Background: an optimization exercise with open tools, aiming at small area. Do not read the settings as production practice.
Where RTL was checked, it was by simulation tests only, not by an equivalence proof against the original.
The series may have gaps, and a smaller design here may also do less where the tests do not look.
The RTL of runs 12 and 13 was laid out without a check of its function.
In runs 6 to 11 the design's own scripts or RTL, not TritonCTS, make the clock network.
The clock input has no modelled driver; a real chip could not lean on it and would need a root buffer or a full tree.
No activity file was given, so power comes from the tool's default toggle rates.

==> flow/design.v <==
module change (output1 , input1 , input2 , changed);
input [6:0] input1; 
input [6:0] input2;
input changed;
output [6:0] output1;
reg [6:0] output1;
always@(*) 
begin
if (changed)begin 
output1 = input1;
end else
begin
output1 = input2;
end 
end
endmodule
module clk_generator(clk_1hz,tick,clk,reset);
input clk;
input reset;
output clk_1hz;
output tick;
reg clk_1hz;
reg[24:0]count;
assign tick = (count==6) && !clk_1hz;
always@ (posedge clk)
begin if(reset)begin
count <= 0;
clk_1hz <= 0;
end else if(count==6)begin
count <= 0;
clk_1hz <= ~clk_1hz;
end else begin 
count <= count +1;
clk_1hz <= clk_1hz;
end 
end
endmodule
module clk_generator1(clk_1hz,tick,clk,reset);
input clk;
input reset;
output clk_1hz;
output tick;
reg clk_1hz;
reg[34:0]count;
assign tick = (count==2) && !clk_1hz;
always@ (posedge clk)
begin if(reset)begin
count <= 0;
clk_1hz <= 0;
end else if(count==2)begin
count <= 0;
clk_1hz <= ~clk_1hz;
end else begin 
count <= count +1;
clk_1hz <= clk_1hz;
end 
end
endmodule
module seven_segment_decoder(num,segments);
input[3:0]num;
output[6:0]segments;
reg [6:0] segments;
always@(*)
begin
case (num)
0: segments = ~7'b0111111;  
1: segments = ~7'b0000110;
2: segments = ~7'b1011011;  
3: segments = ~7'b1001111;  
4: segments = ~7'b1100110;  
5: segments = ~7'b1101101;  
6: segments = ~7'b1111101;  
7: segments = ~7'b0000111;  
8: segments = ~7'b1111111;  
9: segments = ~7'b1101111;  
default: segments = 7'b1111111;  
endcase
end
endmodule
module sixty_counter (count,count_complete,clk,en,reset);
input clk,en,reset;
output count_complete;
output [7:0] count;
reg[3:0] tens_counter , units_counter;
assign count = {tens_counter,units_counter};
assign count_complete = en && (units_counter == 9) && (tens_counter == 5);
always @(posedge clk) begin
if(reset) begin 
tens_counter <=0;
units_counter <=0;
end else if (en) begin
if(units_counter == 9) begin 
if(tens_counter==5) begin
units_counter <= 0;
tens_counter <=0;
end else begin 
units_counter <=0;
tens_counter <= tens_counter + 1;
end end else begin
units_counter <=units_counter +1;
end 
end 
end 
endmodule
module twentyfour_counter (count,count_complete,clk,en,reset);
input clk,en,reset;
output count_complete;
output [7:0] count;
reg[3:0] tens_counter , units_counter;
assign count = {tens_counter,units_counter};
assign count_complete = en && (units_counter == 3) && (tens_counter == 2);
always @(posedge clk) begin
if(reset) begin 
tens_counter <=0;
units_counter <=0;
end 
else if (en)
if(units_counter == 9) 
      begin  
      units_counter <=0;
      tens_counter <= tens_counter + 1;
      end  
else if(units_counter == 3 && tens_counter == 2)
     begin
       units_counter <= 0;
       tens_counter <=0;
	   end
 else 
 begin
   units_counter <=units_counter +1;
end 
end 
endmodule
module hrs_mins_secs(output1,secst,secsu,hrs,mins,secs,clk,en,reset);
input [13:0] hrs;
input [13:0] mins;
input [13:0] secs;
input clk;
input en;
input reset;
output [6:0] output1;
output [6:0] secst;
output [6:0] secsu;
reg    [6:0] output1;
reg [32:0] count;
reg    [6:0] secst;
reg    [6:0] secsu;
always@(posedge clk)
if (reset)
begin
output1 <= 7'b0000000;
secst <= 7'b0000000;
secsu <= 7'b0000000;
count <= 1;
end
else if (en)
begin
if (count == 1 )
begin
output1 <=  hrs[13:7] ;
secst <=    hrs[13:7];
count <= count +1 ; 
end 
else if (count == 2 )
begin
output1 <=  7'b0000000 ;
count <= count +1;
end 
else if (count == 5)
begin
output1 <=  hrs [6:0];
secsu <=    hrs [6:0];
count <= count +1;
end else if(count == 6)
begin
output1 <=  7'b0000000 ;
count <= count +1;
end 
else  
if (count ==28) begin
output1 <=  mins [13:7];
count <= count +1;
end 
else if (count == 29) 
begin 
output1 <=  7'b0000000 ;
count <= count +1;
end
else if (count == 34) 
begin 
output1 <=  mins [6:0];
count <= count +1;
end 
else if(count == 35)
begin
output1 <=  7'b0000000 ;
count <= count +1;
end 
if (count == 57) begin
output1 <=  secs [13:7];
count <= count +1;
end 
else if (count == 58) 
begin 
output1 <=  7'b0000000 ;
count <= count +1;
end
else if (count == 62) 
begin 
output1 <=  secs [6:0];
count <= count +1;
end 
else if(count == 63)
begin
output1 <=  7'b0000000 ;
count <= count +1;
end 
else if (count == 900)
begin
count <= 1;
end 
else 
begin  
count <= count +1;
end
end
endmodule
module eclipse(output1,clk,en,reset);
input clk;
input en;
input reset;
output [6:0] output1;
reg    [6:0] output1;
reg [32:0] count;
always@(posedge clk)
if (reset)
begin
output1 <= 7'b0000000;
count <= 1;
end
else if (en)
begin
if (count == 1 )
begin
output1 <= 7'b1111001 ;
count <= count +1 ; 
end 
else if (count == 2 )
begin
output1 <=  7'b0000000 ;
count <= count +1;
end 
else if (count == 5)
begin
output1 <= 7'b0111001;
count <= count +1;
end else if(count == 6)
begin
output1 <=  7'b0000000 ;
count <= count +1;
end 
else  
if (count == 9) begin
output1 <=  7'b0111000;
count <= count +1;
end 
else if (count == 10) 
begin 
output1 <=  7'b0000000 ;
count <= count +1;
end
else if (count == 13) 
begin 
output1 <=  7'b0110000;
count <= count +1;
end 
else if(count == 14)
begin
output1 <=  7'b0000000 ;
count <= count +1;
end 
if (count == 17) begin
output1 <=  7'b1110011;
count <= count +1;
end 
else if (count == 18) 
begin 
output1 <=  7'b0000000 ;
count <= count +1;
end
else if (count == 21) 
begin 
output1 <=  7'b1101101;
count <= count +1;
end 
else if(count == 22)
begin
output1 <=  7'b0000000 ;
count <= count +1;
end 
if (count == 25) begin
output1 <=  7'b1111011;
count <= count +1;
end 
else if (count == 26) 
begin 
output1 <=  7'b0000000 ;
count <= count +1;
end
else if (count == 900)
begin
count <= 1;
end 
else 
begin  
count <= count +1;
end
end
endmodule
module direc (output1,secs_segments,changed,reset,clk);
output [13:0] secs_segments;
output [6:0] output1;
wire [6:0] output2;
wire [6:0] output3;
wire [13:0] secs_segments1;
wire [13:0] mins_segments;
wire [13:0] hours_segments;
input reset;
input clk;
input changed;
wire clk_1hz,clk_min,min_complete,hour_complete,day_complete;
wire sec_tick,min_tick;
wire [7:0] mins,secs,hrs;
wire [6:0] secst , secsu;
wire [6:0] secs_units_segments,secs_tens_segments;
wire [6:0] mins_units_segments,mins_tens_segments;
wire [6:0] hours_units_segments,hours_tens_segments;
assign secs_segments1 = {secs_tens_segments,secs_units_segments};
assign mins_segments = {mins_tens_segments,mins_units_segments};
assign hours_segments = {hours_tens_segments,hours_units_segments};
assign secs_segments = {~secst,~secsu};
clk_generator clk2 (clk_1hz,sec_tick,clk,~reset);
clk_generator1 clk3 (clk_min,min_tick,clk,~reset);
sixty_counter seconds (secs,min_complete,clk,sec_tick,~reset);
sixty_counter minutes (mins,hour_complete,clk,min_complete,~reset);
twentyfour_counter hours (hrs, day_complete,clk,hour_complete,~reset);
seven_segment_decoder secs_units (secs[3:0],secs_units_segments);
seven_segment_decoder secs_tens (secs[7:4],secs_tens_segments);
seven_segment_decoder mins_units (mins[3:0],mins_units_segments);
seven_segment_decoder mins_tens (mins[7:4],mins_tens_segments);
seven_segment_decoder hrs_units (hrs[3:0],hours_units_segments);
seven_segment_decoder hrs_tens (hrs[7:4],hours_tens_segments);
hrs_mins_secs hrs_mins_secs1(output2,secst,secsu,~hours_segments,~mins_segments,~secs_segments1,clk,min_tick,~reset);
eclipse eclipse1(output3,clk,min_tick,~reset);
change change1 (output1 , output3 , output2 , changed);
endmodule
==> flow/run.sh <==
#!/bin/bash
# synth_recipe.tcl (not shown) runs the flow's synth.tcl, then flattens the netlist and writes it again
# the make line also repeats each setting of config.mk as NAME=value (left out here)
make -C /OpenROAD-flow-scripts/flow DESIGN_CONFIG=/design/flow/config.mk WORK_HOME=/design/flow/orfs CLKGATE_MAP_FILE= SYNTH_SCRIPT=/design/flow/synth_recipe.tcl finish
==> flow/config.mk <==
export PLATFORM = sky130hd
export DESIGN_NAME = direc
export DESIGN_NICKNAME = direc
export VERILOG_FILES = /design/flow/design.v
export SDC_FILE = /design/flow/constraint.sdc
export NUM_CORES = 4
export LEC_CHECK = 0
export CAP_MARGIN = 20
export CORE_MARGIN = 2
export CORE_UTILIZATION = 40
export SLEW_MARGIN = 20
==> flow/constraint.sdc <==
create_clock -name core_clock -period 5.0 [get_ports {clk}]
set_input_delay 1.0000 -clock core_clock [delete_from_list [all_inputs] [get_ports {clk}]]
set_output_delay 1.0000 -clock core_clock [all_outputs]
set_load 0.01 [all_outputs]
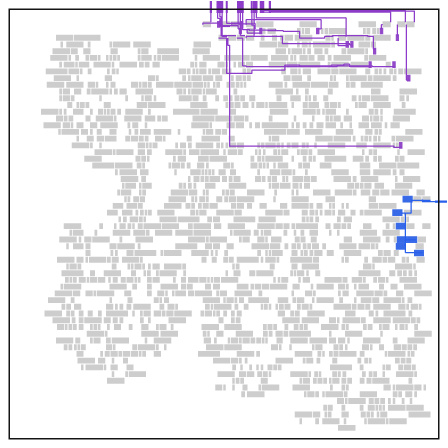
**Above:** run 1 (nets reached from selected ports).
[secs_segments] purple | bits: 14 | direction: output | edge: top | end cells: 14 | buffers: 14 | wire: 825 um
[changed] blue | bits: 1 | direction: input | edge: right | end cells: 7 | buffers: 1 | wire: 51.6 um

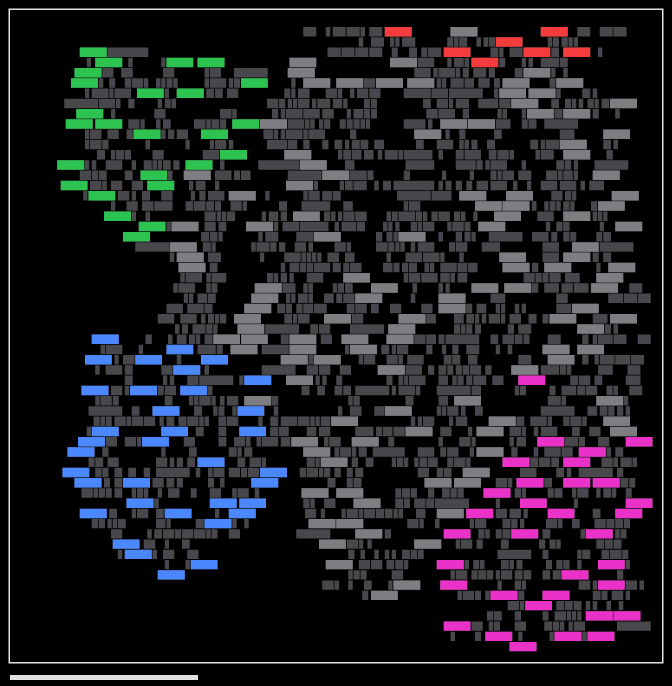
**Above:** run 1 (where the registers sit).
The bar under the picture is 50 um long.
[clk2.count] green | flops: 25 | where: upper left
[eclipse1.count] magenta | flops: 33 | where: lower right
[hrs_mins_secs1.secst] red | flops: 7 | where: upper right
[clk3.count] blue | flops: 35
not colored: 122

==> flow_metrics.tcl, run 1 <==
set metrics [dict create \
    status "timing/DRC/antenna clean" \
    num-nonclk-inverters 70 \
    design.seq.count 222 \
    yosysTopAreaCellShare_pct 38.9 \
    dp.cells 1728 \
    synth_most_common_cell "dfxtp_1" \
    nets 1426 \
    grt.met3_usage_pct 3.12 \
    io_pins 24 \
    placed_area_um2 12000 \
    synthXorXnorAreaFrac_pct 8.88 \
    taps 378 \
    via_count 9325 \
    clkSinkCount 222 \
    syn_area_per_cell_um2 8.31 \
    nFillCells 2738 \
    gr-usage-met2_pct 27.2 \
    total_power_w 0.00409 \
    synth_flop_cell "dfxtp_1" \
    start_util_pct 40.9 \
    dr.pass1.iters 5 \
    fin_crit_sh_pct 74.8 \
    min-delay-start "eclipse1.output1[0]" \
    synth-edff-count 0 \
    power_leader "the clock network" \
    drt_iter0_drc 616 \
    final_area_um2 12800 \
    seq_area_um2 4440 \
    p_int_w 0.00312 \
    post_cts_buffers 0 \
    seqAreaFraction_pct 34.6 \
    cp_slowest_cell "or2_1" \
    wl_met2_mm 11.3 \
    start_kind "register" \
    r2r_end "mins_tens_segments[5]" \
    synth_fa_ha_area_share_pct 5.12 \
    synth_cells 1376 \
    remaining_drc_errors 0 \
    gr-usage-all-layers_pct 17.3 \
    signal_buffers 31 \
    met3_length_mm 1.14 \
    tightest_slew_ps 902 \
    finalHoldViolations 0 \
    multi_input_area_um2 6520 \
]
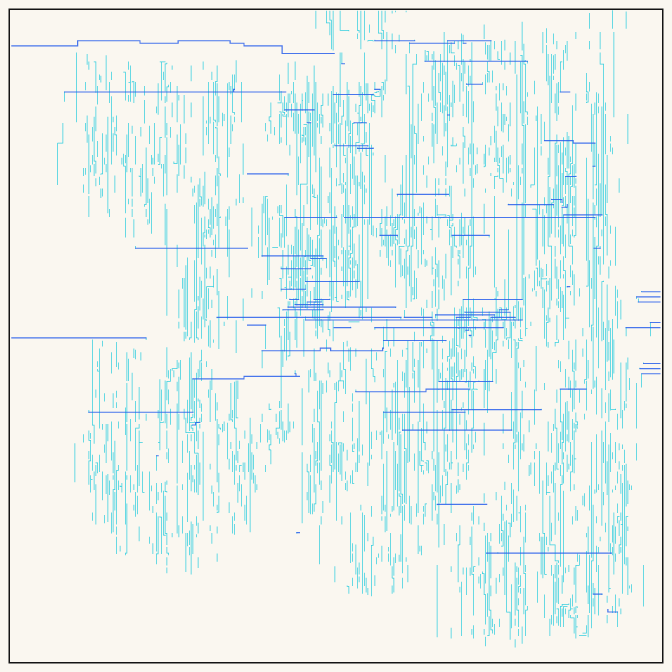
**Above:** run 1 (signal wires by layer).
Two of the layers only.
[metal 2] cyan | wire length: 11,300 um
[metal 3] blue | wire length: 1,140 um

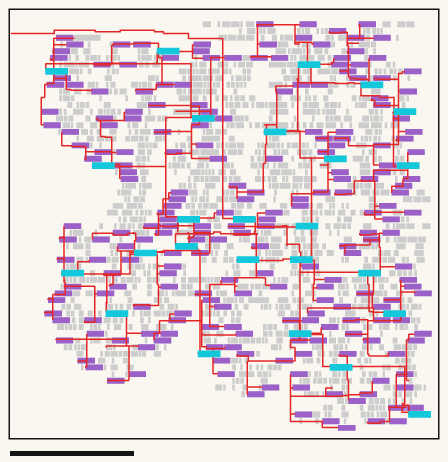
**Above:** run 1 (clock wires, drivers and flops).
The bar under the picture is 50 um long.
[clock wires] red | length: 2,990 um
[clock drivers] cyan | count: 25
[flip-flops] purple | count: 222
flops lie: widely spread
routed clock nets: 26

**Run 1: the whole layout, all layers**

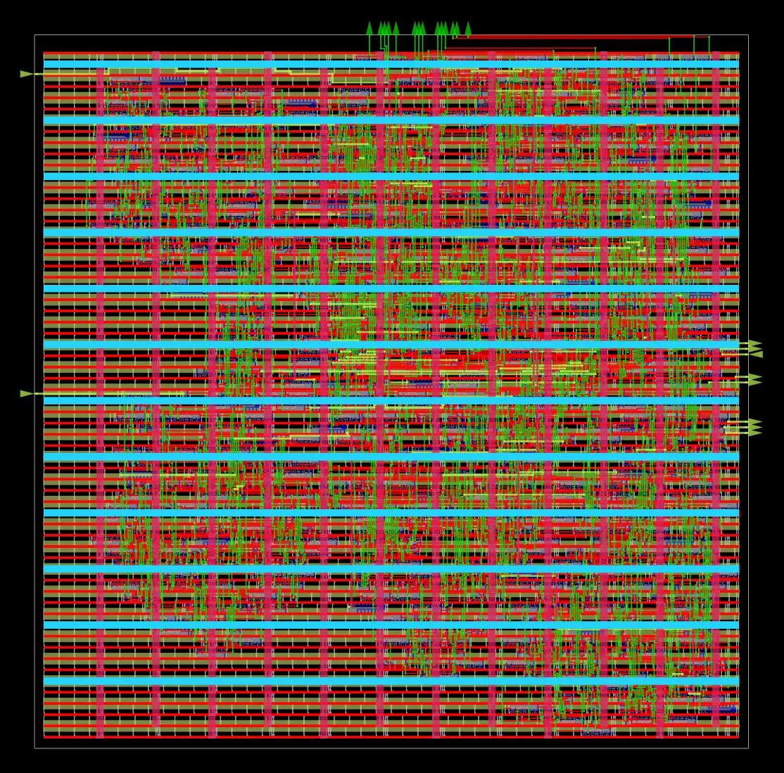

==> run 1 -> run 2 <==
==> flow/design.v (replaced) <==
module direc (output1,secs_segments,changed,reset,clk);
output [13:0] secs_segments;
output [6:0] output1;
input changed;
input reset;
input clk;
reg       ph2;
reg [2:0] ph7;
reg [1:0] ph3;
wire sec_tick  = ~ph2 & ph7[2] & ph7[1];
wire scan_tick = ~ph2 & ph3[1];
always @(posedge clk)
if (!reset) begin
  ph2 <= 1'b0; ph7 <= 3'd0; ph3 <= 2'd0;
end else begin
  ph2 <= ~ph2;
  ph7 <= (ph7[2] & ph7[1]) ? 3'd0 : ph7 + 3'd1;
  ph3 <= {ph3[0], ~ph3[1] & ~ph3[0]};
end
reg [3:0] su, mu, hu;
reg [2:0] st, mt;
reg [1:0] ht;
wire su9 = su[3] & su[0];
wire st5 = st[2] & st[0];
wire mu9 = mu[3] & mu[0];
wire mt5 = mt[2] & mt[0];
wire s_wrap = sec_tick & su9 & st5;
wire m_wrap = s_wrap & mu9 & mt5;
wire h_end  = ht[1] & hu[1] & hu[0];
always @(posedge clk)
if (!reset) begin
  su <= 4'd0; st <= 3'd0; mu <= 4'd0; mt <= 3'd0; hu <= 4'd0; ht <= 2'd0;
end else begin
  if (sec_tick) su <= su9 ? 4'd0 : su + 4'd1;
  if (sec_tick & su9) st <= st5 ? 3'd0 : st + 3'd1;
  if (s_wrap) mu <= mu9 ? 4'd0 : mu + 4'd1;
  if (s_wrap & mu9) mt <= mt5 ? 3'd0 : mt + 3'd1;
  if (m_wrap) begin
    if (hu[3] & hu[0]) begin hu <= 4'd0; ht <= ht + 2'd1; end
    else if (h_end) begin hu <= 4'd0; ht <= 2'd0; end
    else hu <= hu + 4'd1;
  end
end
reg [9:0] pos;
wire pos_end = pos[9] & pos[8] & pos[7] & pos[2];
wire low = ~|pos[9:6];
wire p1  = low & (pos[5:0] == 6'd1);
wire p5  = low & (pos[5:0] == 6'd5);
wire p28 = low & (pos[5:0] == 6'd28);
wire p34 = low & (pos[5:0] == 6'd34);
wire p57 = low & (pos[5:0] == 6'd57);
wire p62 = low & (pos[5:0] == 6'd62);
reg [3:0] dig;
reg [1:0] cap_t;    
reg [3:0] cap_u;    
always @(posedge clk)
if (!reset) begin
  pos <= 10'd1; dig <= 4'd15; cap_t <= 2'd3; cap_u <= 4'd15;
end else if (scan_tick) begin
  pos <= pos_end ? 10'd1 : pos + 10'd1;
  dig <= p1 ? {2'b00, ht} : p5 ? hu : p28 ? {1'b0, mt} : p34 ? mu :
         p57 ? {1'b0, st} : p62 ? su : 4'd15;
  if (p1) cap_t <= ht;
  if (p5) cap_u <= hu;
end
function [6:0] seg;
input [3:0] d;
seg = d == 4'd0 ? 7'b0111111 :
      d == 4'd1 ? 7'b0000110 :
      d == 4'd2 ? 7'b1011011 :
      d == 4'd3 ? 7'b1001111 :
      d == 4'd4 ? 7'b1100110 :
      d == 4'd5 ? 7'b1101101 :
      d == 4'd6 ? 7'b1111101 :
      d == 4'd7 ? 7'b0000111 :
      d == 4'd8 ? 7'b1111111 :
      d == 4'd9 ? 7'b1101111 : 7'b0000000;
endfunction
reg [6:0] ecl;
always @(*) begin
  ecl = 7'b0000000;
  if (low & ~pos[5] & pos[1] & ~pos[0])
    case (pos[4:2])
      3'd0: ecl = 7'b1111001;
      3'd1: ecl = 7'b0111001;
      3'd2: ecl = 7'b0111000;
      3'd3: ecl = 7'b0110000;
      3'd4: ecl = 7'b1110011;
      3'd5: ecl = 7'b1101101;
      3'd6: ecl = 7'b1111011;
      default: ecl = 7'b0000000;
    endcase
end
assign output1 = changed ? ecl : seg(dig);
assign secs_segments = {~(cap_t[1] & cap_t[0] ? 7'b0000000 : seg({2'b00, cap_t})), ~seg(cap_u)};
endmodule
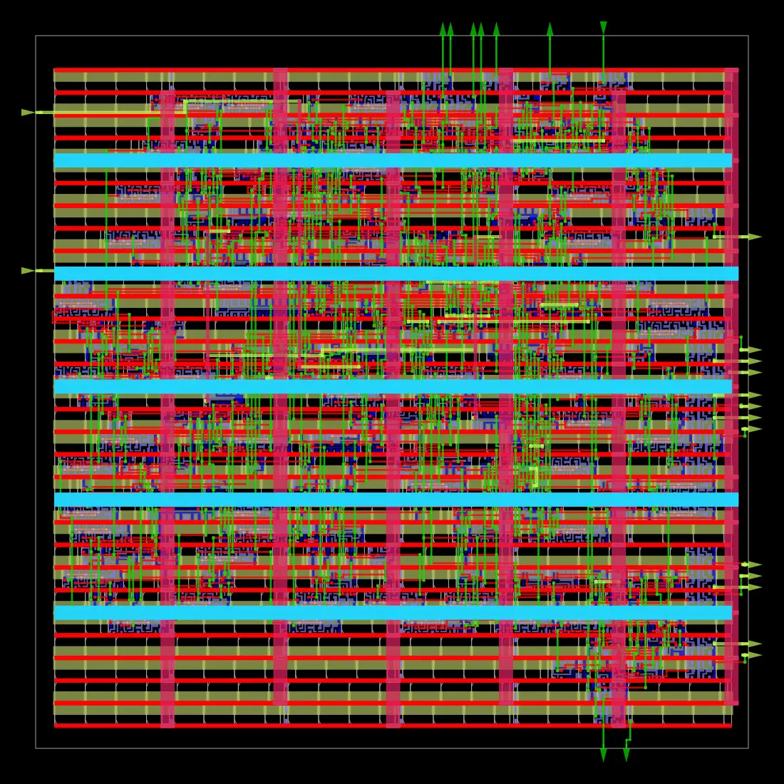
**Above:** run 2 (the whole layout, all layers).
Detailed Route WL: 5.77 mm
IO Pins: 24
Die Area: 7350 um^2
die height: 85.7 um

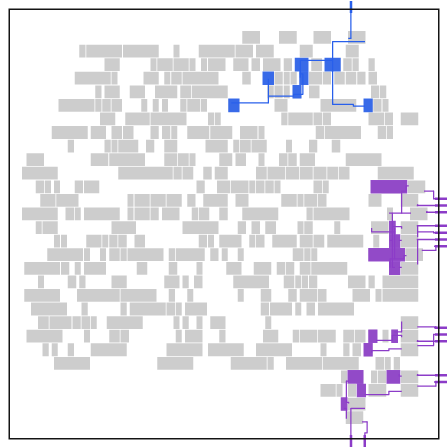
**Above:** run 2 (nets reached from selected ports).
[secs_segments] purple | bits: 14 | direction: output | edge: 12 right, 2 bottom | end cells: 12 | buffers: 14 | wire: 141 um
[changed] blue | bits: 1 | direction: input | edge: top | end cells: 7 | buffers: 1 | wire: 65.3 um

==> flow_metrics.tcl, run 2 <==
set metrics [dict create \
    layout_min_cycle_time_ps 3780 \
    r2r_end "cap_t[1]" \
    largest_class "multi-input combinational cells" \
    num-nonclk-inverters 12 \
    swShare_pct 24.0 \
    synth_cells 350 \
    cp_slowest_cell "clkdlybuf4s50_1" \
    top_register "pos" \
    signal_buffers 23 \
    grt_pass1_vias 2107 \
    holdCritPathClass "reg2reg" \
    hold_depth 1 \
    cts_made_buffers 5 \
    syn_area_per_cell_um2 7.64 \
    crit_family "buffers and inverters" \
    seqPwrFrac_pct 53.1 \
    status "timing/DRC/antenna clean" \
    synthSimpleGateAreaFrac_pct 29.1 \
    synthXorXnorAreaFrac_pct 4.92 \
    design.seq.count 46 \
    fin_ws_ps 1220 \
    syn_to_final_growth_pct 13.1 \
    vdd_drop_max_v 0.000154 \
    critPathMaxFanout 7 \
    synth_top_family_by_area "simple AND/OR/NAND/NOR gates" \
    yosysSeqAreaShare_pct 34.5 \
    start_util_pct 41.6 \
    total_power_w 0.000727 \
    nFillCells 657 \
    drive_gt1_share_pct 5.01 \
    antenna_found_initial 0 \
    dp_slack_ps 1210 \
    drt_iter0_drc 168 \
    area_share_nonclk_buffers_pct 7.62 \
    core-area_um2 6420 \
    clk_latency_ps 300 \
    multi_input_area_um2 1620 \
    taps 77 \
    via_count 2419 \
    gr-usage-all-layers_pct 16.6 \
    ys_ff_latch 46 \
    synth_most_common_cell "nand2_1" \
    grt.met3_usage_pct 3.27 \
    grtUsageMet1_pct 23.8 \
    holdPathEnd "ph3[0]" \
    placed_area_um2 2910 \
    final_common_cell "nand2_1" \
    reg2reg_depth 6 \
    yosys_warnings 1 \
    tns_ps 0 \
    dp.cells 428 \
    busiest_layer "met2" \
    fin_crit_sh_pct 75.7 \
    maxCapViolCount 0 \
    num_antenna_cells 0 \
    num-multi-input-gates 270 \
    hold_ws_ps 419 \
    tightest_slew_ps 724 \
    synth_fa_ha_area_share_pct 5.06 \
    ctsHtreeMaxLevel 2 \
    power_leader "sequential cells" \
    cts_resized 0 \
    ff2ff_setup_slack_ps 2800 \
    p_int_w 0.000553 \
    critical_path_class "in2out" \
    finalHoldViolations 0 \
    met3_length_um 165 \
    min-delay-start "ph3[0]" \
    async_flop_share_pct 0 \
    synth.area.top_cells "dfxtp_1 (34%), nand2_1 (7.2%), nor2_1 (5.8%)" \
    start_kind "input pin" \
    final_area_um2 3020 \
    cts.clk_slew.worst_paths_ps 90 \
    highest_layer "met4" \
    power_switching_w 0.000175 \
    muxShareOfSynthArea_pct 2.62 \
    dieWidth_um 85.7 \
    dr.pass1.iters 22 \
    p_clk_w 0.000280 \
    synth-edff-count 0 \
    combPwrFrac_pct 8.4 \
    yosysTopAreaCellShare_pct 34.5 \
    cp_common_cell "clkdlybuf4s50_1" \
    clkPwrFrac_pct 38.5 \
    gr-usage-met2_pct 24.9 \
    clock_skew_ps 7.77 \
    wl_met2_mm 2.55 \
    synth_flop_cell "dfxtp_1" \
    multi_input_area_share_pct 53.5 \
    largest_reg_flops 10 \
    final-clk-cell-share_pct 3.73 \
    nets 371 \
    synth_compound_area_share_pct 18.9 \
    post_cts_buffers 0 \
    clkSinkCount 46 \
    clock_path_buffers 2 \
    layout.cells.non_filler 436 \
    grt_pass1_wl_mm 9.88 \
    pg_comb_w 0.0000609 \
    dp_hpwl_mm 4.13 \
    remaining_drc_errors 0 \
]
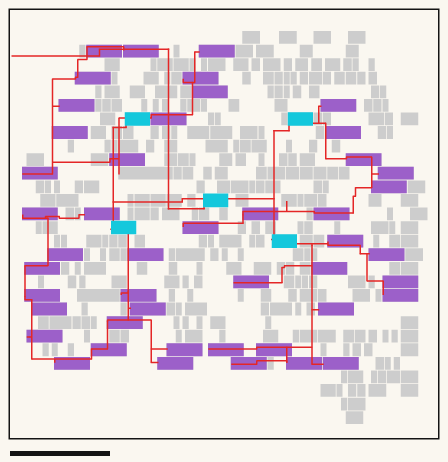
**Above:** run 2 (clock wires, drivers and flops).
The bar under the picture is 20 um long.
[flip-flops] purple | count: 46
[clock wires] red | length: 571 um
[clock drivers] cyan | count: 5
flops lie: widely spread
routed clock nets: 6

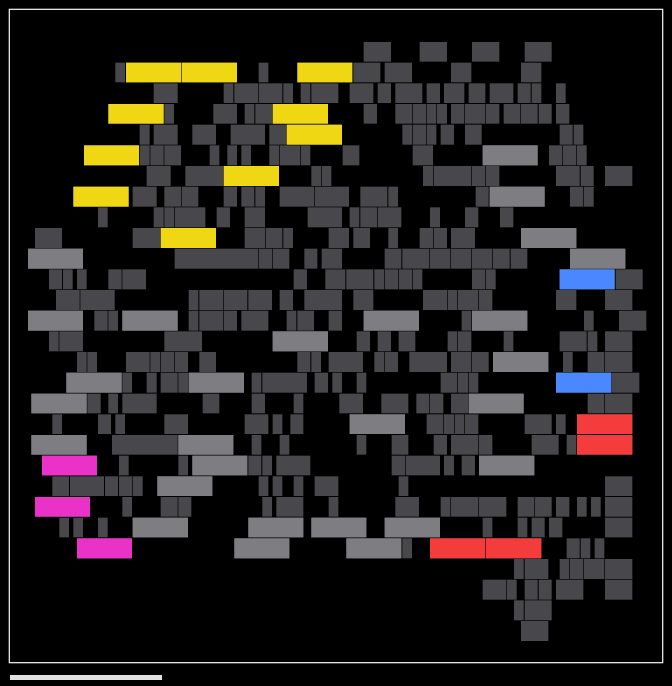
**Above:** run 2 (where the registers sit).
The bar under the picture is 20 um long.
register area: 921 um^2
fin util: 47.1%
Seq/total area: 30.5%
P_seq: 0.000386 W

**Run 2: signal wires by layer**

Two of the layers only.
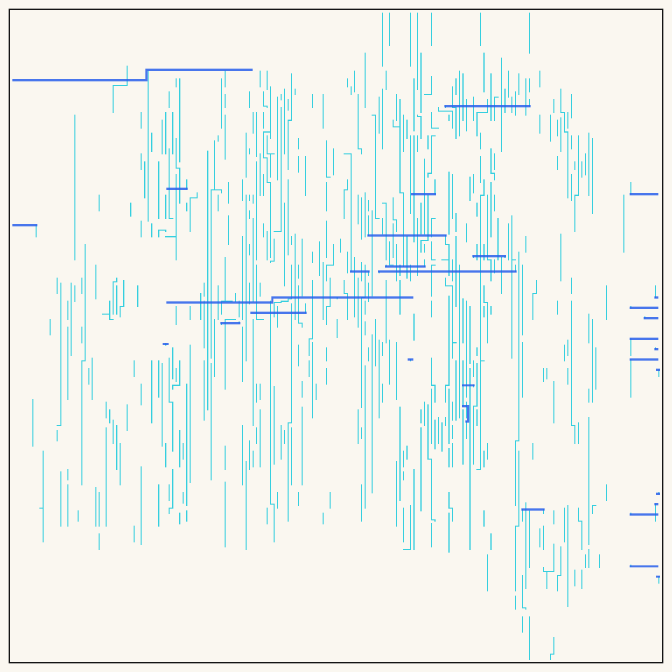

==> run 2 -> run 3 <==
==> flow/design.v (replaced) <==
module direc (output1,secs_segments,changed,reset,clk);
output [13:0] secs_segments;
output [6:0] output1;
input changed;
input reset;
input clk;
reg       ph2;
reg [2:0] ph7;
reg [1:0] ph3;
wire scan_tick = ~ph2 & ph3[1];
wire sec_inc   = scan_tick & ph7[0];
always @(posedge clk)
if (!reset) begin
  ph2 <= 1'b0; ph7 <= 3'd0; ph3 <= 2'd0;
end else begin
  ph2 <= ~ph2;
  ph7 <= (ph7[2] & ph7[1]) ? 3'd0 : ph7 + 3'd1;
  ph3 <= {ph3[0], ~ph3[1] & ~ph3[0]};
end
reg [3:0] su, mu;
reg [2:0] st, mt;
wire su9 = su[3] & su[0];
wire st5 = st[2] & st[0];
wire mu9 = mu[3] & mu[0];
wire mt5 = mt[2] & mt[0];
wire s_wrap = sec_inc & su9 & st5;
always @(posedge clk)
if (!reset) begin
  su <= 4'd0; st <= 3'd0; mu <= 4'd0; mt <= 3'd0;
end else begin
  if (sec_inc) su <= su9 ? 4'd0 : su + 4'd1;
  if (sec_inc & su9) st <= st5 ? 3'd0 : st + 3'd1;
  if (s_wrap) mu <= mu9 ? 4'd0 : mu + 4'd1;
  if (s_wrap & mu9) mt <= mt5 ? 3'd0 : mt + 3'd1;
end
reg [9:0] pos;
wire pos_end = pos[9] & pos[8] & pos[7] & pos[2];
wire low = ~|pos[9:6];
wire [5:0] p = pos[5:0];
wire p1 = low & (p == 6'd1);
wire p5 = low & (p == 6'd5);
reg [1:0] ht;       
reg [3:0] hu;       
wire new_hour = (mt == 3'd0) & ~mu[3] & ~(mu[2] & mu[1]);
wire tens_carry = (hu[3] & hu[0]) | (ht[1] & hu[1] & hu[0]);
wire units_zero = (hu[3] & hu[0]) | (~ht[1] & ~ht[0] & ~hu[2] & hu[1] & hu[0] & ~mu[2]);
always @(posedge clk)
if (!reset) begin
  pos <= 10'd1; ht <= 2'd3; hu <= 4'd15;
end else if (scan_tick) begin
  pos <= pos_end ? 10'd1 : pos + 10'd1;
  if (p1 & new_hour & tens_carry) ht <= {~ht[1] & ht[0], ~ht[1] & ~ht[0]};
  if (p5 & new_hour) hu <= units_zero ? 4'd0 : hu + 4'd1;
end
function [6:0] seg;
input [3:0] d;
seg = d == 4'd0 ? 7'b0111111 :
      d == 4'd1 ? 7'b0000110 :
      d == 4'd2 ? 7'b1011011 :
      d == 4'd3 ? 7'b1001111 :
      d == 4'd4 ? 7'b1100110 :
      d == 4'd5 ? 7'b1101101 :
      d == 4'd6 ? 7'b1111101 :
      d == 4'd7 ? 7'b0000111 :
      d == 4'd8 ? 7'b1111111 :
      d == 4'd9 ? 7'b1101111 : 7'b0000000;
endfunction
wire [3:0] dig = p == 6'd2  ? {2'b00, ht} :
                 p == 6'd6  ? hu :
                 p == 6'd29 ? {1'b0, mt} :
                 p == 6'd35 ? mu :
                 p == 6'd58 ? {1'b0, st} :
                 p == 6'd63 ? su : 4'd15;
wire [6:0] tim = low ? seg(dig) : 7'b0000000;
reg [6:0] ecl;
always @(*) begin
  ecl = 7'b0000000;
  if (low & ~p[5] & p[1] & ~p[0])
    case (p[4:2])
      3'd0: ecl = 7'b1111001;
      3'd1: ecl = 7'b0111001;
      3'd2: ecl = 7'b0111000;
      3'd3: ecl = 7'b0110000;
      3'd4: ecl = 7'b1110011;
      3'd5: ecl = 7'b1101101;
      3'd6: ecl = 7'b1111011;
      default: ecl = 7'b0000000;
    endcase
end
assign output1 = changed ? ecl : tim;
assign secs_segments = {~(ht[1] & ht[0] ? 7'b0000000 : seg({2'b00, ht})), ~(hu[3] & hu[2] ? 7'b0000000 : seg(hu))};
endmodule
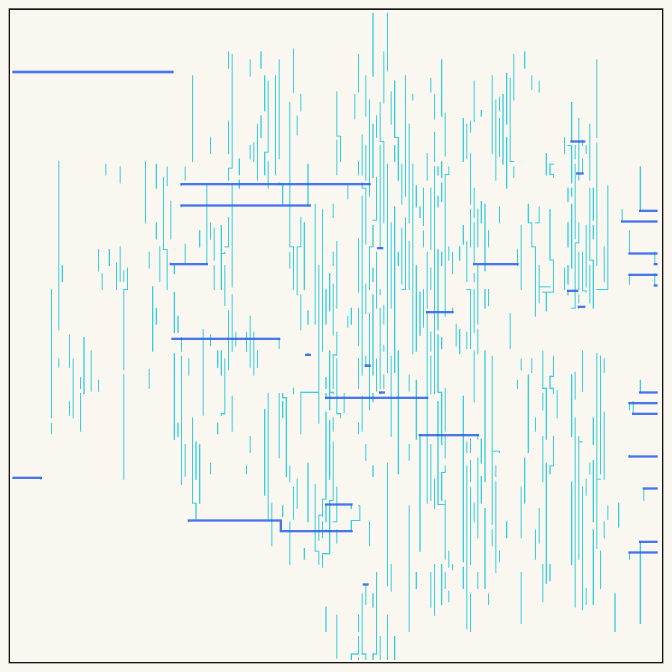
**Above:** run 3 (signal wires by layer).
Two of the layers only.
[metal 3] blue | wire length: 175 um
[metal 2] cyan | wire length: 2,480 um

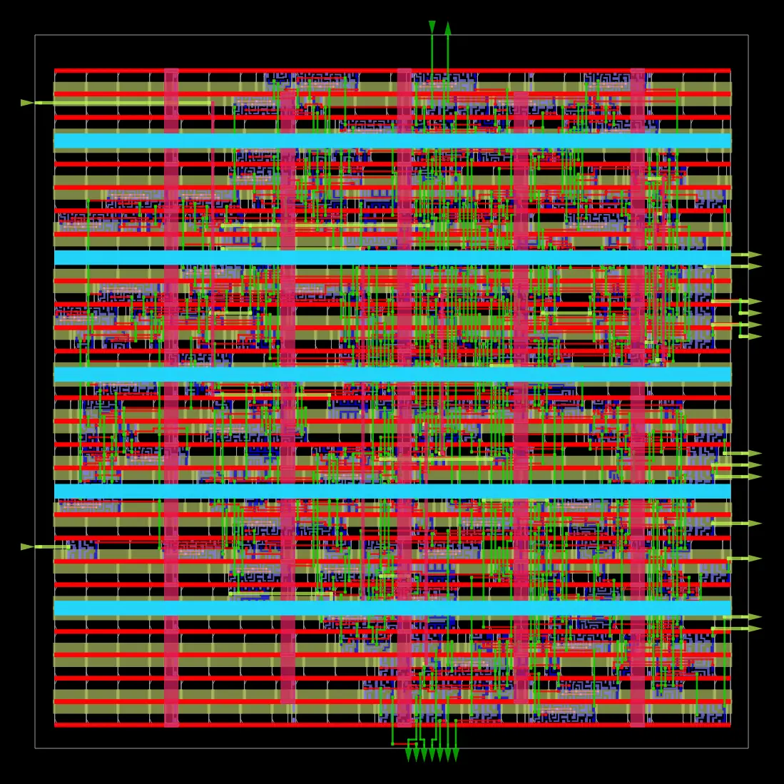
**Above:** run 3 (the whole layout, all layers).
die width: 83.0 um
Design Area, Final: 2820 um^2
Die Area: 6890 um^2
fin cells: 400
die height: 83.0 um

==> flow_metrics.tcl, run 3 <==
set metrics [dict create \
    largest_reg_flops 10 \
    area_share_nonclk_buffers_pct 8.43 \
    dp_hpwl_mm 3.95 \
    nFillCells 625 \
    drt_iter0_drc 152 \
    grt_pass1_wl_mm 9.60 \
    grtUsageMet1_pct 21.6 \
    final_core_util_pct 47.1 \
    maxCapViolCount 0 \
    num-nonclk-inverters 10 \
    synth_flop_cell "dfxtp_1" \
    remaining_drc_errors 0 \
    final_common_cell "nand2_1" \
    yosys_warnings 1 \
    synthXorXnorAreaFrac_pct 5.61 \
    clock_skew_ps 4.79 \
    p_clk_w 0.000220 \
    fin_crit_sh_pct 83.3 \
    yosysSeqAreaShare_pct 28.8 \
    final-clk-cell-share_pct 3.46 \
    io_pins 24 \
    power_leader "sequential cells" \
    placed_area_um2 2720 \
    tightest_slew_ps 875 \
    status "timing/DRC/antenna clean" \
    cts.clk_slew.worst_paths_ps 70 \
    total_power_w 0.000560 \
    clkSinkCount 36 \
    synth.area.top_cells "dfxtp_1 (29%), ha_1 (6.5%), nand2_1 (5.9%)" \
    design.seq.count 36 \
    start_util_pct 41.7 \
    p_int_w 0.000424 \
    wl_met2_mm 2.48 \
    cp_slowest_cell "dfxtp_1" \
    antenna_found_initial 0 \
    seqAreaFraction_pct 25.6 \
    dr.pass1.iters 4 \
    gr-usage-all-layers_pct 16.5 \
    pg_comb_w 0.0000394 \
    fin_ws_ps 836 \
    syn_area_per_cell_um2 7.96 \
    grt.met3_usage_pct 2.98 \
    muxShareOfSynthArea_pct 1.60 \
    multi_input_area_um2 1630 \
    multi_input_area_share_pct 57.9 \
    power_switching_w 0.000137 \
    num-multi-input-gates 247 \
    combPwrFrac_pct 7.0 \
    largest_class "multi-input combinational cells" \
    clk_latency_ps 290 \
    critical_path_class "reg2out" \
    hold_depth 1 \
    holdCritPathClass "reg2reg" \
    swShare_pct 24.4 \
    holdPathEnd "ph3[0]" \
    cts_made_buffers 5 \
    clkPwrFrac_pct 39.3 \
    gr-usage-met2_pct 26.1 \
    synth_fa_ha_area_share_pct 6.91 \
    grt_pass1_vias 2091 \
    syn_to_final_growth_pct 12.8 \
    ys_ff_latch 36 \
    drive_gt1_share_pct 8.00 \
    seq_area_um2 721 \
    synth_cells 314 \
    clock_path_buffers 2 \
    num_antenna_cells 0 \
    async_flop_share_pct 0 \
    min-delay-start "ph3[0]" \
    seqPwrFrac_pct 53.7 \
    synth_most_common_cell "nand2_1" \
    synth-edff-count 0 \
    met3_length_um 174 \
    r2r_end "ht[1]" \
    core-area_um2 5990 \
    seq_power_w 0.000301 \
    busiest_layer "met2" \
    dp_slack_ps 1030 \
    taps 75 \
    ff2ff_setup_slack_ps 2850 \
    synth_top_family_by_area "simple AND/OR/NAND/NOR gates" \
    highest_layer "met4" \
    ctsHtreeMaxLevel 2 \
    synth_compound_area_share_pct 17.9 \
    post_cts_buffers 0 \
]
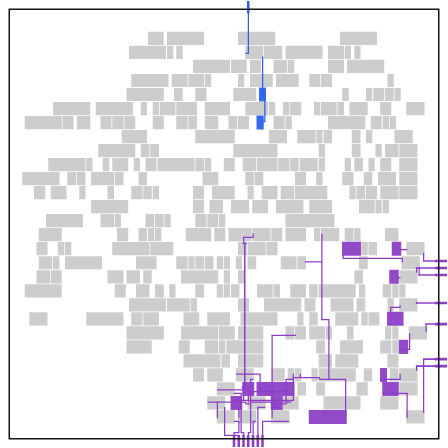
**Above:** run 3 (nets reached from selected ports).
[secs_segments] purple | bits: 14 | direction: output | edge: 7 right, 7 bottom | end cells: 12 | buffers: 14 | wire: 305 um
[changed] blue | bits: 1 | direction: input | edge: top | end cells: 2 | buffers: 1 | wire: 22.4 um

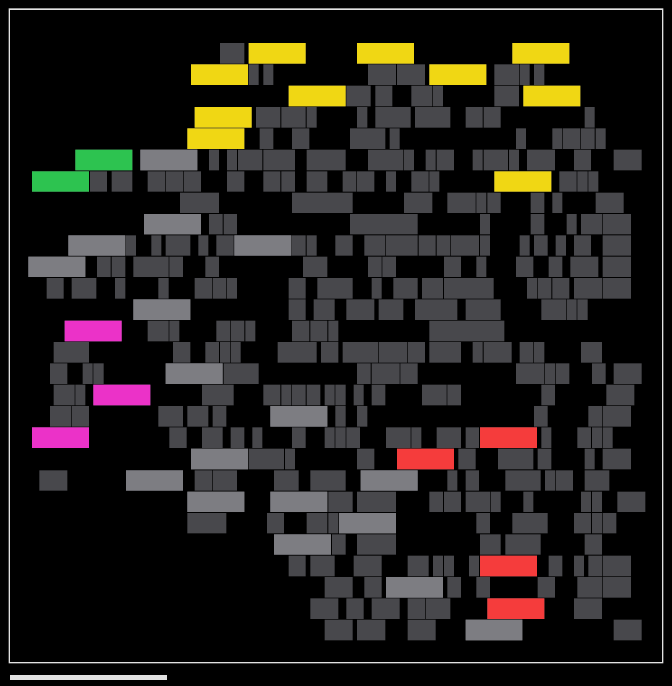
**Above:** run 3 (where the registers sit).
The bar under the picture is 20 um long.
[ph7] magenta | flops: 3
[pos] yellow | flops: 10
[hu] red | flops: 4 | where: lower right
[ph3] green | flops: 2

**Run 3: clock wires, drivers and flops**

The bar under the picture is 20 um long.
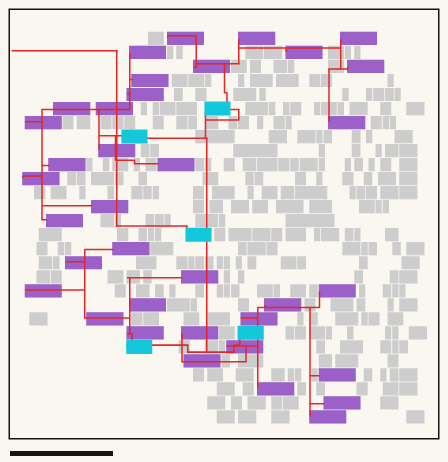

==> run 3 -> run 4 <==
==> flow/flow/run.sh (new file) <==
#!/bin/bash
# Layout: the standard flow (standard.sh) with an area-oriented ABC mapping in
# synthesis, unit-size port buffers and a clock tree of clkbuf_4 without dummy loads.
set -euo pipefail
W=$(pwd)
export OWN_WORK=$W
export OWN_ABC_SCRIPT=$W/flow/area.abc
bash standard.sh \
  SYNTH_SCRIPT=$W/flow/own_synth.tcl \
  REMOVE_ABC_BUFFERS=1 \
  "BUFFER_PORTS_ARGS=-buffer_cell sky130_fd_sc_hd__buf_1" \
  "CTS_ARGS=-sink_clustering_enable -repair_clock_nets -dont_use_dummy_load -buf_list sky130_fd_sc_hd__clkbuf_8 -sink_clustering_size 64 -sink_clustering_max_diameter 400" \
  finish > $W/make_flow.log 2>&1
==> flow/flow/area.abc (new file) <==
strash
&get -n
&deepsyn -T 20
&put
dch -f
amap
mfs2
strash
dch -f
amap
topo
==> flow/flow/own_synth.tcl (new file) <==
# The standard flow's synthesis (synth_recipe.tcl) with two changes: Yosys does not extract
# half/full adders, and ABC maps for area with the script named by OWN_ABC_SCRIPT.
# Flip-flops are mapped before ABC runs, so the registers are the standard ones.
proc extract_fa {args} {}
proc abc {args} {
  set i [lsearch -exact $args -script]
  if {$i >= 0} {
    lset args [expr {$i + 1}] $::env(OWN_ABC_SCRIPT)
  }
  yosys abc {*}$args
}
source $::env(OWN_WORK)/synth_recipe.tcl
==> flow/standard.sh (new file) <==
#!/bin/bash
# synth_recipe.tcl (not shown) runs the flow's synth.tcl, then flattens the netlist and writes it again
# the make line also repeats each setting of config.mk as NAME=value (left out here)
make -C /OpenROAD-flow-scripts/flow DESIGN_CONFIG=/design/flow/config.mk WORK_HOME=/design/flow/orfs CLKGATE_MAP_FILE= SYNTH_SCRIPT=/design/flow/synth_recipe.tcl "${@:-finish}"
removed: flow/run.sh
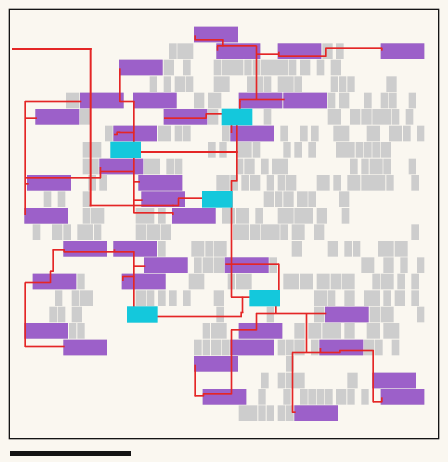
**Above:** run 4 (clock wires, drivers and flops).
The bar under the picture is 20 um long.
[clock wires] red | length: 458 um
[clock drivers] cyan | count: 5
[flip-flops] purple | count: 36
flops lie: widely spread

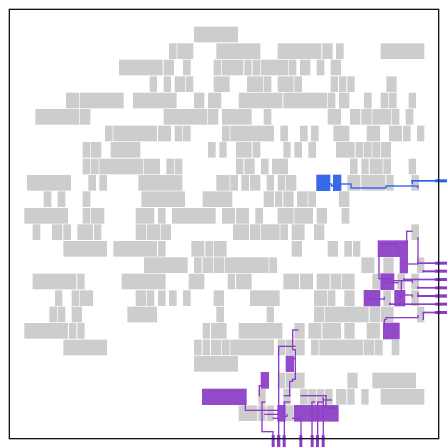
**Above:** run 4 (nets reached from selected ports).
[secs_segments] purple | bits: 14 | direction: output | edge: 7 right, 7 bottom | end cells: 12 | buffers: 14 | wire: 162 um
[changed] blue | bits: 1 | direction: input | edge: right | end cells: 2 | buffers: 1 | wire: 22.1 um

==> flow_metrics.tcl, run 4 <==
set metrics [dict create \
    status "timing/DRC/antenna clean" \
    synthXorXnorAreaFrac_pct 0 \
    gr-usage-all-layers_pct 17.7 \
    seqPwrFrac_pct 58.5 \
    syn_to_final_growth_pct 11.7 \
    async_flop_share_pct 0 \
    seqAreaFraction_pct 36.2 \
    multi_input_area_um2 905 \
    num-nonclk-inverters 38 \
    clk_latency_ps 280 \
    vdd_drop_max_v 0.000116 \
    holdCritPathClass "reg2reg" \
    clock_path_buffers 2 \
    power_switching_w 0.000116 \
    area_share_nonclk_buffers_pct 4.34 \
    post_cts_buffers 0 \
    io_pins 24 \
    min-delay-start "ph3[0]" \
    largest_reg_flops 10 \
    core-area_um2 4320 \
    nFillCells 468 \
    hold_ws_ps 404 \
    nets 279 \
    swShare_pct 22.9 \
    pg_comb_w 0.0000308 \
    combPwrFrac_pct 6.0 \
    synth_most_common_cell "nor2_1" \
    met3_length_um 206 \
    p_int_w 0.000393 \
    via_count 1773 \
    muxShareOfSynthArea_pct 0 \
    final_area_um2 1990 \
    cts_made_buffers 5 \
    seq_power_w 0.000298 \
    top_register "pos" \
    syn_area_per_cell_um2 7.12 \
    grt_pass1_wl_mm 7.08 \
    synth_flop_cell "dfxtp_1" \
    synth_cells 250 \
    maxCapViolCount 0 \
    dp_hpwl_mm 3.23 \
    start_util_pct 41.2 \
    dr.pass1.iters 4 \
    synth_compound_area_share_pct 22.6 \
    yosysTopAreaCellShare_pct 40.5 \
    finalHoldViolations 0 \
    r2r_end "mt[2]" \
    start_kind "register" \
    signal_buffers 23 \
    fin_ws_ps 586 \
    final_common_cell "nor2_1" \
    final-clk-cell-share_pct 3.46 \
    wl_met2_mm 1.80 \
    clkSinkCount 36 \
    synth-edff-count 0 \
    synth_fa_ha_area_share_pct 0 \
    critPathMaxFanout 5 \
    num_antenna_cells 0 \
    ff2ff_setup_slack_ps 2370 \
    drive_gt1_share_pct 2.19 \
    holdPathEnd "ph3[0]" \
    total_power_w 0.000509 \
    highest_layer "met4" \
    gr-usage-met2_pct 26.0 \
    die_h_um 70.7 \
    power_leader "sequential cells" \
    cts_resized 0 \
]
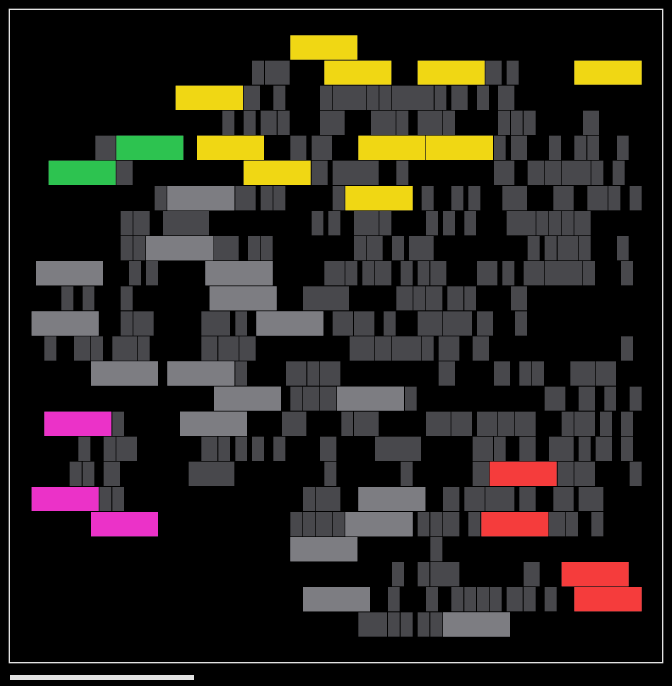
**Above:** run 4 (where the registers sit).
The bar under the picture is 20 um long.
[pos] yellow | flops: 10
[ph7] magenta | flops: 3
[ph3] green | flops: 2
[hu] red | flops: 4 | where: lower right

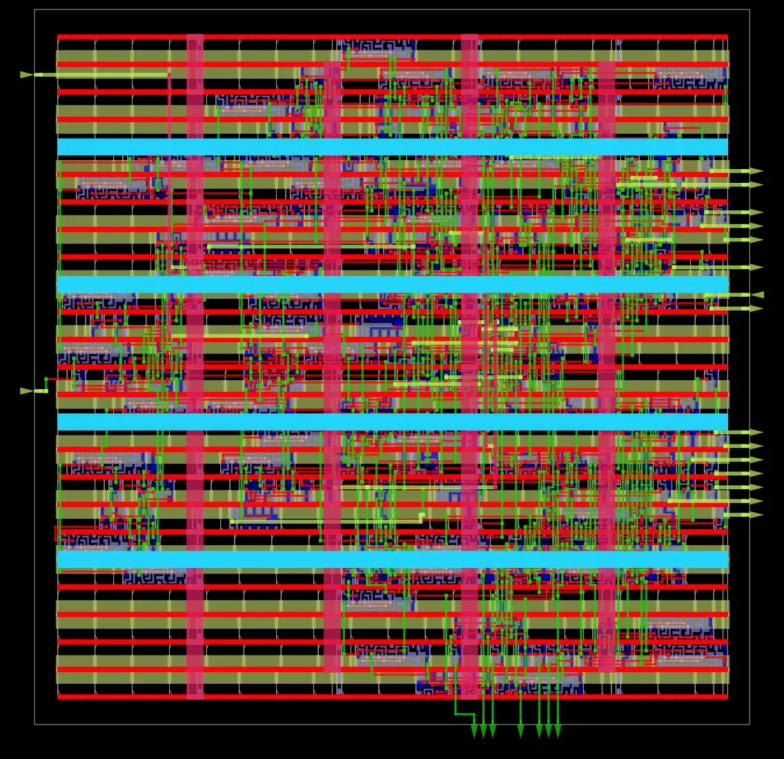
**Above:** run 4 (the whole layout, all layers).
fin cells: 326
Die Area: 5000 um^2
Detailed Route WL: 4.16 mm
Core Rows: 24
fin util: 46.0%

==> run 4 -> run 5 <==
==> flow/flow/run.sh (replaced) <==
#!/bin/bash
# Layout: the standard flow (standard.sh) with an area-oriented ABC mapping in
# synthesis, unit-size port buffers, and one clock buffer for all flip-flops in
# place of the clock tree. make's output goes to make_flow.log; each ORFS step
# keeps its own log under orfs/logs.
set -euo pipefail
W=$(pwd)
export OWN_WORK=$W
export OWN_ABC_SCRIPT=$W/flow/area.abc
export ONE_CLOCK_BUFFER=sky130_fd_sc_hd__clkbuf_16
bash standard.sh \
  SYNTH_SCRIPT=$W/flow/own_synth.tcl \
  REMOVE_ABC_BUFFERS=1 \
  "BUFFER_PORTS_ARGS=-buffer_cell sky130_fd_sc_hd__buf_1" \
  PRE_CTS_TCL=$W/flow/one_clock_buffer.tcl \
  finish > $W/make_flow.log 2>&1
==> flow/flow/one_clock_buffer.tcl (new file) <==
# PRE_CTS hook: instead of TritonCTS's H-tree, one clock buffer at the centre of
# the flip-flops drives every clock pin (the design has few registers). Every
# register's clock then comes through the same buffer and net.
proc clock_tree_synthesis {args} {
  set block [ord::get_db_block]
  set dbu [$block getDbUnitsPerMicron]
  set sx 0.0
  set sy 0.0
  set n 0
  foreach inst [$block getInsts] {
    if {[string match "sky130_fd_sc_hd__*df*" [[$inst getMaster] getName]]} {
      set bb [$inst getBBox]
      set sx [expr {$sx + ([$bb xMin] + [$bb xMax]) / 2.0}]
      set sy [expr {$sy + ([$bb yMin] + [$bb yMax]) / 2.0}]
      incr n
    }
  }
  set x [expr {$sx / $n / $dbu}]
  set y [expr {$sy / $n / $dbu}]
  puts "one clock buffer for $n flip-flops at ($x, $y)"
  insert_buffer -buffer_cell $::env(ONE_CLOCK_BUFFER) -net clk -location [list $x $y] \
    -buffer_name clkbuf_root -net_name clk_root
  [[ord::get_db_block] findNet clk_root] setSigType CLOCK
}
==> flow_metrics.tcl, run 5 <==
set metrics [dict create \
    synth-edff-count 0 \
    die_h_um 70.7 \
    synth_most_common_cell "nor2_1" \
    synth_compound_area_share_pct 22.6 \
    muxShareOfSynthArea_pct 0 \
    yosysSeqAreaShare_pct 40.5 \
    synthTopCellsByCount "nor2_1 (47), clkinv_1 (38), dfxtp_1 (36)" \
    syn_area_um2 1780 \
    io_pins 24 \
    syn_area_per_cell_um2 7.12 \
    synthSimpleGateAreaFrac_pct 27.9 \
    dieWidth_um 70.7 \
    dp_hpwl_mm 3.23 \
    dp.cells 321 \
    placed_area_um2 1910 \
    synth.area.top_cells "dfxtp_1 (40%), nor2_1 (9.9%), clkinv_1 (8.0%)" \
    yosys_warnings 1 \
    lastStage "clock tree synthesis" \
    synth_flop_cell "dfxtp_1" \
    synth_cell_types 33 \
    error_line "Error: cts.tcl, 36 invalid command name \"NULL\"" \
    start_util_pct 41.2 \
    synth_fa_ha_area_share_pct 0 \
    async_flop_share_pct 0 \
    yosys.area.top_type "dfxtp_1" \
    routabilityCongestion 1.01 \
    ys_ff_latch 36 \
    rows 24 \
    yosysTopAreaCellShare_pct 40.5 \
    status "stopped before the end" \
    synth_top_family_by_area "simple AND/OR/NAND/NOR gates" \
    synthXorXnorAreaFrac_pct 0 \
    synth_cells 250 \
    numPortBuffers 23 \
    dp_slack_ps 867 \
]
==> run 5 -> run 6 <==
==> flow/flow/run.sh (replaced) <==
#!/bin/bash
# Layout: the standard flow (standard.sh) with an area-oriented ABC mapping in
# synthesis, unit-size port buffers, and in place of the clock tree one clock
# buffer for each of CLOCK_GROUPS groups of flip-flops (one_clock_buffer.tcl). make's output goes to make_flow.log; each ORFS step
# keeps its own log under orfs/logs.
set -euo pipefail
W=$(pwd)
export OWN_WORK=$W
export OWN_ABC_SCRIPT=$W/flow/area.abc
export CLOCK_BUFFER=sky130_fd_sc_hd__clkbuf_8
export CLOCK_GROUPS=2
bash standard.sh \
  SYNTH_SCRIPT=$W/flow/own_synth.tcl \
  REMOVE_ABC_BUFFERS=1 \
  "BUFFER_PORTS_ARGS=-buffer_cell sky130_fd_sc_hd__buf_1" \
  PRE_CTS_TCL=$W/flow/one_clock_buffer.tcl \
  finish > $W/make_flow.log 2>&1
==> flow/flow/one_clock_buffer.tcl (replaced) <==
# PRE_CTS hook: in place of TritonCTS's H-tree, the flip-flops are split into
# CLOCK_GROUPS groups by position (halving along the wider side) and one clock
# buffer at each group's centre drives the group's clock pins. Every register's
# clock comes from the clock port through exactly one buffer.
proc clock_groups {items n} {
  if {$n <= 1 || [llength $items] < 2} { return [list $items] }
  set xs [lmap it $items {lindex $it 1}]
  set ys [lmap it $items {lindex $it 2}]
  set dx [expr {[tcl::mathfunc::max {*}$xs] - [tcl::mathfunc::min {*}$xs]}]
  set dy [expr {[tcl::mathfunc::max {*}$ys] - [tcl::mathfunc::min {*}$ys]}]
  set k [expr {$dx >= $dy ? 1 : 2}]
  set sorted [lsort -real -index $k $items]
  set h [expr {[llength $sorted] / 2}]
  set m [expr {$n / 2}]
  return [concat [clock_groups [lrange $sorted 0 [expr {$h - 1}]] $m] \
                 [clock_groups [lrange $sorted $h end] [expr {$n - $m}]]]
}

proc clock_tree_synthesis {args} {
  set block [ord::get_db_block]
  set dbu [$block getDbUnitsPerMicron]
  set items {}
  foreach pin [get_pins -of_objects [get_nets clk]] {
    set bb [[[sta::sta_to_db_pin $pin] getInst] getBBox]
    lappend items [list $pin [expr {([$bb xMin] + [$bb xMax]) / 2.0 / $dbu}] \
                             [expr {([$bb yMin] + [$bb yMax]) / 2.0 / $dbu}]]
  }
  foreach group [clock_groups $items $::env(CLOCK_GROUPS)] {
    set pins [lmap it $group {lindex $it 0}]
    set x [expr {[tcl::mathop::+ {*}[lmap it $group {lindex $it 1}]] / [llength $group]}]
    set y [expr {[tcl::mathop::+ {*}[lmap it $group {lindex $it 2}]] / [llength $group]}]
    set buf [insert_buffer -buffer_cell $::env(CLOCK_BUFFER) -net clk -load_pins $pins \
      -location [list $x $y] -buffer_name clkbuf_root -net_name clk_root]
    puts "clock buffer [get_full_name $buf] at ($x, $y) for [llength $pins] clock pins"
  }
}
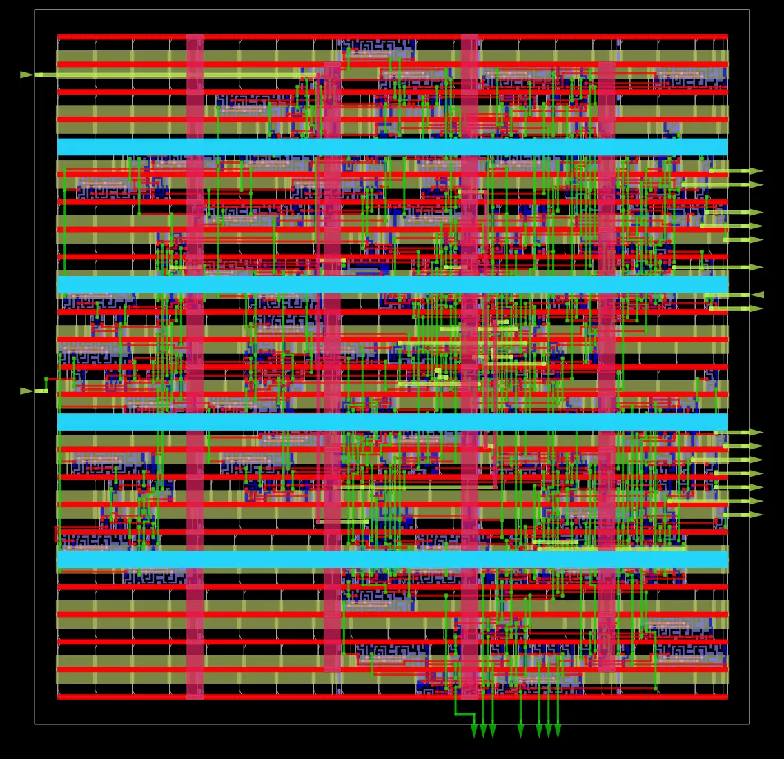
**Above:** run 6 (the whole layout, all layers).
die width: 70.7 um
fin cells: 323
fin util: 44.9%

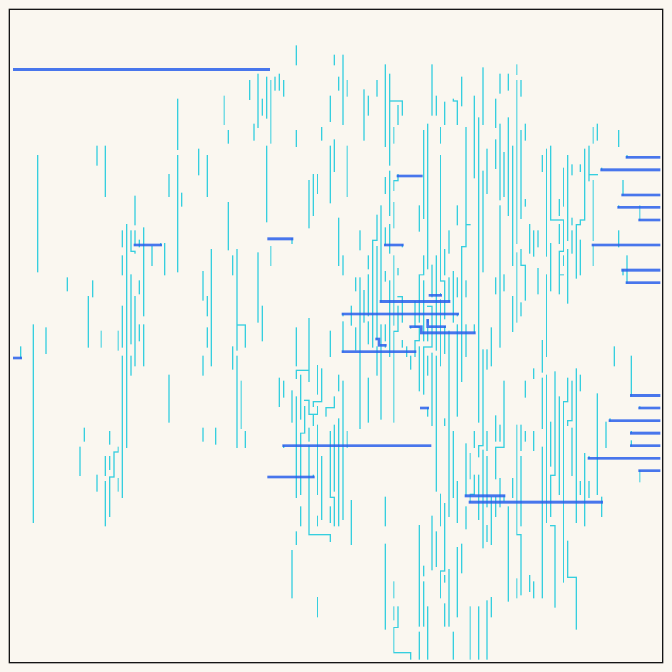
**Above:** run 6 (signal wires by layer).
Two of the layers only.
[metal 2] cyan | wire length: 1,710 um
[metal 3] blue | wire length: 179 um

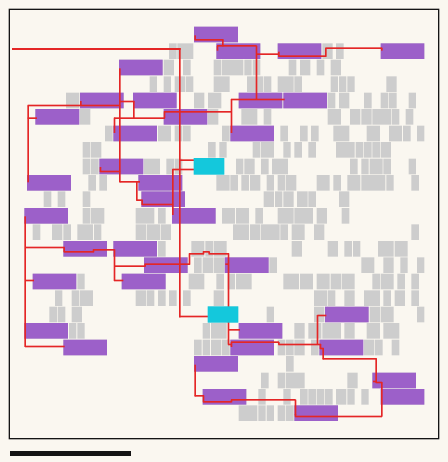
**Above:** run 6 (clock wires, drivers and flops).
The bar under the picture is 20 um long.
[clock wires] red | length: 423 um
[clock drivers] cyan | count: 2
[flip-flops] purple | count: 36
flops lie: widely spread

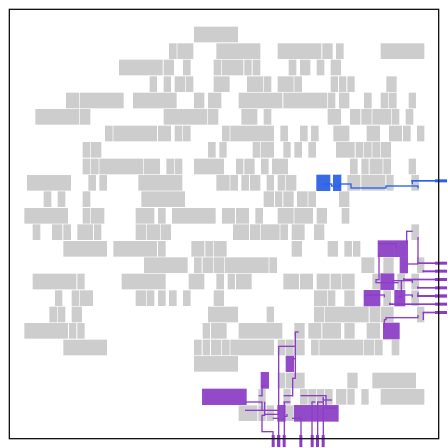
**Above:** run 6 (nets reached from selected ports).
[secs_segments] purple | bits: 14 | direction: output | edge: 7 right, 7 bottom | end cells: 12 | buffers: 14 | wire: 164 um
[changed] blue | bits: 1 | direction: input | edge: right | end cells: 2 | buffers: 1 | wire: 22.1 um

==> flow_metrics.tcl, run 6 <==
set metrics [dict create \
    status "timing/DRC/antenna clean" \
    dr.pass1.iters 5 \
    clock_skew_ps 4.49 \
    clkPwrFrac_pct 25.7 \
    grt.met3_usage_pct 0.997 \
    seq_power_w 0.000298 \
    num-multi-input-gates 172 \
    combPwrFrac_pct 7.0 \
    top_register "pos" \
    synth_most_common_cell "nor2_1" \
    hold_depth 1 \
    synth_fa_ha_area_share_pct 0 \
    layout_min_cycle_time_ps 4390 \
    num_antenna_cells 0 \
    min-delay-start "ph3[0]" \
    fin_ws_ps 607 \
    wl_mm 4.09 \
    critical_path_class "reg2out" \
    via_count 1754 \
    routabilityCongestion 1.01 \
    met3_length_um 178 \
    dp_slack_ps 867 \
    syn_to_final_growth_pct 8.99 \
    start_kind "register" \
    nets 276 \
    synth_cell_types 33 \
    drive_gt1_share_pct 0.738 \
    busiest_layer "met2" \
    yosys.area.top_type "dfxtp_1" \
    cts.clk_slew.worst_paths_ps 110 \
    numPortBuffers 23 \
    core-area_um2 4320 \
    rows 24 \
    hold_ws_ps 414 \
    holdPathEnd "ph3[0]" \
    async_flop_share_pct 0 \
    start_util_pct 41.2 \
    wl_met2_mm 1.71 \
    drt_iter0_drc 94 \
    seqAreaFraction_pct 37.1 \
    highest_layer "met4" \
    final_area_um2 1940 \
    dp_hpwl_mm 3.23 \
    pg_comb_w 0.0000308 \
    cts_resized 0 \
    placed_area_um2 1910 \
    dp.cells 321 \
    design.seq.count 36 \
    swShare_pct 23.0 \
    fin_crit_sh_pct 87.9 \
    synthTopCellsByCount "nor2_1 (47), clkinv_1 (38), dfxtp_1 (36)" \
    reg2reg_depth 13 \
    yosysTopAreaCellShare_pct 40.5 \
    syn_area_um2 1780 \
    holdCritPathClass "reg2reg" \
    synth_flop_cell "dfxtp_1" \
    die-area_um2 5000 \
    gr-usage-met2_pct 25.3 \
    yosys_warnings 1 \
    num-nonclk-inverters 38 \
    io_pins 24 \
    taps 52 \
    vdd_drop_max_v 0.000113 \
    cp_common_cell "nor2_1" \
    antenna_found_initial 0 \
    ff2ff_setup_slack_ps 2350 \
    synthSimpleGateAreaFrac_pct 27.9 \
    syn_area_per_cell_um2 7.12 \
    r2r_end "mt[2]" \
    maxCapViolCount 0 \
    remaining_drc_errors 0 \
    yosysSeqAreaShare_pct 40.5 \
    final_common_cell "nor2_1" \
    power_switching_w 0.000102 \
    post_cts_buffers 0 \
    synth_cells 250 \
    seqPwrFrac_pct 67.4 \
    multi_input_area_share_pct 46.3 \
    gr-usage-all-layers_pct 16.3 \
    nFillCells 466 \
    grt_pass1_vias 1501 \
    p_int_w 0.000340 \
    crit_family "compound AO/OA/AOI/OAI gates" \
    critPathMaxFanout 12 \
    cp_slowest_cell "dfxtp_1" \
    synth-edff-count 0 \
    synth.area.top_cells "dfxtp_1 (40%), nor2_1 (9.9%), clkinv_1 (8.0%)" \
    multi_input_area_um2 898 \
    power_leader "sequential cells" \
    ys_ff_latch 36 \
    largest_reg_flops 10 \
    finalHoldViolations 0 \
    synth_top_family_by_area "simple AND/OR/NAND/NOR gates" \
    tightest_slew_ps 476 \
]
**Run 6: where the registers sit**

The bar under the picture is 20 um long.
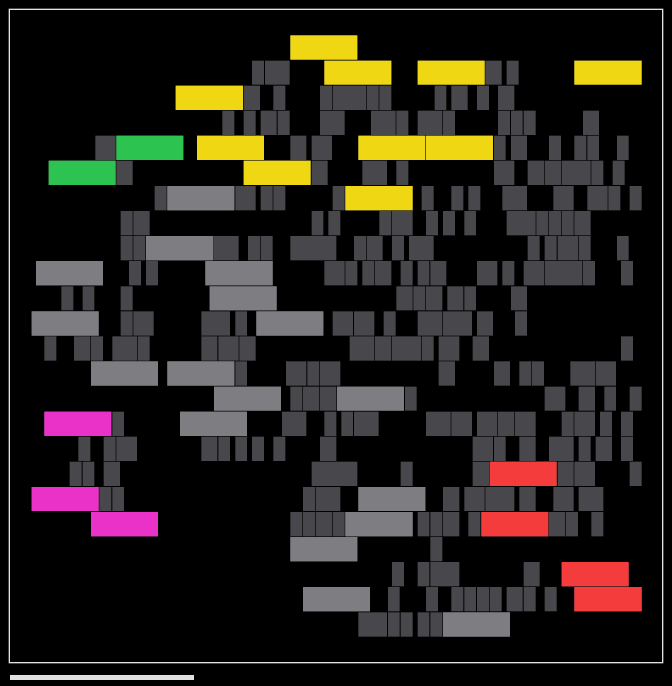

==> run 6 -> run 7 <==
--- a/flow/flow/run.sh
+++ b/flow/flow/run.sh
@@ -7,8 +7,8 @@
 W=$(pwd)
 export OWN_WORK=$W
 export OWN_ABC_SCRIPT=$W/flow/area.abc
-export CLOCK_BUFFER=sky130_fd_sc_hd__clkbuf_8
-export CLOCK_GROUPS=2
+export CLOCK_BUFFER=sky130_fd_sc_hd__clkbuf_4
+export CLOCK_GROUPS=4
 bash standard.sh \
   SYNTH_SCRIPT=$W/flow/own_synth.tcl \
   REMOVE_ABC_BUFFERS=1 \
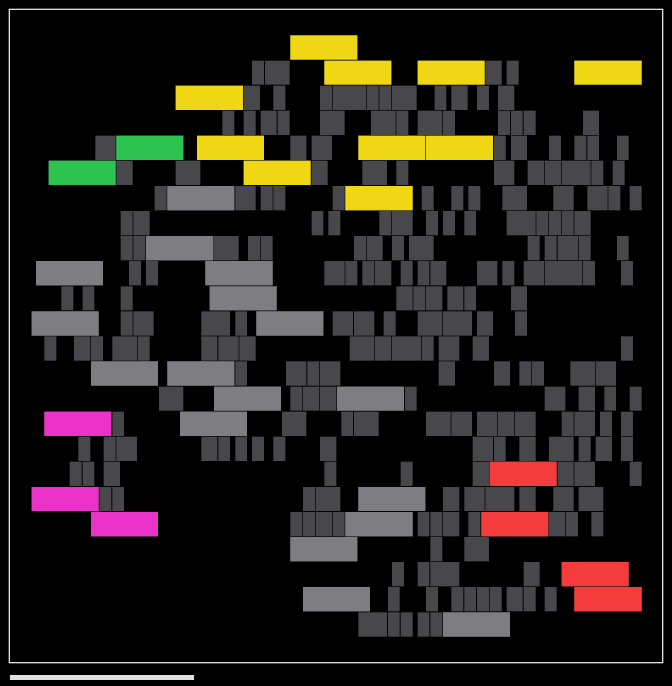
**Above:** run 7 (where the registers sit).
The bar under the picture is 20 um long.
[hu] red | flops: 4 | where: lower right
[ph7] magenta | flops: 3
[pos] yellow | flops: 10
[ph3] green | flops: 2

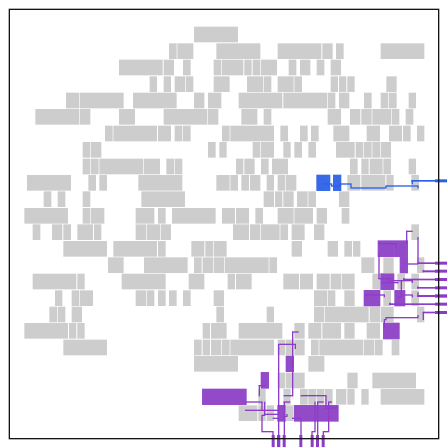
**Above:** run 7 (nets reached from selected ports).
[secs_segments] purple | bits: 14 | direction: output | edge: 7 right, 7 bottom | end cells: 12 | buffers: 14 | wire: 164 um
[changed] blue | bits: 1 | direction: input | edge: right | end cells: 2 | buffers: 1 | wire: 22.1 um

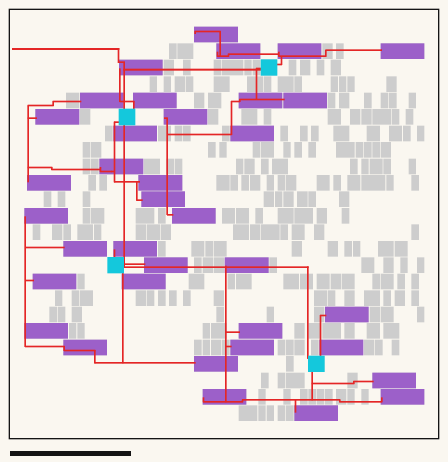
**Above:** run 7 (clock wires, drivers and flops).
The bar under the picture is 20 um long.
Setup Skew: 11.9 ps
Power Clock: 0.000111 W

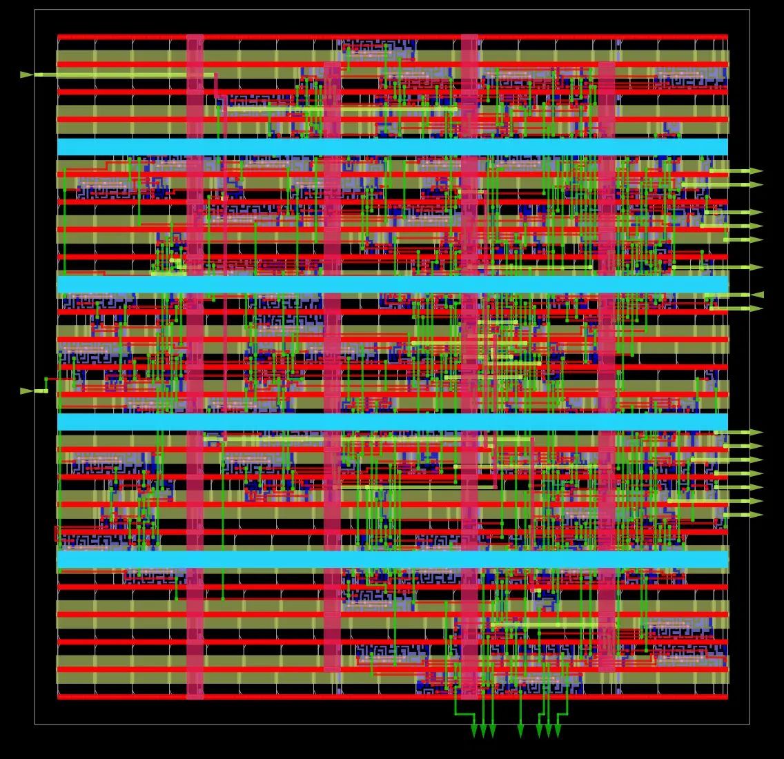
**Above:** run 7 (the whole layout, all layers).
Detailed Route WL: 4.09 mm
Design Area, Final: 1940 um^2

==> flow_metrics.tcl, run 7 <==
set metrics [dict create \
    status "timing/DRC/antenna clean" \
    num-nonclk-inverters 38 \
    tightest_slew_ps 481 \
    die_h_um 70.7 \
    rows 24 \
    synth_cell_types 33 \
    taps 52 \
    via_count 1753 \
    syn_to_final_growth_pct 9.14 \
    layout_min_cycle_time_ps 4390 \
    dp_slack_ps 867 \
    ff2ff_setup_slack_ps 2380 \
    synthTopCellsByCount "nor2_1 (47), clkinv_1 (38), dfxtp_1 (36)" \
    seq_power_w 0.000298 \
    design.seq.count 36 \
    num-multi-input-gates 172 \
    hold_ws_ps 411 \
    holdPathEnd "ph3[0]" \
    power_leader "sequential cells" \
    final_common_cell "nor2_1" \
    seqAreaFraction_pct 37.1 \
    synthSimpleGateAreaFrac_pct 27.9 \
    ys_ff_latch 36 \
    met3_length_um 234 \
    start_util_pct 41.2 \
    synth_most_common_cell "nor2_1" \
    cts.clk_slew.worst_paths_ps 100 \
    drive_gt1_share_pct 1.47 \
    muxShareOfSynthArea_pct 0 \
    maxCapViolCount 0 \
    yosysSeqAreaShare_pct 40.5 \
    holdCritPathClass "reg2reg" \
    syn_area_um2 1780 \
    grt_pass1_vias 1517 \
    dieWidth_um 70.7 \
    synth_top_family_by_area "simple AND/OR/NAND/NOR gates" \
    gr-usage-all-layers_pct 16.5 \
    synthXorXnorAreaFrac_pct 0 \
    dp_hpwl_mm 3.23 \
    seqPwrFrac_pct 67.8 \
    async_flop_share_pct 0 \
    num_antenna_cells 0 \
    die-area_um2 5000 \
    largest_class "multi-input combinational cells" \
    finalHoldViolations 0 \
    combPwrFrac_pct 7.0 \
    synth_cells 250 \
    multi_input_area_um2 898 \
    top_register "pos" \
]
==> run 7 -> run 8 <==
==> flow/flow/run.sh (replaced) <==
#!/bin/bash
# Layout: the standard flow (standard.sh) with three changes:
# - synthesis maps the logic with three area-oriented ABC scripts and keeps the
#   smallest result (own_synth.tcl); flip-flops are mapped as standard;
# - the port buffers are buf_1;
# - in place of the clock tree, one clock buffer drives each of CLOCK_GROUPS
#   groups of flip-flops (one_clock_buffer.tcl).
# make's output goes to make_flow.log; each ORFS step keeps its log in orfs/logs.
set -euo pipefail
W=$(pwd)
export OWN_WORK=$W
export OWN_ABC_SCRIPTS="$W/flow/abc_a.abc $W/flow/abc_b.abc $W/flow/abc_c.abc"
export CLOCK_BUFFER=sky130_fd_sc_hd__clkbuf_4
export CLOCK_GROUPS=4
bash standard.sh \
  SYNTH_SCRIPT=$W/flow/own_synth.tcl \
  REMOVE_ABC_BUFFERS=1 \
  "BUFFER_PORTS_ARGS=-buffer_cell sky130_fd_sc_hd__buf_1" \
  PRE_CTS_TCL=$W/flow/one_clock_buffer.tcl \
  finish > $W/make_flow.log 2>&1
==> flow/flow/abc_a.abc (new file) <==
strash
&get -n
&deepsyn -T 20
&put
dch -f
amap
mfs2
strash
dch -f
amap
topo
==> flow/flow/abc_b.abc (new file) <==
strash
&get -n
&deepsyn -T 20
&put
dch -f
amap
mfs2
strash
&get -n
&deepsyn -T 10
&put
dch -f
amap
mfs2
strash
dch -f
amap
topo
==> flow/flow/abc_c.abc (new file) <==
strash
dch -f
if -K 4 -a
mfs2 -W 10
strash
dch -f
amap
mfs2
strash
dch -f
amap
topo
==> flow/flow/own_synth.tcl (replaced) <==
# The standard flow's synthesis (synth_recipe.tcl) with two changes: Yosys does not extract
# half/full adders, and ABC maps for area: each script in OWN_ABC_SCRIPTS is tried
# on the same logic and the mapping with the smallest cell area is kept.
# Flip-flops are mapped before ABC runs, so the registers are the standard ones.
proc extract_fa {args} {}
proc abc {args} {
  set i [lsearch -exact $args -script]
  set j [lsearch -exact $args -liberty]
  set lib [lindex $args [expr {$j + 1}]]
  yosys design -save own_pre_abc
  set best ""
  set best_area 0
  foreach script $::env(OWN_ABC_SCRIPTS) {
    yosys design -load own_pre_abc
    lset args [expr {$i + 1}] $script
    yosys abc {*}$args
    set out [tee -q -s result.string stat -liberty $lib]
    regexp {Chip area for (?:top )?module '[^']*': ([0-9.]+)} $out -> area
    puts "OWN abc script $script: area $area"
    if {$best eq "" || $area < $best_area} {
      set best $script
      set best_area $area
      yosys design -save own_best_abc
    }
  }
  puts "OWN abc script kept: $best (area $best_area)"
  yosys design -load own_best_abc
}
source $::env(OWN_WORK)/synth_recipe.tcl
removed: flow/flow/area.abc
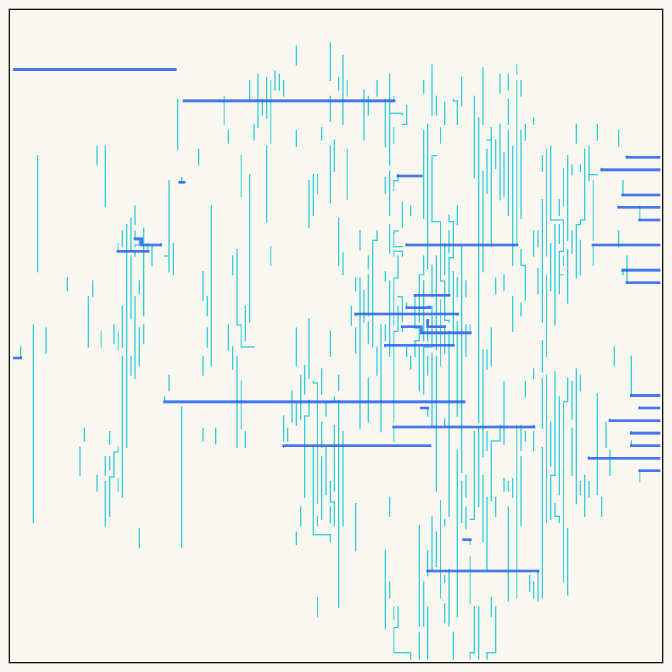
**Above:** run 8 (signal wires by layer).
Two of the layers only.
WL per Instance: 12.6 um
Total GRT Usage: 16.5%

==> flow_metrics.tcl, run 8 <==
set metrics [dict create \
    met3_length_um 234 \
    gr-usage-met2_pct 25.4 \
    largest_class "multi-input combinational cells" \
    synth.area.top_cells "dfxtp_1 (40%), nor2_1 (9.9%), clkinv_1 (8.0%)" \
    nets 278 \
    nFillCells 469 \
    synth_cell_types 33 \
    vdd_drop_max_v 0.000150 \
    numPortBuffers 23 \
    syn_area_per_cell_um2 7.12 \
    synth_fa_ha_area_share_pct 0 \
    combPwrFrac_pct 7.0 \
    power_switching_w 0.0000978 \
    layout_min_cycle_time_ps 4390 \
    drt_iter0_drc 85 \
    holdPathEnd "ph3[0]" \
    core-area_um2 4320 \
    fin_ws_ps 612 \
    dp_slack_ps 867 \
    final_common_cell "nor2_1" \
    final_area_um2 1940 \
    layout.cells.non_filler 325 \
    grt.met3_usage_pct 1.99 \
    busiest_layer "met2" \
    seq_power_w 0.000298 \
    io_pins 24 \
    largest_reg_flops 10 \
    synth-edff-count 0 \
    synth_compound_area_share_pct 22.6 \
    seqAreaFraction_pct 37.1 \
    post_cts_buffers 0 \
    ys_ff_latch 36 \
    clkPwrFrac_pct 25.2 \
    antenna_found_initial 0 \
    yosys.area.top_type "dfxtp_1" \
    status "timing/DRC/antenna clean" \
    grt_pass1_vias 1517 \
    wl_mm 4.09 \
    multi_input_area_um2 898 \
    tns_ps 0 \
    seqPwrFrac_pct 67.8 \
    cp_common_cell "nor2_1" \
    cts.clk_slew.worst_paths_ps 100 \
    r2r_end "mt[2]" \
    grt_pass1_wl_mm 7.03 \
    remaining_drc_errors 0 \
    hold_depth 1 \
    taps 52 \
]
==> run 8 -> run 9 <==
--- a/flow/design.v
+++ b/flow/design.v
@@ -24,17 +24,36 @@
 wire mu9 = mu[3] & mu[0];
 wire mt5 = mt[2] & mt[0];
 wire s_wrap = sec_inc & su9 & st5;
+wire e_st = sec_inc & su9;
+wire e_mu = e_st & st5;
+wire e_mt = e_mu & mu9;
 always @(posedge clk)
 if (!reset) begin
   su <= 4'd0; st <= 3'd0; mu <= 4'd0; mt <= 3'd0;
 end else begin
-  if (sec_inc) su <= su9 ? 4'd0 : su + 4'd1;
-  if (sec_inc & su9) st <= st5 ? 3'd0 : st + 3'd1;
-  if (s_wrap) mu <= mu9 ? 4'd0 : mu + 4'd1;
-  if (s_wrap & mu9) mt <= mt5 ? 3'd0 : mt + 3'd1;
+  su[0] <= su[0] ^ sec_inc;
+  su[1] <= su[1] ^ (sec_inc & su[0] & ~su[3]);
+  su[2] <= su[2] ^ (sec_inc & su[0] & su[1]);
+  su[3] <= su[3] ^ (sec_inc & su[0] & (su[3] | (su[1] & su[2])));
+  st[0] <= st[0] ^ e_st;
+  st[1] <= st[1] ^ (e_st & st[0] & ~st[2]);
+  st[2] <= st[2] ^ (e_st & st[0] & (st[2] | st[1]));
+  mu[0] <= mu[0] ^ e_mu;
+  mu[1] <= mu[1] ^ (e_mu & mu[0] & ~mu[3]);
+  mu[2] <= mu[2] ^ (e_mu & mu[0] & mu[1]);
+  mu[3] <= mu[3] ^ (e_mu & mu[0] & (mu[3] | (mu[1] & mu[2])));
+  mt[0] <= mt[0] ^ e_mt;
+  mt[1] <= mt[1] ^ (e_mt & mt[0] & ~mt[2]);
+  mt[2] <= mt[2] ^ (e_mt & mt[0] & (mt[2] | mt[1]));
 end
 reg [9:0] pos;
 wire pos_end = pos[9] & pos[8] & pos[7] & pos[2];
+wire [9:0] pos_t;
+assign pos_t[0] = scan_tick;
+genvar gi;
+generate for (gi = 1; gi < 10; gi = gi + 1) begin : g_pos_t
+  assign pos_t[gi] = scan_tick & (&pos[gi-1:0]);
+end endgenerate
 wire low = ~|pos[9:6];
 wire [5:0] p = pos[5:0];
 wire p1 = low & (p == 6'd1);
@@ -45,10 +64,12 @@
 wire tens_carry = (hu[3] & hu[0]) | (ht[1] & hu[1] & hu[0]);
 wire units_zero = (hu[3] & hu[0]) | (~ht[1] & ~ht[0] & ~hu[2] & hu[1] & hu[0] & ~mu[2]);
 always @(posedge clk)
+if (!reset) pos <= 10'd1;
+else pos <= (pos ^ pos_t) & ~({3'b111, 4'b0000, 1'b1, 2'b00} & {10{scan_tick & pos_end}});
+always @(posedge clk)
 if (!reset) begin
-  pos <= 10'd1; ht <= 2'd3; hu <= 4'd15;
+  ht <= 2'd3; hu <= 4'd15;
 end else if (scan_tick) begin
-  pos <= pos_end ? 10'd1 : pos + 10'd1;
   if (p1 & new_hour & tens_carry) ht <= {~ht[1] & ht[0], ~ht[1] & ~ht[0]};
   if (p5 & new_hour) hu <= units_zero ? 4'd0 : hu + 4'd1;
 end
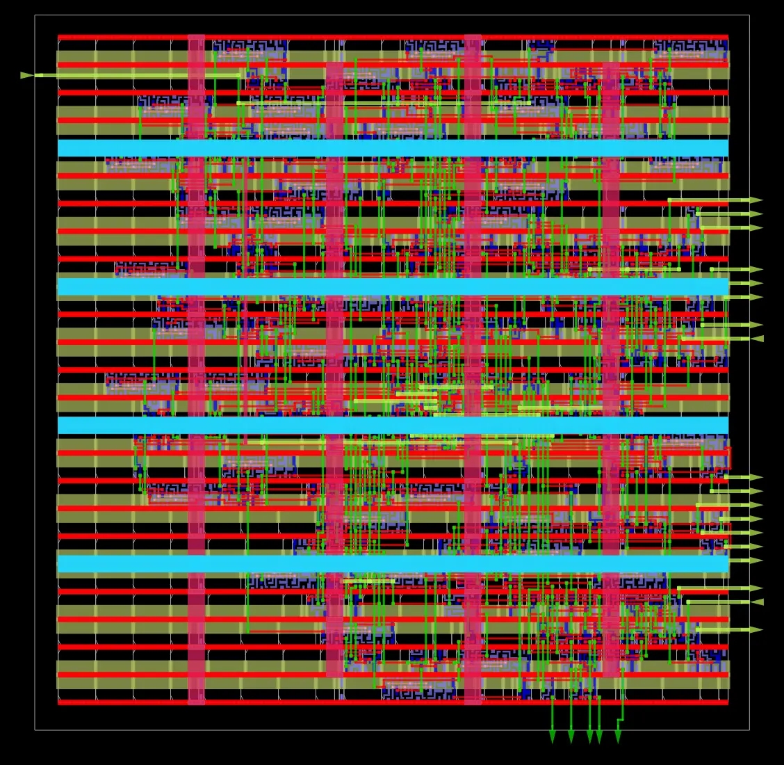
**Above:** run 9 (the whole layout, all layers).
die width: 70.2 um
die height: 70.2 um
Detailed Route WL: 4.06 mm

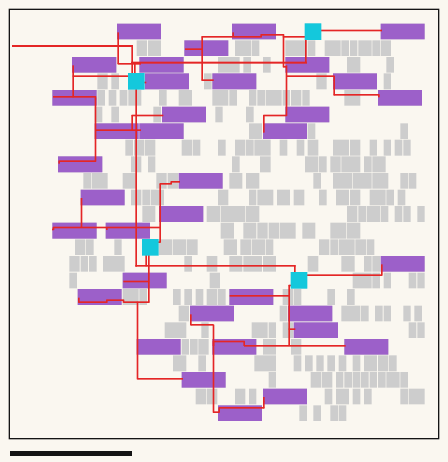
**Above:** run 9 (clock wires, drivers and flops).
The bar under the picture is 20 um long.
clock power share: 25.6%
Skew-Pair Late Insertion Delay: 170 ps
Power Clock: 0.000112 W

==> flow_metrics.tcl, run 9 <==
set metrics [dict create \
    cts.clk_slew.worst_paths_ps 100 \
    postRouteAntennaNets 0 \
    nFillCells 446 \
    post_cts_buffers 0 \
    wl_per_cell_um 12.9 \
    synth_compound_area_share_pct 22.3 \
    ys_ff_latch 36 \
    drive_gt1_share_pct 1.91 \
    dp_slack_ps 1190 \
    seq_power_w 0.000298 \
    combPwrFrac_pct 6.5 \
    start_util_pct 40.8 \
    busiest_layer "met2" \
    r2r_end "mt[1]" \
    via_per_inst 5.49 \
    syn_to_final_growth_pct 9.71 \
    synth_top_family_by_area "simple AND/OR/NAND/NOR gates" \
    layout.cells.non_filler 314 \
    met3_length_um 219 \
    tightest_slew_ps 558 \
    yosys_warnings 1 \
    hold_depth 1 \
    pg_comb_w 0.0000284 \
    routabilityCongestion 0.852 \
    async_flop_share_pct 0 \
    hold_ws_ps 413 \
    dr.pass1.iters 5 \
    design.seq.count 36 \
    synth_cell_types 32 \
    crit_family "compound AO/OA/AOI/OAI gates" \
    synth.area.top_cells "dfxtp_1 (41%), nor2_1 (9.9%), nor3_1 (5.1%)" \
    fin_crit_sh_pct 80.9 \
    fin_ws_ps 956 \
    synthTopCellsByCount "nor2_1 (46), dfxtp_1 (36), clkinv_1 (24)" \
    min-delay-start "ph3[0]" \
    muxShareOfSynthArea_pct 0 \
    rsz0062_at_grt "no" \
    final_area_um2 1920 \
    gr-usage-met2_pct 26.3 \
    synth_flop_cell "dfxtp_1" \
    layout_min_cycle_time_ps 4040 \
    num-multi-input-gates 174 \
    vdd_drop_max_v 0.000127 \
    placed_area_um2 1890 \
    yosysSeqAreaShare_pct 41.1 \
    synth_fa_ha_area_share_pct 0 \
    final_common_cell "nor2_1" \
    synth-edff-count 0 \
    power_leader "sequential cells" \
    swShare_pct 22.3 \
    grt.met3_usage_pct 1.44 \
    holdCritPathClass "reg2reg" \
    p_int_w 0.000341 \
    start_kind "register" \
    grt_pass1_vias 1490 \
    multi_input_area_um2 922 \
    synth_most_common_cell "nor2_1" \
    final_core_util_pct 44.8 \
    dp.cells 310 \
    syn_area_per_cell_um2 7.36 \
    critical_path_class "reg2out" \
    cts_resized 0 \
    io_pins 24 \
    status "timing/DRC/antenna clean" \
    syn_area_um2 1750 \
    die-area_um2 4920 \
    grt_pass1_wl_mm 6.83 \
    seq_area_um2 721 \
    synthXorXnorAreaFrac_pct 0 \
    power_switching_w 0.0000979 \
    via_count 1724 \
    cp_slowest_cell "dfxtp_1" \
    seqPwrFrac_pct 68.0 \
    critPathMaxFanout 6 \
    clock_skew_ps 14.1 \
    ff2ff_setup_slack_ps 2510 \
    tns_ps 0 \
    grtUsageMet1_pct 24.2 \
    yosys.area.top_type "dfxtp_1" \
    num-nonclk-inverters 24 \
    taps 52 \
    largest_class "multi-input combinational cells" \
    seqAreaFraction_pct 37.5 \
    reg2reg_depth 10 \
    drt_iter0_drc 117 \
    startpoint "pos[2]" \
    maxCapViolCount 0 \
    dp_hpwl_mm 3.09 \
    total_power_w 0.000439 \
    top_register "pos" \
    antenna_found_initial 0 \
    wl_met2_mm 1.74 \
    synth_cells 238 \
    yosysTopAreaCellShare_pct 41.1 \
    rows 24 \
    holdPathEnd "ph3[0]" \
    nets 267 \
    remaining_drc_errors 0 \
    core-area_um2 4290 \
    synthSimpleGateAreaFrac_pct 30.4 \
    multi_input_area_share_pct 48.0 \
    num_antenna_cells 0 \
    largest_reg_flops 10 \
    finalHoldViolations 0 \
    highest_layer "met4" \
    overflow 0 \
    gr-usage-all-layers_pct 16.2 \
]
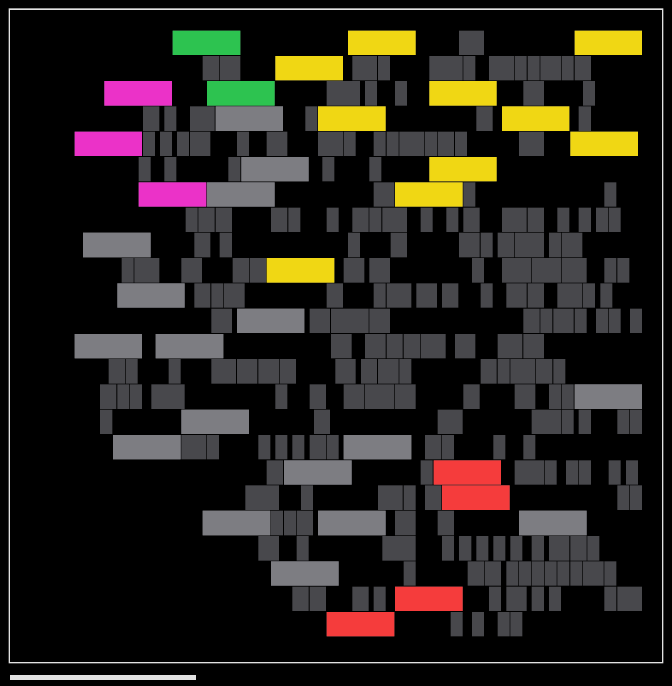
**Above:** run 9 (where the registers sit).
The bar under the picture is 20 um long.
[ph7] magenta | flops: 3
[ph3] green | flops: 2
[pos] yellow | flops: 10
[hu] red | flops: 4
not colored: 17

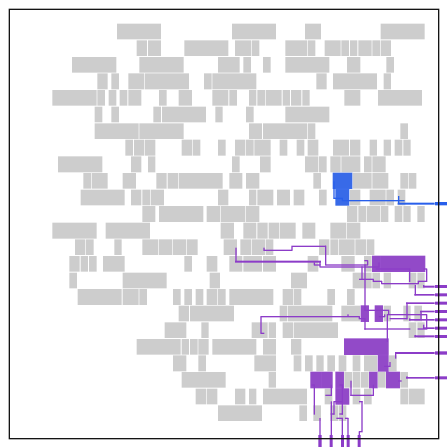
**Above:** run 9 (nets reached from selected ports).
port bufs: 23

**Run 9: signal wires by layer**

Two of the layers only.
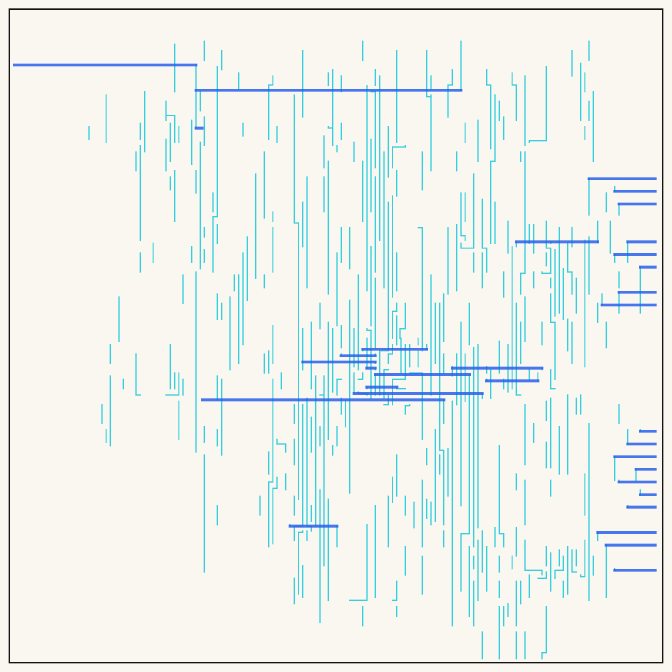

==> run 9 -> run 10 <==
==> flow/flow/abc_c.abc (replaced) <==
strash
&get -n
&deepsyn -T 20
&put
dch -f
amap
mfs2
strash
dch -f
amap
mfs2
strash
dch -f
amap
topo
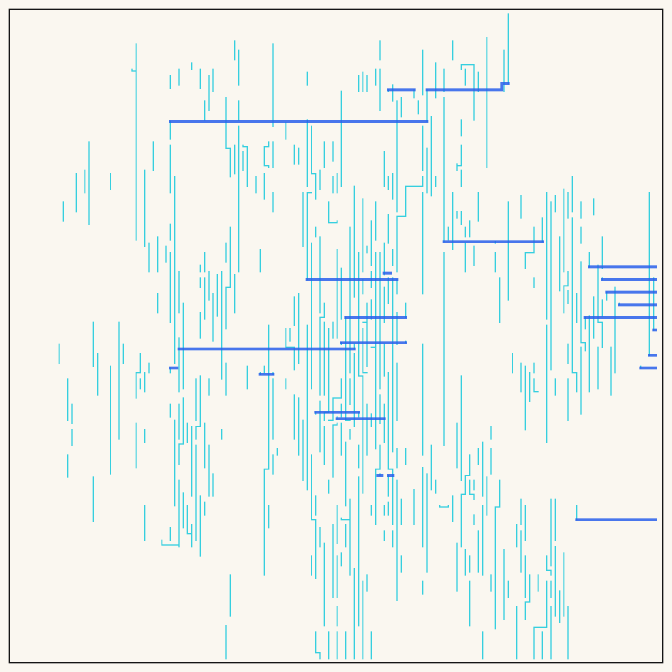
**Above:** run 10 (signal wires by layer).
Two of the layers only.
WL per Instance: 12.7 um
via count: 1,766
Total GRT Usage: 16.7%
Detailed Route WL: 4.06 mm

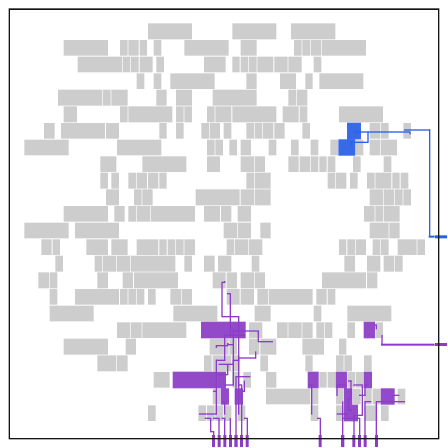
**Above:** run 10 (nets reached from selected ports).

==> flow_metrics.tcl, run 10 <==
set metrics [dict create \
    critPathMaxFanout 7 \
    num_antenna_cells 0 \
    synthXorXnorAreaFrac_pct 0.501 \
    layout.cells.non_filler 320 \
    yosysTopAreaCellShare_pct 41.2 \
    vdd_drop_max_v 0.000141 \
    fin_crit_sh_pct 79.6 \
    path_buf_inv 3 \
    synth.area.top_cells "dfxtp_1 (41%), nor2_1 (10%), clkinv_1 (6.9%)" \
    rsz0062_at_grt "no" \
    gr-usage-met2_pct 27.0 \
    swShare_pct 22.0 \
    grt_pass1_vias 1545 \
    dp_hpwl_mm 3.17 \
    combPwrFrac_pct 6.3 \
    grtUsageMet1_pct 24.7 \
    fin_ws_ps 1020 \
    via_per_inst 5.52 \
    synth-edff-count 0 \
    dp.cells 316 \
    drive_gt1_share_pct 1.87 \
    io_pins 24 \
    power_leader "sequential cells" \
    largest_class "multi-input combinational cells" \
    taps 52 \
    placed_area_um2 1890 \
    numPortBuffers 23 \
    crit_family "simple AND/OR/NAND/NOR gates" \
    seq_power_w 0.000298 \
    overflow 0 \
    rows 24 \
    status "timing/DRC/antenna clean" \
    routabilityCongestion 0.878 \
    p_leak_nw 0.684 \
    holdCritPathClass "reg2reg" \
    synth_cells 244 \
    syn_area_um2 1750 \
    cts_resized 0 \
    slew_headroom_pct 63.5 \
    finalHoldViolations 0 \
    multi_input_area_um2 890 \
    synth_flop_cell "dfxtp_1" \
    largest_reg_flops 10 \
    remaining_drc_errors 0 \
    num-nonclk-inverters 32 \
    postRouteAntennaNets 0 \
    total_power_w 0.000436 \
    cts.clk_slew.worst_paths_ps 90 \
    synth_top_family_by_area "simple AND/OR/NAND/NOR gates" \
    start_util_pct 40.7 \
    holdPathEnd "ph3[0]" \
    design.seq.count 36 \
    final_common_cell "nor2_1" \
    async_flop_share_pct 0 \
    synth_cell_types 30 \
    syn_area_per_cell_um2 7.17 \
    muxShareOfSynthArea_pct 0 \
    seqAreaFraction_pct 37.5 \
    nets 273 \
    met3_length_um 145 \
    post_cts_buffers 0 \
    p_clk_w 0.000111 \
    yosys.area.top_type "dfxtp_1" \
    startpoint "pos[4]" \
    synth_fa_ha_area_share_pct 0 \
    clk_latency_ps 160 \
    synth_compound_area_share_pct 22.1 \
    dp_slack_ps 1230 \
    top_register "pos" \
    cp_num_cells 13 \
    wl_met2_mm 1.76 \
    nFillCells 463 \
    slew_violations 0 \
    min-delay-start "ph3[1]" \
    layout_min_cycle_time_ps 3980 \
    seq_area_um2 721 \
    tightest_slew_ps 543 \
    seqPwrFrac_pct 68.3 \
    tns_ps 0 \
    grt.met3_usage_pct 1.01 \
    drt_iter0_drc 88 \
    busiest_layer "met2" \
    cp_slowest_cell "or4_1" \
    synthTopCellsByCount "nor2_1 (47), dfxtp_1 (36), clkinv_1 (32)" \
    ys_ff_latch 36 \
    clkPwrFrac_pct 25.4 \
    pg_comb_w 0.0000276 \
    reg2reg_depth 14 \
    core-area_um2 4290 \
    start_kind "register" \
    r2r_end "pos[9]" \
    clock_skew_ps 11.4 \
    grt_pass1_wl_mm 6.98 \
    syn_to_final_growth_pct 9.73 \
    antenna_found_initial 0 \
    synth_most_common_cell "nor2_1" \
    num-multi-input-gates 172 \
    synthSimpleGateAreaFrac_pct 28.3 \
    hold_ws_ps 418 \
    yosysSeqAreaShare_pct 41.2 \
    hold_depth 1 \
    highest_layer "met4" \
    multi_input_area_share_pct 46.3 \
    critical_path_class "reg2out" \
    maxCapViolCount 0 \
    p_int_w 0.000340 \
    dr.pass1.iters 4 \
    ff2ff_setup_slack_ps 2570 \
    yosys_warnings 1 \
    power_switching_w 0.0000960 \
]
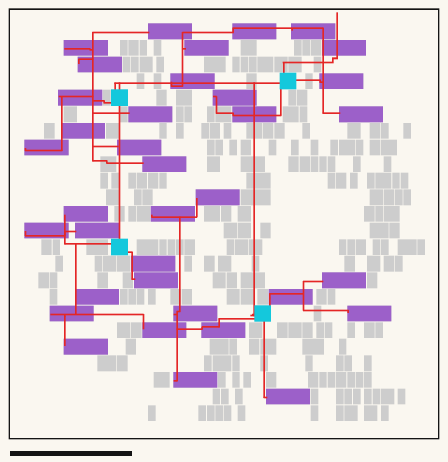
**Above:** run 10 (clock wires, drivers and flops).
The bar under the picture is 20 um long.
[clock drivers] cyan | count: 4
[clock wires] red | length: 433 um
[flip-flops] purple | count: 36
flops lie: widely spread

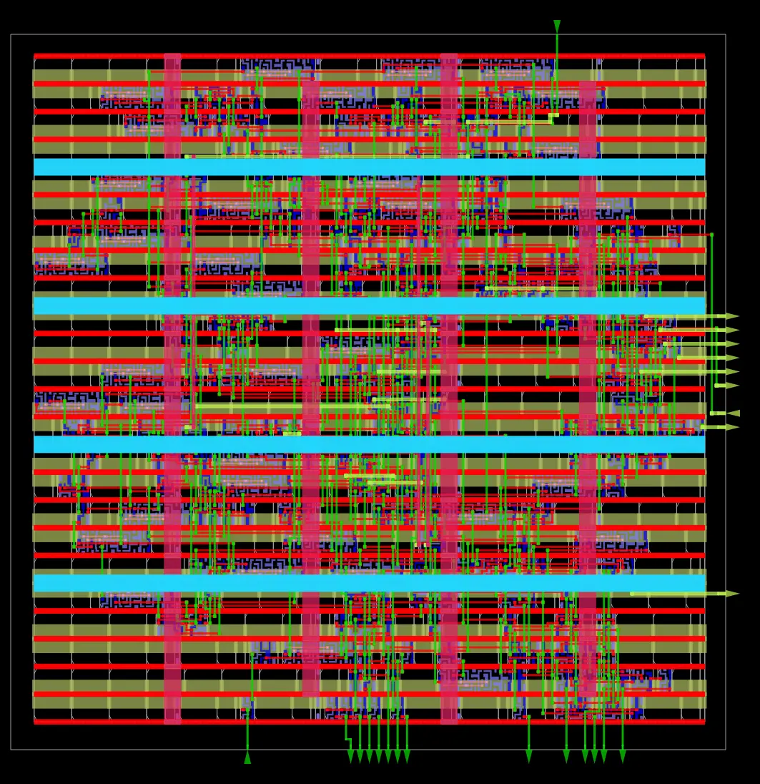
**Above:** run 10 (the whole layout, all layers).
die width: 70.1 um
Design Area, Final: 1920 um^2
fin util: 44.7%
Die Area: 4920 um^2

==> run 10 -> run 11 <==
--- a/flow/design.v
+++ b/flow/design.v
@@ -22,8 +22,6 @@
 wire su9 = su[3] & su[0];
 wire st5 = st[2] & st[0];
 wire mu9 = mu[3] & mu[0];
-wire mt5 = mt[2] & mt[0];
-wire s_wrap = sec_inc & su9 & st5;
 wire e_st = sec_inc & su9;
 wire e_mu = e_st & st5;
 wire e_mt = e_mu & mu9;
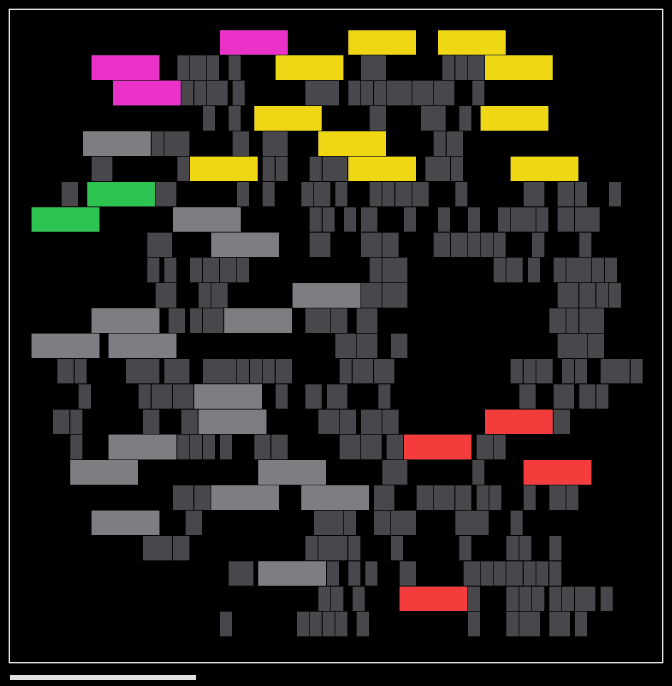
**Above:** run 11 (where the registers sit).
The bar under the picture is 20 um long.
[ph7] magenta | flops: 3
[ph3] green | flops: 2
[hu] red | flops: 4
[pos] yellow | flops: 10
not colored: 17

==> flow_metrics.tcl, run 11 <==
set metrics [dict create \
    syn_to_final_growth_pct 9.73 \
    wl_met2_mm 1.76 \
    wl_per_cell_um 12.7 \
    path_buf_inv 3 \
    r2r_end "pos[9]" \
    met3_length_um 145 \
    reg2reg_depth 14 \
    synth_fa_ha_area_share_pct 0 \
    clkPwrFrac_pct 25.4 \
    top_register "pos" \
    multi_input_area_um2 890 \
    largest_reg_flops 10 \
    final_core_util_pct 44.7 \
    overflow 0 \
    grt_pass1_wl_mm 6.98 \
    synth_top_family_by_area "simple AND/OR/NAND/NOR gates" \
    postRouteAntennaNets 0 \
    dr.pass1.iters 4 \
    fin_ws_ps 1020 \
    status "timing/DRC/antenna clean" \
    final_common_cell "nor2_1" \
    synthSimpleGateAreaFrac_pct 28.3 \
    layout_min_cycle_time_ps 3980 \
    gr-usage-met2_pct 27.0 \
    rows 24 \
    synth_cells 244 \
    slew_headroom_pct 63.5 \
    remaining_drc_errors 0 \
    grtUsageMet1_pct 24.7 \
    num-multi-input-gates 172 \
    grt.met3_usage_pct 1.01 \
    seqAreaFraction_pct 37.5 \
    combPwrFrac_pct 6.3 \
    routabilityCongestion 0.878 \
    dieWidth_um 70.1 \
    synth_flop_cell "dfxtp_1" \
    multi_input_area_share_pct 46.3 \
    syn_area_per_cell_um2 7.17 \
    nFillCells 463 \
    fin_crit_sh_pct 79.6 \
    p_int_w 0.000340 \
    cts_resized 0 \
    slew_violations 0 \
    final_area_um2 1920 \
    die-area_um2 4920 \
    dp_slack_ps 1230 \
    rsz0062_at_grt "no" \
    grt_pass1_vias 1545 \
    pg_comb_w 0.0000276 \
    dp_hpwl_mm 3.17 \
    busiest_layer "met2" \
    wl_mm 4.06 \
    tightest_slew_ps 543 \
    p_clk_w 0.000111 \
]
## Run 12: files that changed since run 11, shown whole
removed: flow/flow/abc_a.abc
removed: flow/flow/abc_b.abc
removed: flow/flow/abc_c.abc
removed: flow/flow/one_clock_buffer.tcl
==> flow/design.v <==
module direc (output1,secs_segments,changed,reset,clk);
output [13:0] secs_segments;
output [6:0] output1;
input changed;
input reset;
input clk;
reg       ph2;
reg [2:0] ph7;
reg [1:0] ph3;
wire sec_tick  = ~ph2 & ph7[2] & ph7[1];
wire scan_tick = ~ph2 & ph3[1];
always @(posedge clk)
if (!reset) begin
  ph2 <= 1'b0; ph7 <= 3'd0; ph3 <= 2'd0;
end else begin
  ph2 <= ~ph2;
  ph7 <= (ph7[2] & ph7[1]) ? 3'd0 : ph7 + 3'd1;
  ph3 <= {ph3[0], ~ph3[1] & ~ph3[0]};
end
reg [3:0] su, mu;
reg [2:0] st, mt;
wire su9 = su[3] & su[0];
wire st5 = st[2] & st[0];
wire mu9 = mu[3] & mu[0];
wire mt5 = mt[2] & mt[0];
wire s_wrap = sec_tick & su9 & st5;
wire m_wrap = s_wrap & mu9 & mt5;
always @(posedge clk)
if (!reset) begin
  su <= 4'd0; st <= 3'd0; mu <= 4'd0; mt <= 3'd0;
end else begin
  if (sec_tick) su <= su9 ? 4'd0 : su + 4'd1;
  if (sec_tick & su9) st <= st5 ? 3'd0 : st + 3'd1;
  if (s_wrap) mu <= mu9 ? 4'd0 : mu + 4'd1;
  if (s_wrap & mu9) mt <= mt5 ? 3'd0 : mt + 3'd1;
end
reg [9:0] pos;
wire pos_end = pos[9] & pos[8] & pos[7] & pos[2];
wire low = ~|pos[9:6];
wire p1  = low & (pos[5:0] == 6'd1);
wire p5  = low & (pos[5:0] == 6'd5);
wire p28 = low & (pos[5:0] == 6'd28);
wire p34 = low & (pos[5:0] == 6'd34);
wire p57 = low & (pos[5:0] == 6'd57);
wire p62 = low & (pos[5:0] == 6'd62);
reg [1:0] ht;       
reg [3:0] hu;       
reg hp;             
reg hc;             
wire [1:0] ht_now = (ht[1] & ht[0]) ? 2'd0 : (hp & hc) ? (ht[1] ? 2'd0 : ht + 2'd1) : ht;
wire [3:0] hu_now = (hu[3] & hu[2]) ? 4'd0 : hp ? (hc ? 4'd0 : hu + 4'd1) : hu;
reg [3:0] dig;
always @(posedge clk)
if (!reset) begin
  pos <= 10'd1; dig <= 4'd15; ht <= 2'd3; hu <= 4'd15; hp <= 1'b0; hc <= 1'b0;
end else begin
  if (m_wrap) begin
    hp <= 1'b1;
    hc <= (hu[3] & hu[0]) | (ht[1] & hu[1] & hu[0]);
  end
  if (scan_tick) begin
    pos <= pos_end ? 10'd1 : pos + 10'd1;
    dig <= p1 ? {2'b00, ht_now} : p5 ? hu_now : p28 ? {1'b0, mt} : p34 ? mu :
           p57 ? {1'b0, st} : p62 ? su : 4'd15;
    if (p1) ht <= ht_now;
    if (p5) begin hu <= hu_now; if (!m_wrap) hp <= 1'b0; end
  end
end
function [6:0] seg;
input [3:0] d;
seg = d == 4'd0 ? 7'b0111111 :
      d == 4'd1 ? 7'b0000110 :
      d == 4'd2 ? 7'b1011011 :
      d == 4'd3 ? 7'b1001111 :
      d == 4'd4 ? 7'b1100110 :
      d == 4'd5 ? 7'b1101101 :
      d == 4'd6 ? 7'b1111101 :
      d == 4'd7 ? 7'b0000111 :
      d == 4'd8 ? 7'b1111111 :
      d == 4'd9 ? 7'b1101111 : 7'b0000000;
endfunction
reg [6:0] ecl;
always @(*) begin
  ecl = 7'b0000000;
  if (low & ~pos[5] & pos[1] & ~pos[0])
    case (pos[4:2])
      3'd0: ecl = 7'b1111001;
      3'd1: ecl = 7'b0111001;
      3'd2: ecl = 7'b0111000;
      3'd3: ecl = 7'b0110000;
      3'd4: ecl = 7'b1110011;
      3'd5: ecl = 7'b1101101;
      3'd6: ecl = 7'b1111011;
      default: ecl = 7'b0000000;
    endcase
end
assign output1 = changed ? ecl : seg(dig);
assign secs_segments = {~(ht[1] & ht[0] ? 7'b0000000 : seg({2'b00, ht})), ~(hu[3] & hu[2] ? 7'b0000000 : seg(hu))};
endmodule
==> flow/flow/run.sh <==
#!/bin/bash
# Layout: the standard flow (standard.sh) with an area-oriented ABC mapping in
# synthesis, unit-size port buffers and a clock tree of clkbuf_4 without dummy loads.
set -euo pipefail
W=$(pwd)
export OWN_WORK=$W
export OWN_ABC_SCRIPT=$W/flow/area.abc
bash standard.sh \
  SYNTH_SCRIPT=$W/flow/own_synth.tcl \
  REMOVE_ABC_BUFFERS=1 \
  "BUFFER_PORTS_ARGS=-buffer_cell sky130_fd_sc_hd__buf_1" \
  "CTS_ARGS=-sink_clustering_enable -repair_clock_nets -dont_use_dummy_load -buf_list sky130_fd_sc_hd__clkbuf_8 -sink_clustering_size 64 -sink_clustering_max_diameter 400" \
  finish > $W/make_flow.log 2>&1
==> flow/flow/area.abc <==
strash
&get -n
&deepsyn -T 20
&put
dch -f
amap
mfs2
strash
dch -f
amap
topo
==> flow/flow/own_synth.tcl <==
# The standard flow's synthesis (synth_recipe.tcl) with two changes: Yosys does not extract
# half/full adders, and ABC maps for area with the script named by OWN_ABC_SCRIPT.
# Flip-flops are mapped before ABC runs, so the registers are the standard ones.
proc extract_fa {args} {}
proc abc {args} {
  set i [lsearch -exact $args -script]
  if {$i >= 0} {
    lset args [expr {$i + 1}] $::env(OWN_ABC_SCRIPT)
  }
  yosys abc {*}$args
}
source $::env(OWN_WORK)/synth_recipe.tcl
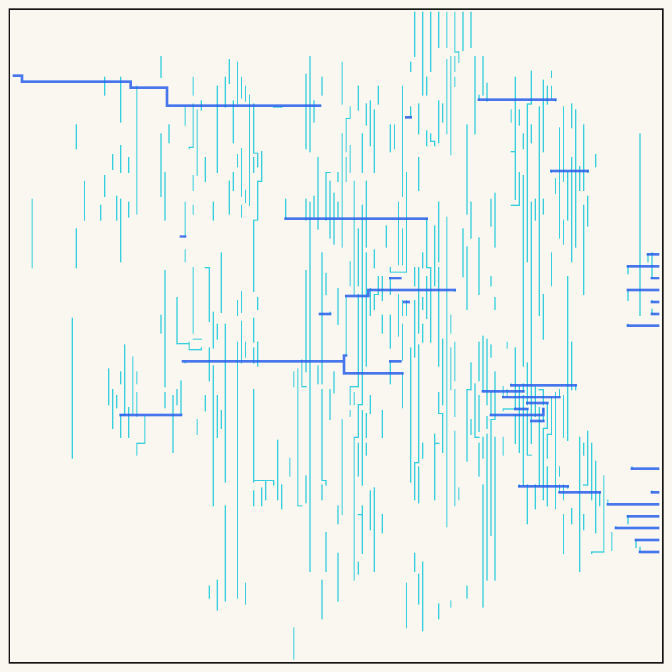
**Above:** run 12 (signal wires by layer).
Two of the layers only.
[metal 3] blue | wire length: 195 um
[metal 2] cyan | wire length: 1,900 um

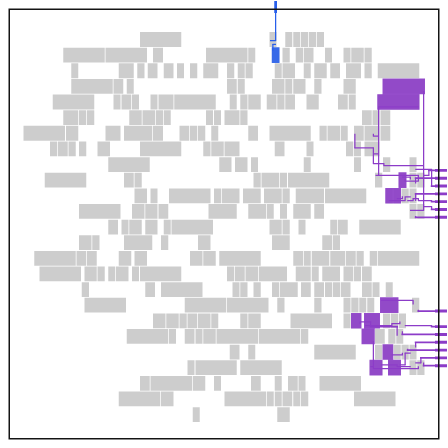
**Above:** run 12 (nets reached from selected ports).

==> flow_metrics.tcl, run 12 <==
set metrics [dict create \
    status "timing/DRC/antenna clean" \
    num-multi-input-gates 197 \
    cts_made_buffers 5 \
    final_common_cell "nor2_1" \
    pg_comb_w 0.0000401 \
    syn_area_per_cell_um2 7.23 \
    holdPathEnd "ph3[0]" \
    gr-usage-all-layers_pct 17.6 \
    dr.pass1.iters 4 \
    critPathMaxFanout 3 \
    crit_family "simple AND/OR/NAND/NOR gates" \
    maxCapViolCount 0 \
    start_kind "register" \
    synth_fa_ha_area_share_pct 0 \
    synth_compound_area_share_pct 19.6 \
    swShare_pct 23.2 \
    synth-edff-count 0 \
    grt_pass1_wl_mm 7.44 \
    ff2ff_setup_slack_ps 1980 \
    seqPwrFrac_pct 60.1 \
    reg2reg_depth 11 \
    via_per_inst 5.13 \
    dp.cells 361 \
    io_pins 24 \
    multi_input_area_share_pct 45.7 \
    post_cts_buffers 0 \
    numPortBuffers 23 \
    multi_input_area_um2 1010 \
    muxShareOfSynthArea_pct 0 \
    gr-usage-met2_pct 27.0 \
    yosysSeqAreaShare_pct 42.3 \
    async_flop_share_pct 0 \
    grtUsageMet1_pct 23.7 \
    via_count 1879 \
    drive_gt1_share_pct 1.67 \
    grt_pass1_vias 1665 \
    tns_ps 0 \
    synth_top_family_by_area "simple AND/OR/NAND/NOR gates" \
    fin_crit_sh_pct 69.0 \
    signal_buffers 23 \
    placed_area_um2 2140 \
    clkPwrFrac_pct 33.0 \
    synthSimpleGateAreaFrac_pct 31.1 \
    cts.clk_slew.worst_paths_ps 80 \
    wl_met2_mm 1.90 \
    synth_cell_types 30 \
    vdd_drop_max_v 0.000116 \
    clock_skew_ps 15.7 \
    top_register "pos" \
    startpoint "pos[9]" \
    rows 25 \
    syn_area_um2 1990 \
    yosysTopAreaCellShare_pct 42.3 \
]
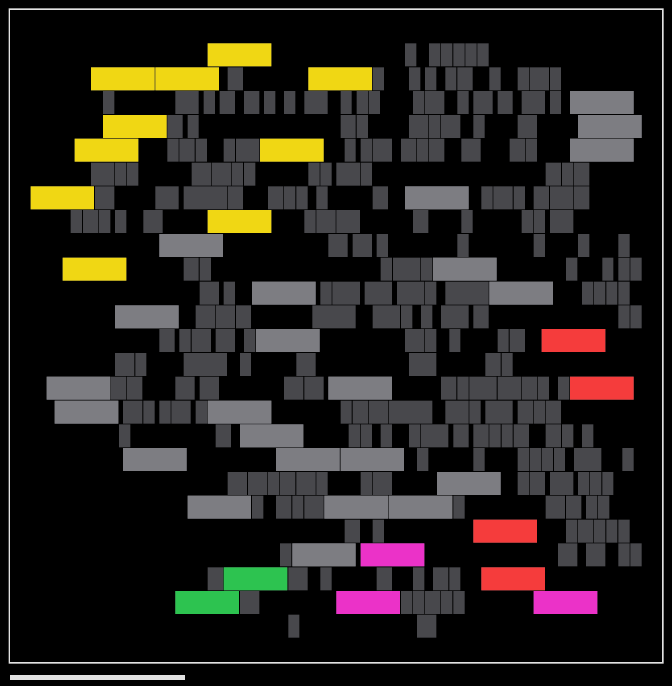
**Above:** run 12 (where the registers sit).
The bar under the picture is 20 um long.
Seq/total area: 38.1%
P_seq: 0.000349 W
fin util: 46.4%
register area: 841 um^2

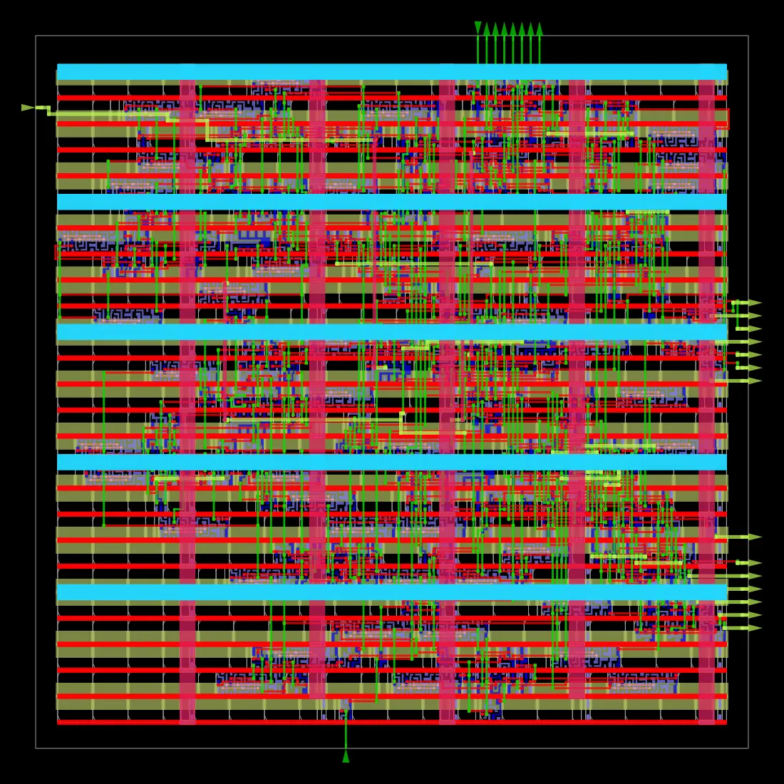
**Above:** run 12 (the whole layout, all layers).
Detailed Route WL: 4.39 mm
die width: 74.5 um
die height: 74.5 um
Die Area: 5550 um^2
Design Area, Final: 2210 um^2

**Run 12: clock wires, drivers and flops**

The bar under the picture is 20 um long.
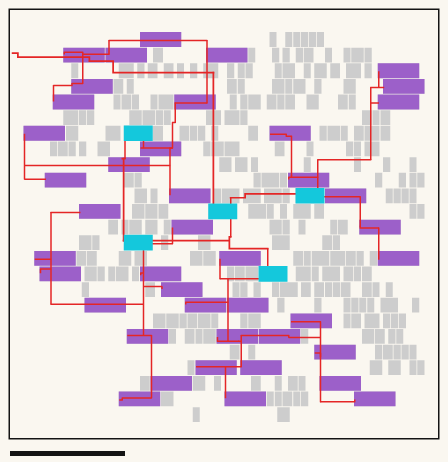

==> run 13: too many edits to list; what changed since run 12 <==
flow/design.v: 99 -> 130 lines; modules unchanged: 0
  direc: edited, 99 -> 130 lines
--- a/flow/flow/run.sh
+++ b/flow/flow/run.sh
@@ -10,4 +10,4 @@
   REMOVE_ABC_BUFFERS=1 \
   "BUFFER_PORTS_ARGS=-buffer_cell sky130_fd_sc_hd__buf_1" \
-  "CTS_ARGS=-sink_clustering_enable -repair_clock_nets -dont_use_dummy_load -buf_list sky130_fd_sc_hd__clkbuf_8 -sink_clustering_size 64 -sink_clustering_max_diameter 400" \
+  "CTS_ARGS=-sink_clustering_enable -repair_clock_nets -dont_use_dummy_load -buf_list sky130_fd_sc_hd__clkbuf_4" \
   finish > $W/make_flow.log 2>&1
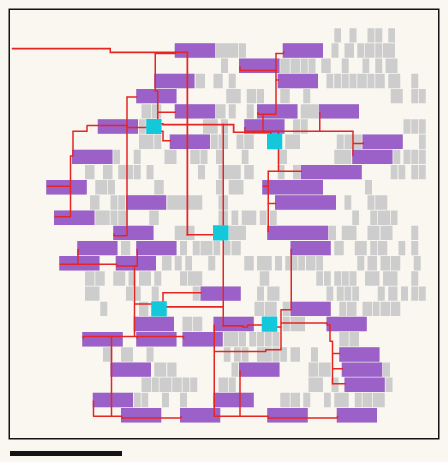
**Above:** run 13 (clock wires, drivers and flops).
The bar under the picture is 20 um long.
[clock drivers] cyan | count: 5
[flip-flops] purple | count: 47
[clock wires] red | length: 536 um
flops lie: widely spread
routed clock nets: 6

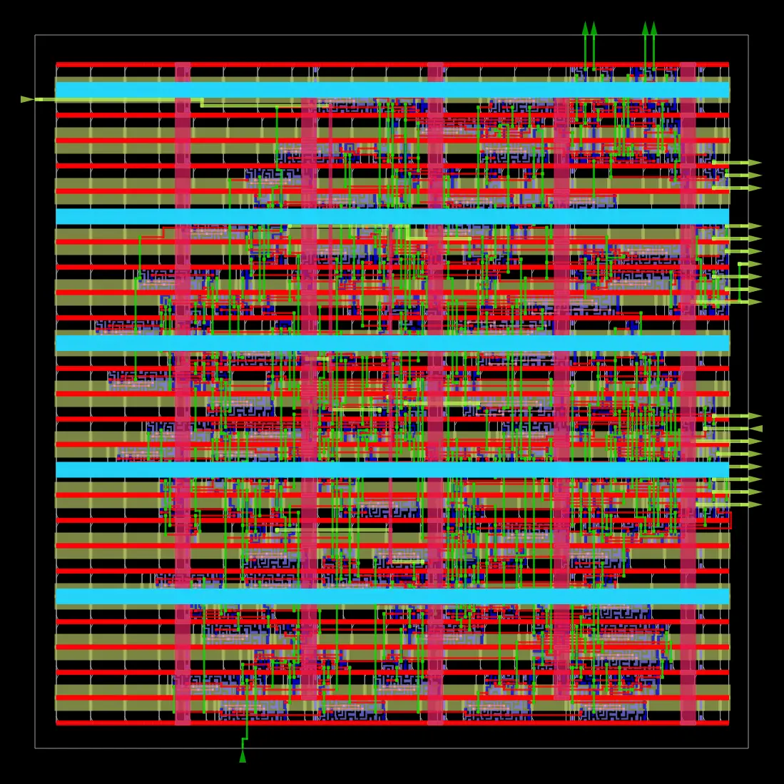
**Above:** run 13 (the whole layout, all layers).
die height: 76.6 um
fin util: 45.3%

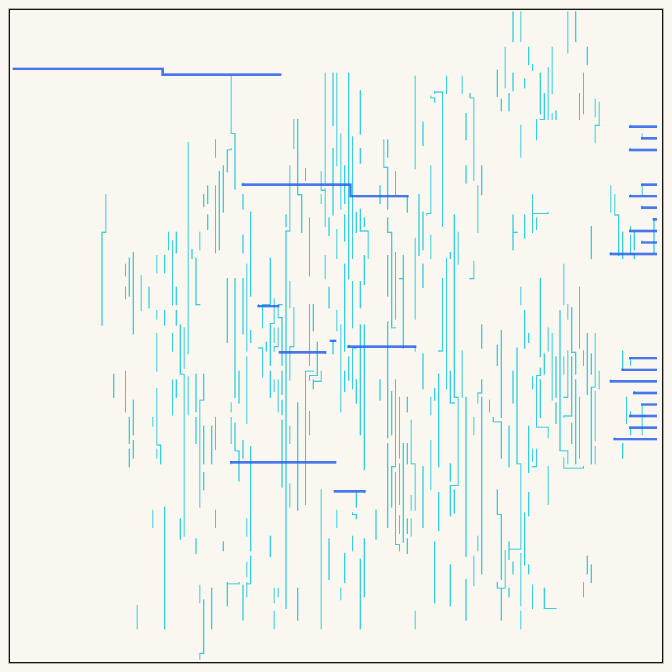
**Above:** run 13 (signal wires by layer).
Two of the layers only.
WL per Instance: 11.1 um
Total GRT Usage: 15.1%
Detailed Route WL: 4.17 mm
via count: 1,837

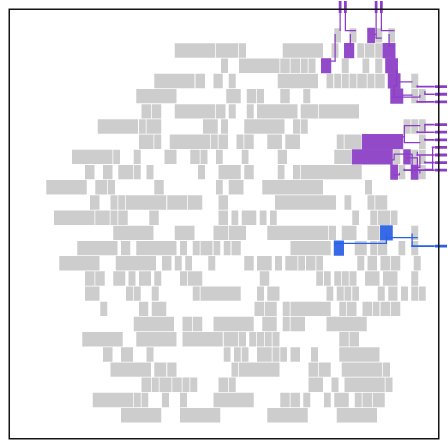
**Above:** run 13 (nets reached from selected ports).
[changed] blue | bits: 1 | direction: input | edge: right | end cells: 2 | buffers: 1 | wire: 22.9 um
[secs_segments] purple | bits: 14 | direction: output | edge: 10 right, 4 top | end cells: 12 | buffers: 14 | wire: 105 um

==> flow_metrics.tcl, run 13 <==
set metrics [dict create \
    finalHoldViolations 0 \
    nFillCells 547 \
    power_leader "sequential cells" \
    tns_ps 0 \
    routabilityCongestion 0.822 \
    signal_buffers 24 \
    status "timing/DRC/antenna clean" \
    antenna_found_initial 0 \
    grtUsageMet1_pct 20.2 \
    gr-usage-met2_pct 23.2 \
    area_share_nonclk_buffers_pct 4.06 \
    r2r_end "hu[2]" \
    synth_fa_ha_area_share_pct 0 \
    crit_family "simple AND/OR/NAND/NOR gates" \
    core-area_um2 5110 \
    tightest_slew_ps 704 \
    p_leak_nw 0.775 \
    drive_gt1_share_pct 1.96 \
    power_switching_w 0.000135 \
    num_antenna_cells 0 \
    p_clk_w 0.000151 \
    overflow 0 \
    hold_ws_ps 420 \
    startpoint "pos[7]" \
    yosysTopAreaCellShare_pct 40.8 \
    cts_made_buffers 5 \
    hold_depth 1 \
    seq_power_w 0.000392 \
    swShare_pct 23.1 \
    clkSinkCount 47 \
    taps 70 \
    synthXorXnorAreaFrac_pct 0 \
    p_int_w 0.000447 \
    syn_area_um2 2110 \
    synth-edff-count 4 \
    seq_area_um2 981 \
    busiest_layer "met2" \
    dp_hpwl_mm 3.20 \
    highest_layer "met4" \
    synth_cells 279 \
    dieWidth_um 76.6 \
    muxShareOfSynthArea_pct 0 \
    fin_crit_sh_pct 62.4 \
    largest_class "sequential cells" \
    multi_input_area_share_pct 41.6 \
    postRouteAntennaNets 0 \
    synth_most_common_cell "nor2_1" \
]

[what the ideal ports hide]
The flow's constraints put no driver on any port. The routed layouts listed below were extracted and timed again, unchanged, in two steps.
Step 1: set_driving_cell puts a clkbuf_16 on clk and a buf_2 on each other input, an assumption about the parent block.
Step 2 moves the port delays by t, midway between the first and last clock arrival at a register: inputs arrive t later, outputs are due t later. That takes back most of the time a late clock gives input paths.
Three values: ideal ports, drivers, drivers and shift; two values: the first two.
run | t, ns | setup slack, ns | clock arrival spread, ns | cell pins on the clock port's net
run 1 | 0.577 | 1.258 / 1.258 / 1.258 | 0.016 / 0.016 | 1
run 2 | 0.328 | 1.216 / 1.193 / 1.193 | 0.008 / 0.008 | 1
run 3 | 0.316 | 0.836 / 0.808 / 1.024 | 0.006 / 0.005 | 1
run 4 | 0.299 | 0.586 / 0.561 / 0.860 | 0.016 / 0.017 | 1
run 6 | 0.201 | 0.607 / 0.571 / 0.772 | 0.004 / 0.004 | 2
run 7 | 0.203 | 0.612 / 0.565 / 0.768 | 0.012 / 0.012 | 4
run 8 | 0.203 | 0.612 / 0.565 / 0.768 | 0.012 / 0.012 | 4
run 9 | 0.204 | 0.956 / 0.910 / 1.114 | 0.014 / 0.014 | 4
run 10 | 0.205 | 1.020 / 0.974 / 1.179 | 0.011 / 0.011 | 4
run 11 | 0.205 | 1.020 / 0.974 / 1.179 | 0.011 / 0.011 | 4
run 12 | 0.309 | 1.550 / 1.521 / 1.716 | 0.016 / 0.015 | 1
run 13 | 0.367 | 1.878 / 1.852 / 1.991 | 0.011 / 0.010 | 1
After both steps every run listed still meets setup and hold. The setup slack of run 2, which loses most, moves by -0.023 ns with the drivers and by -0.023 ns with both steps.
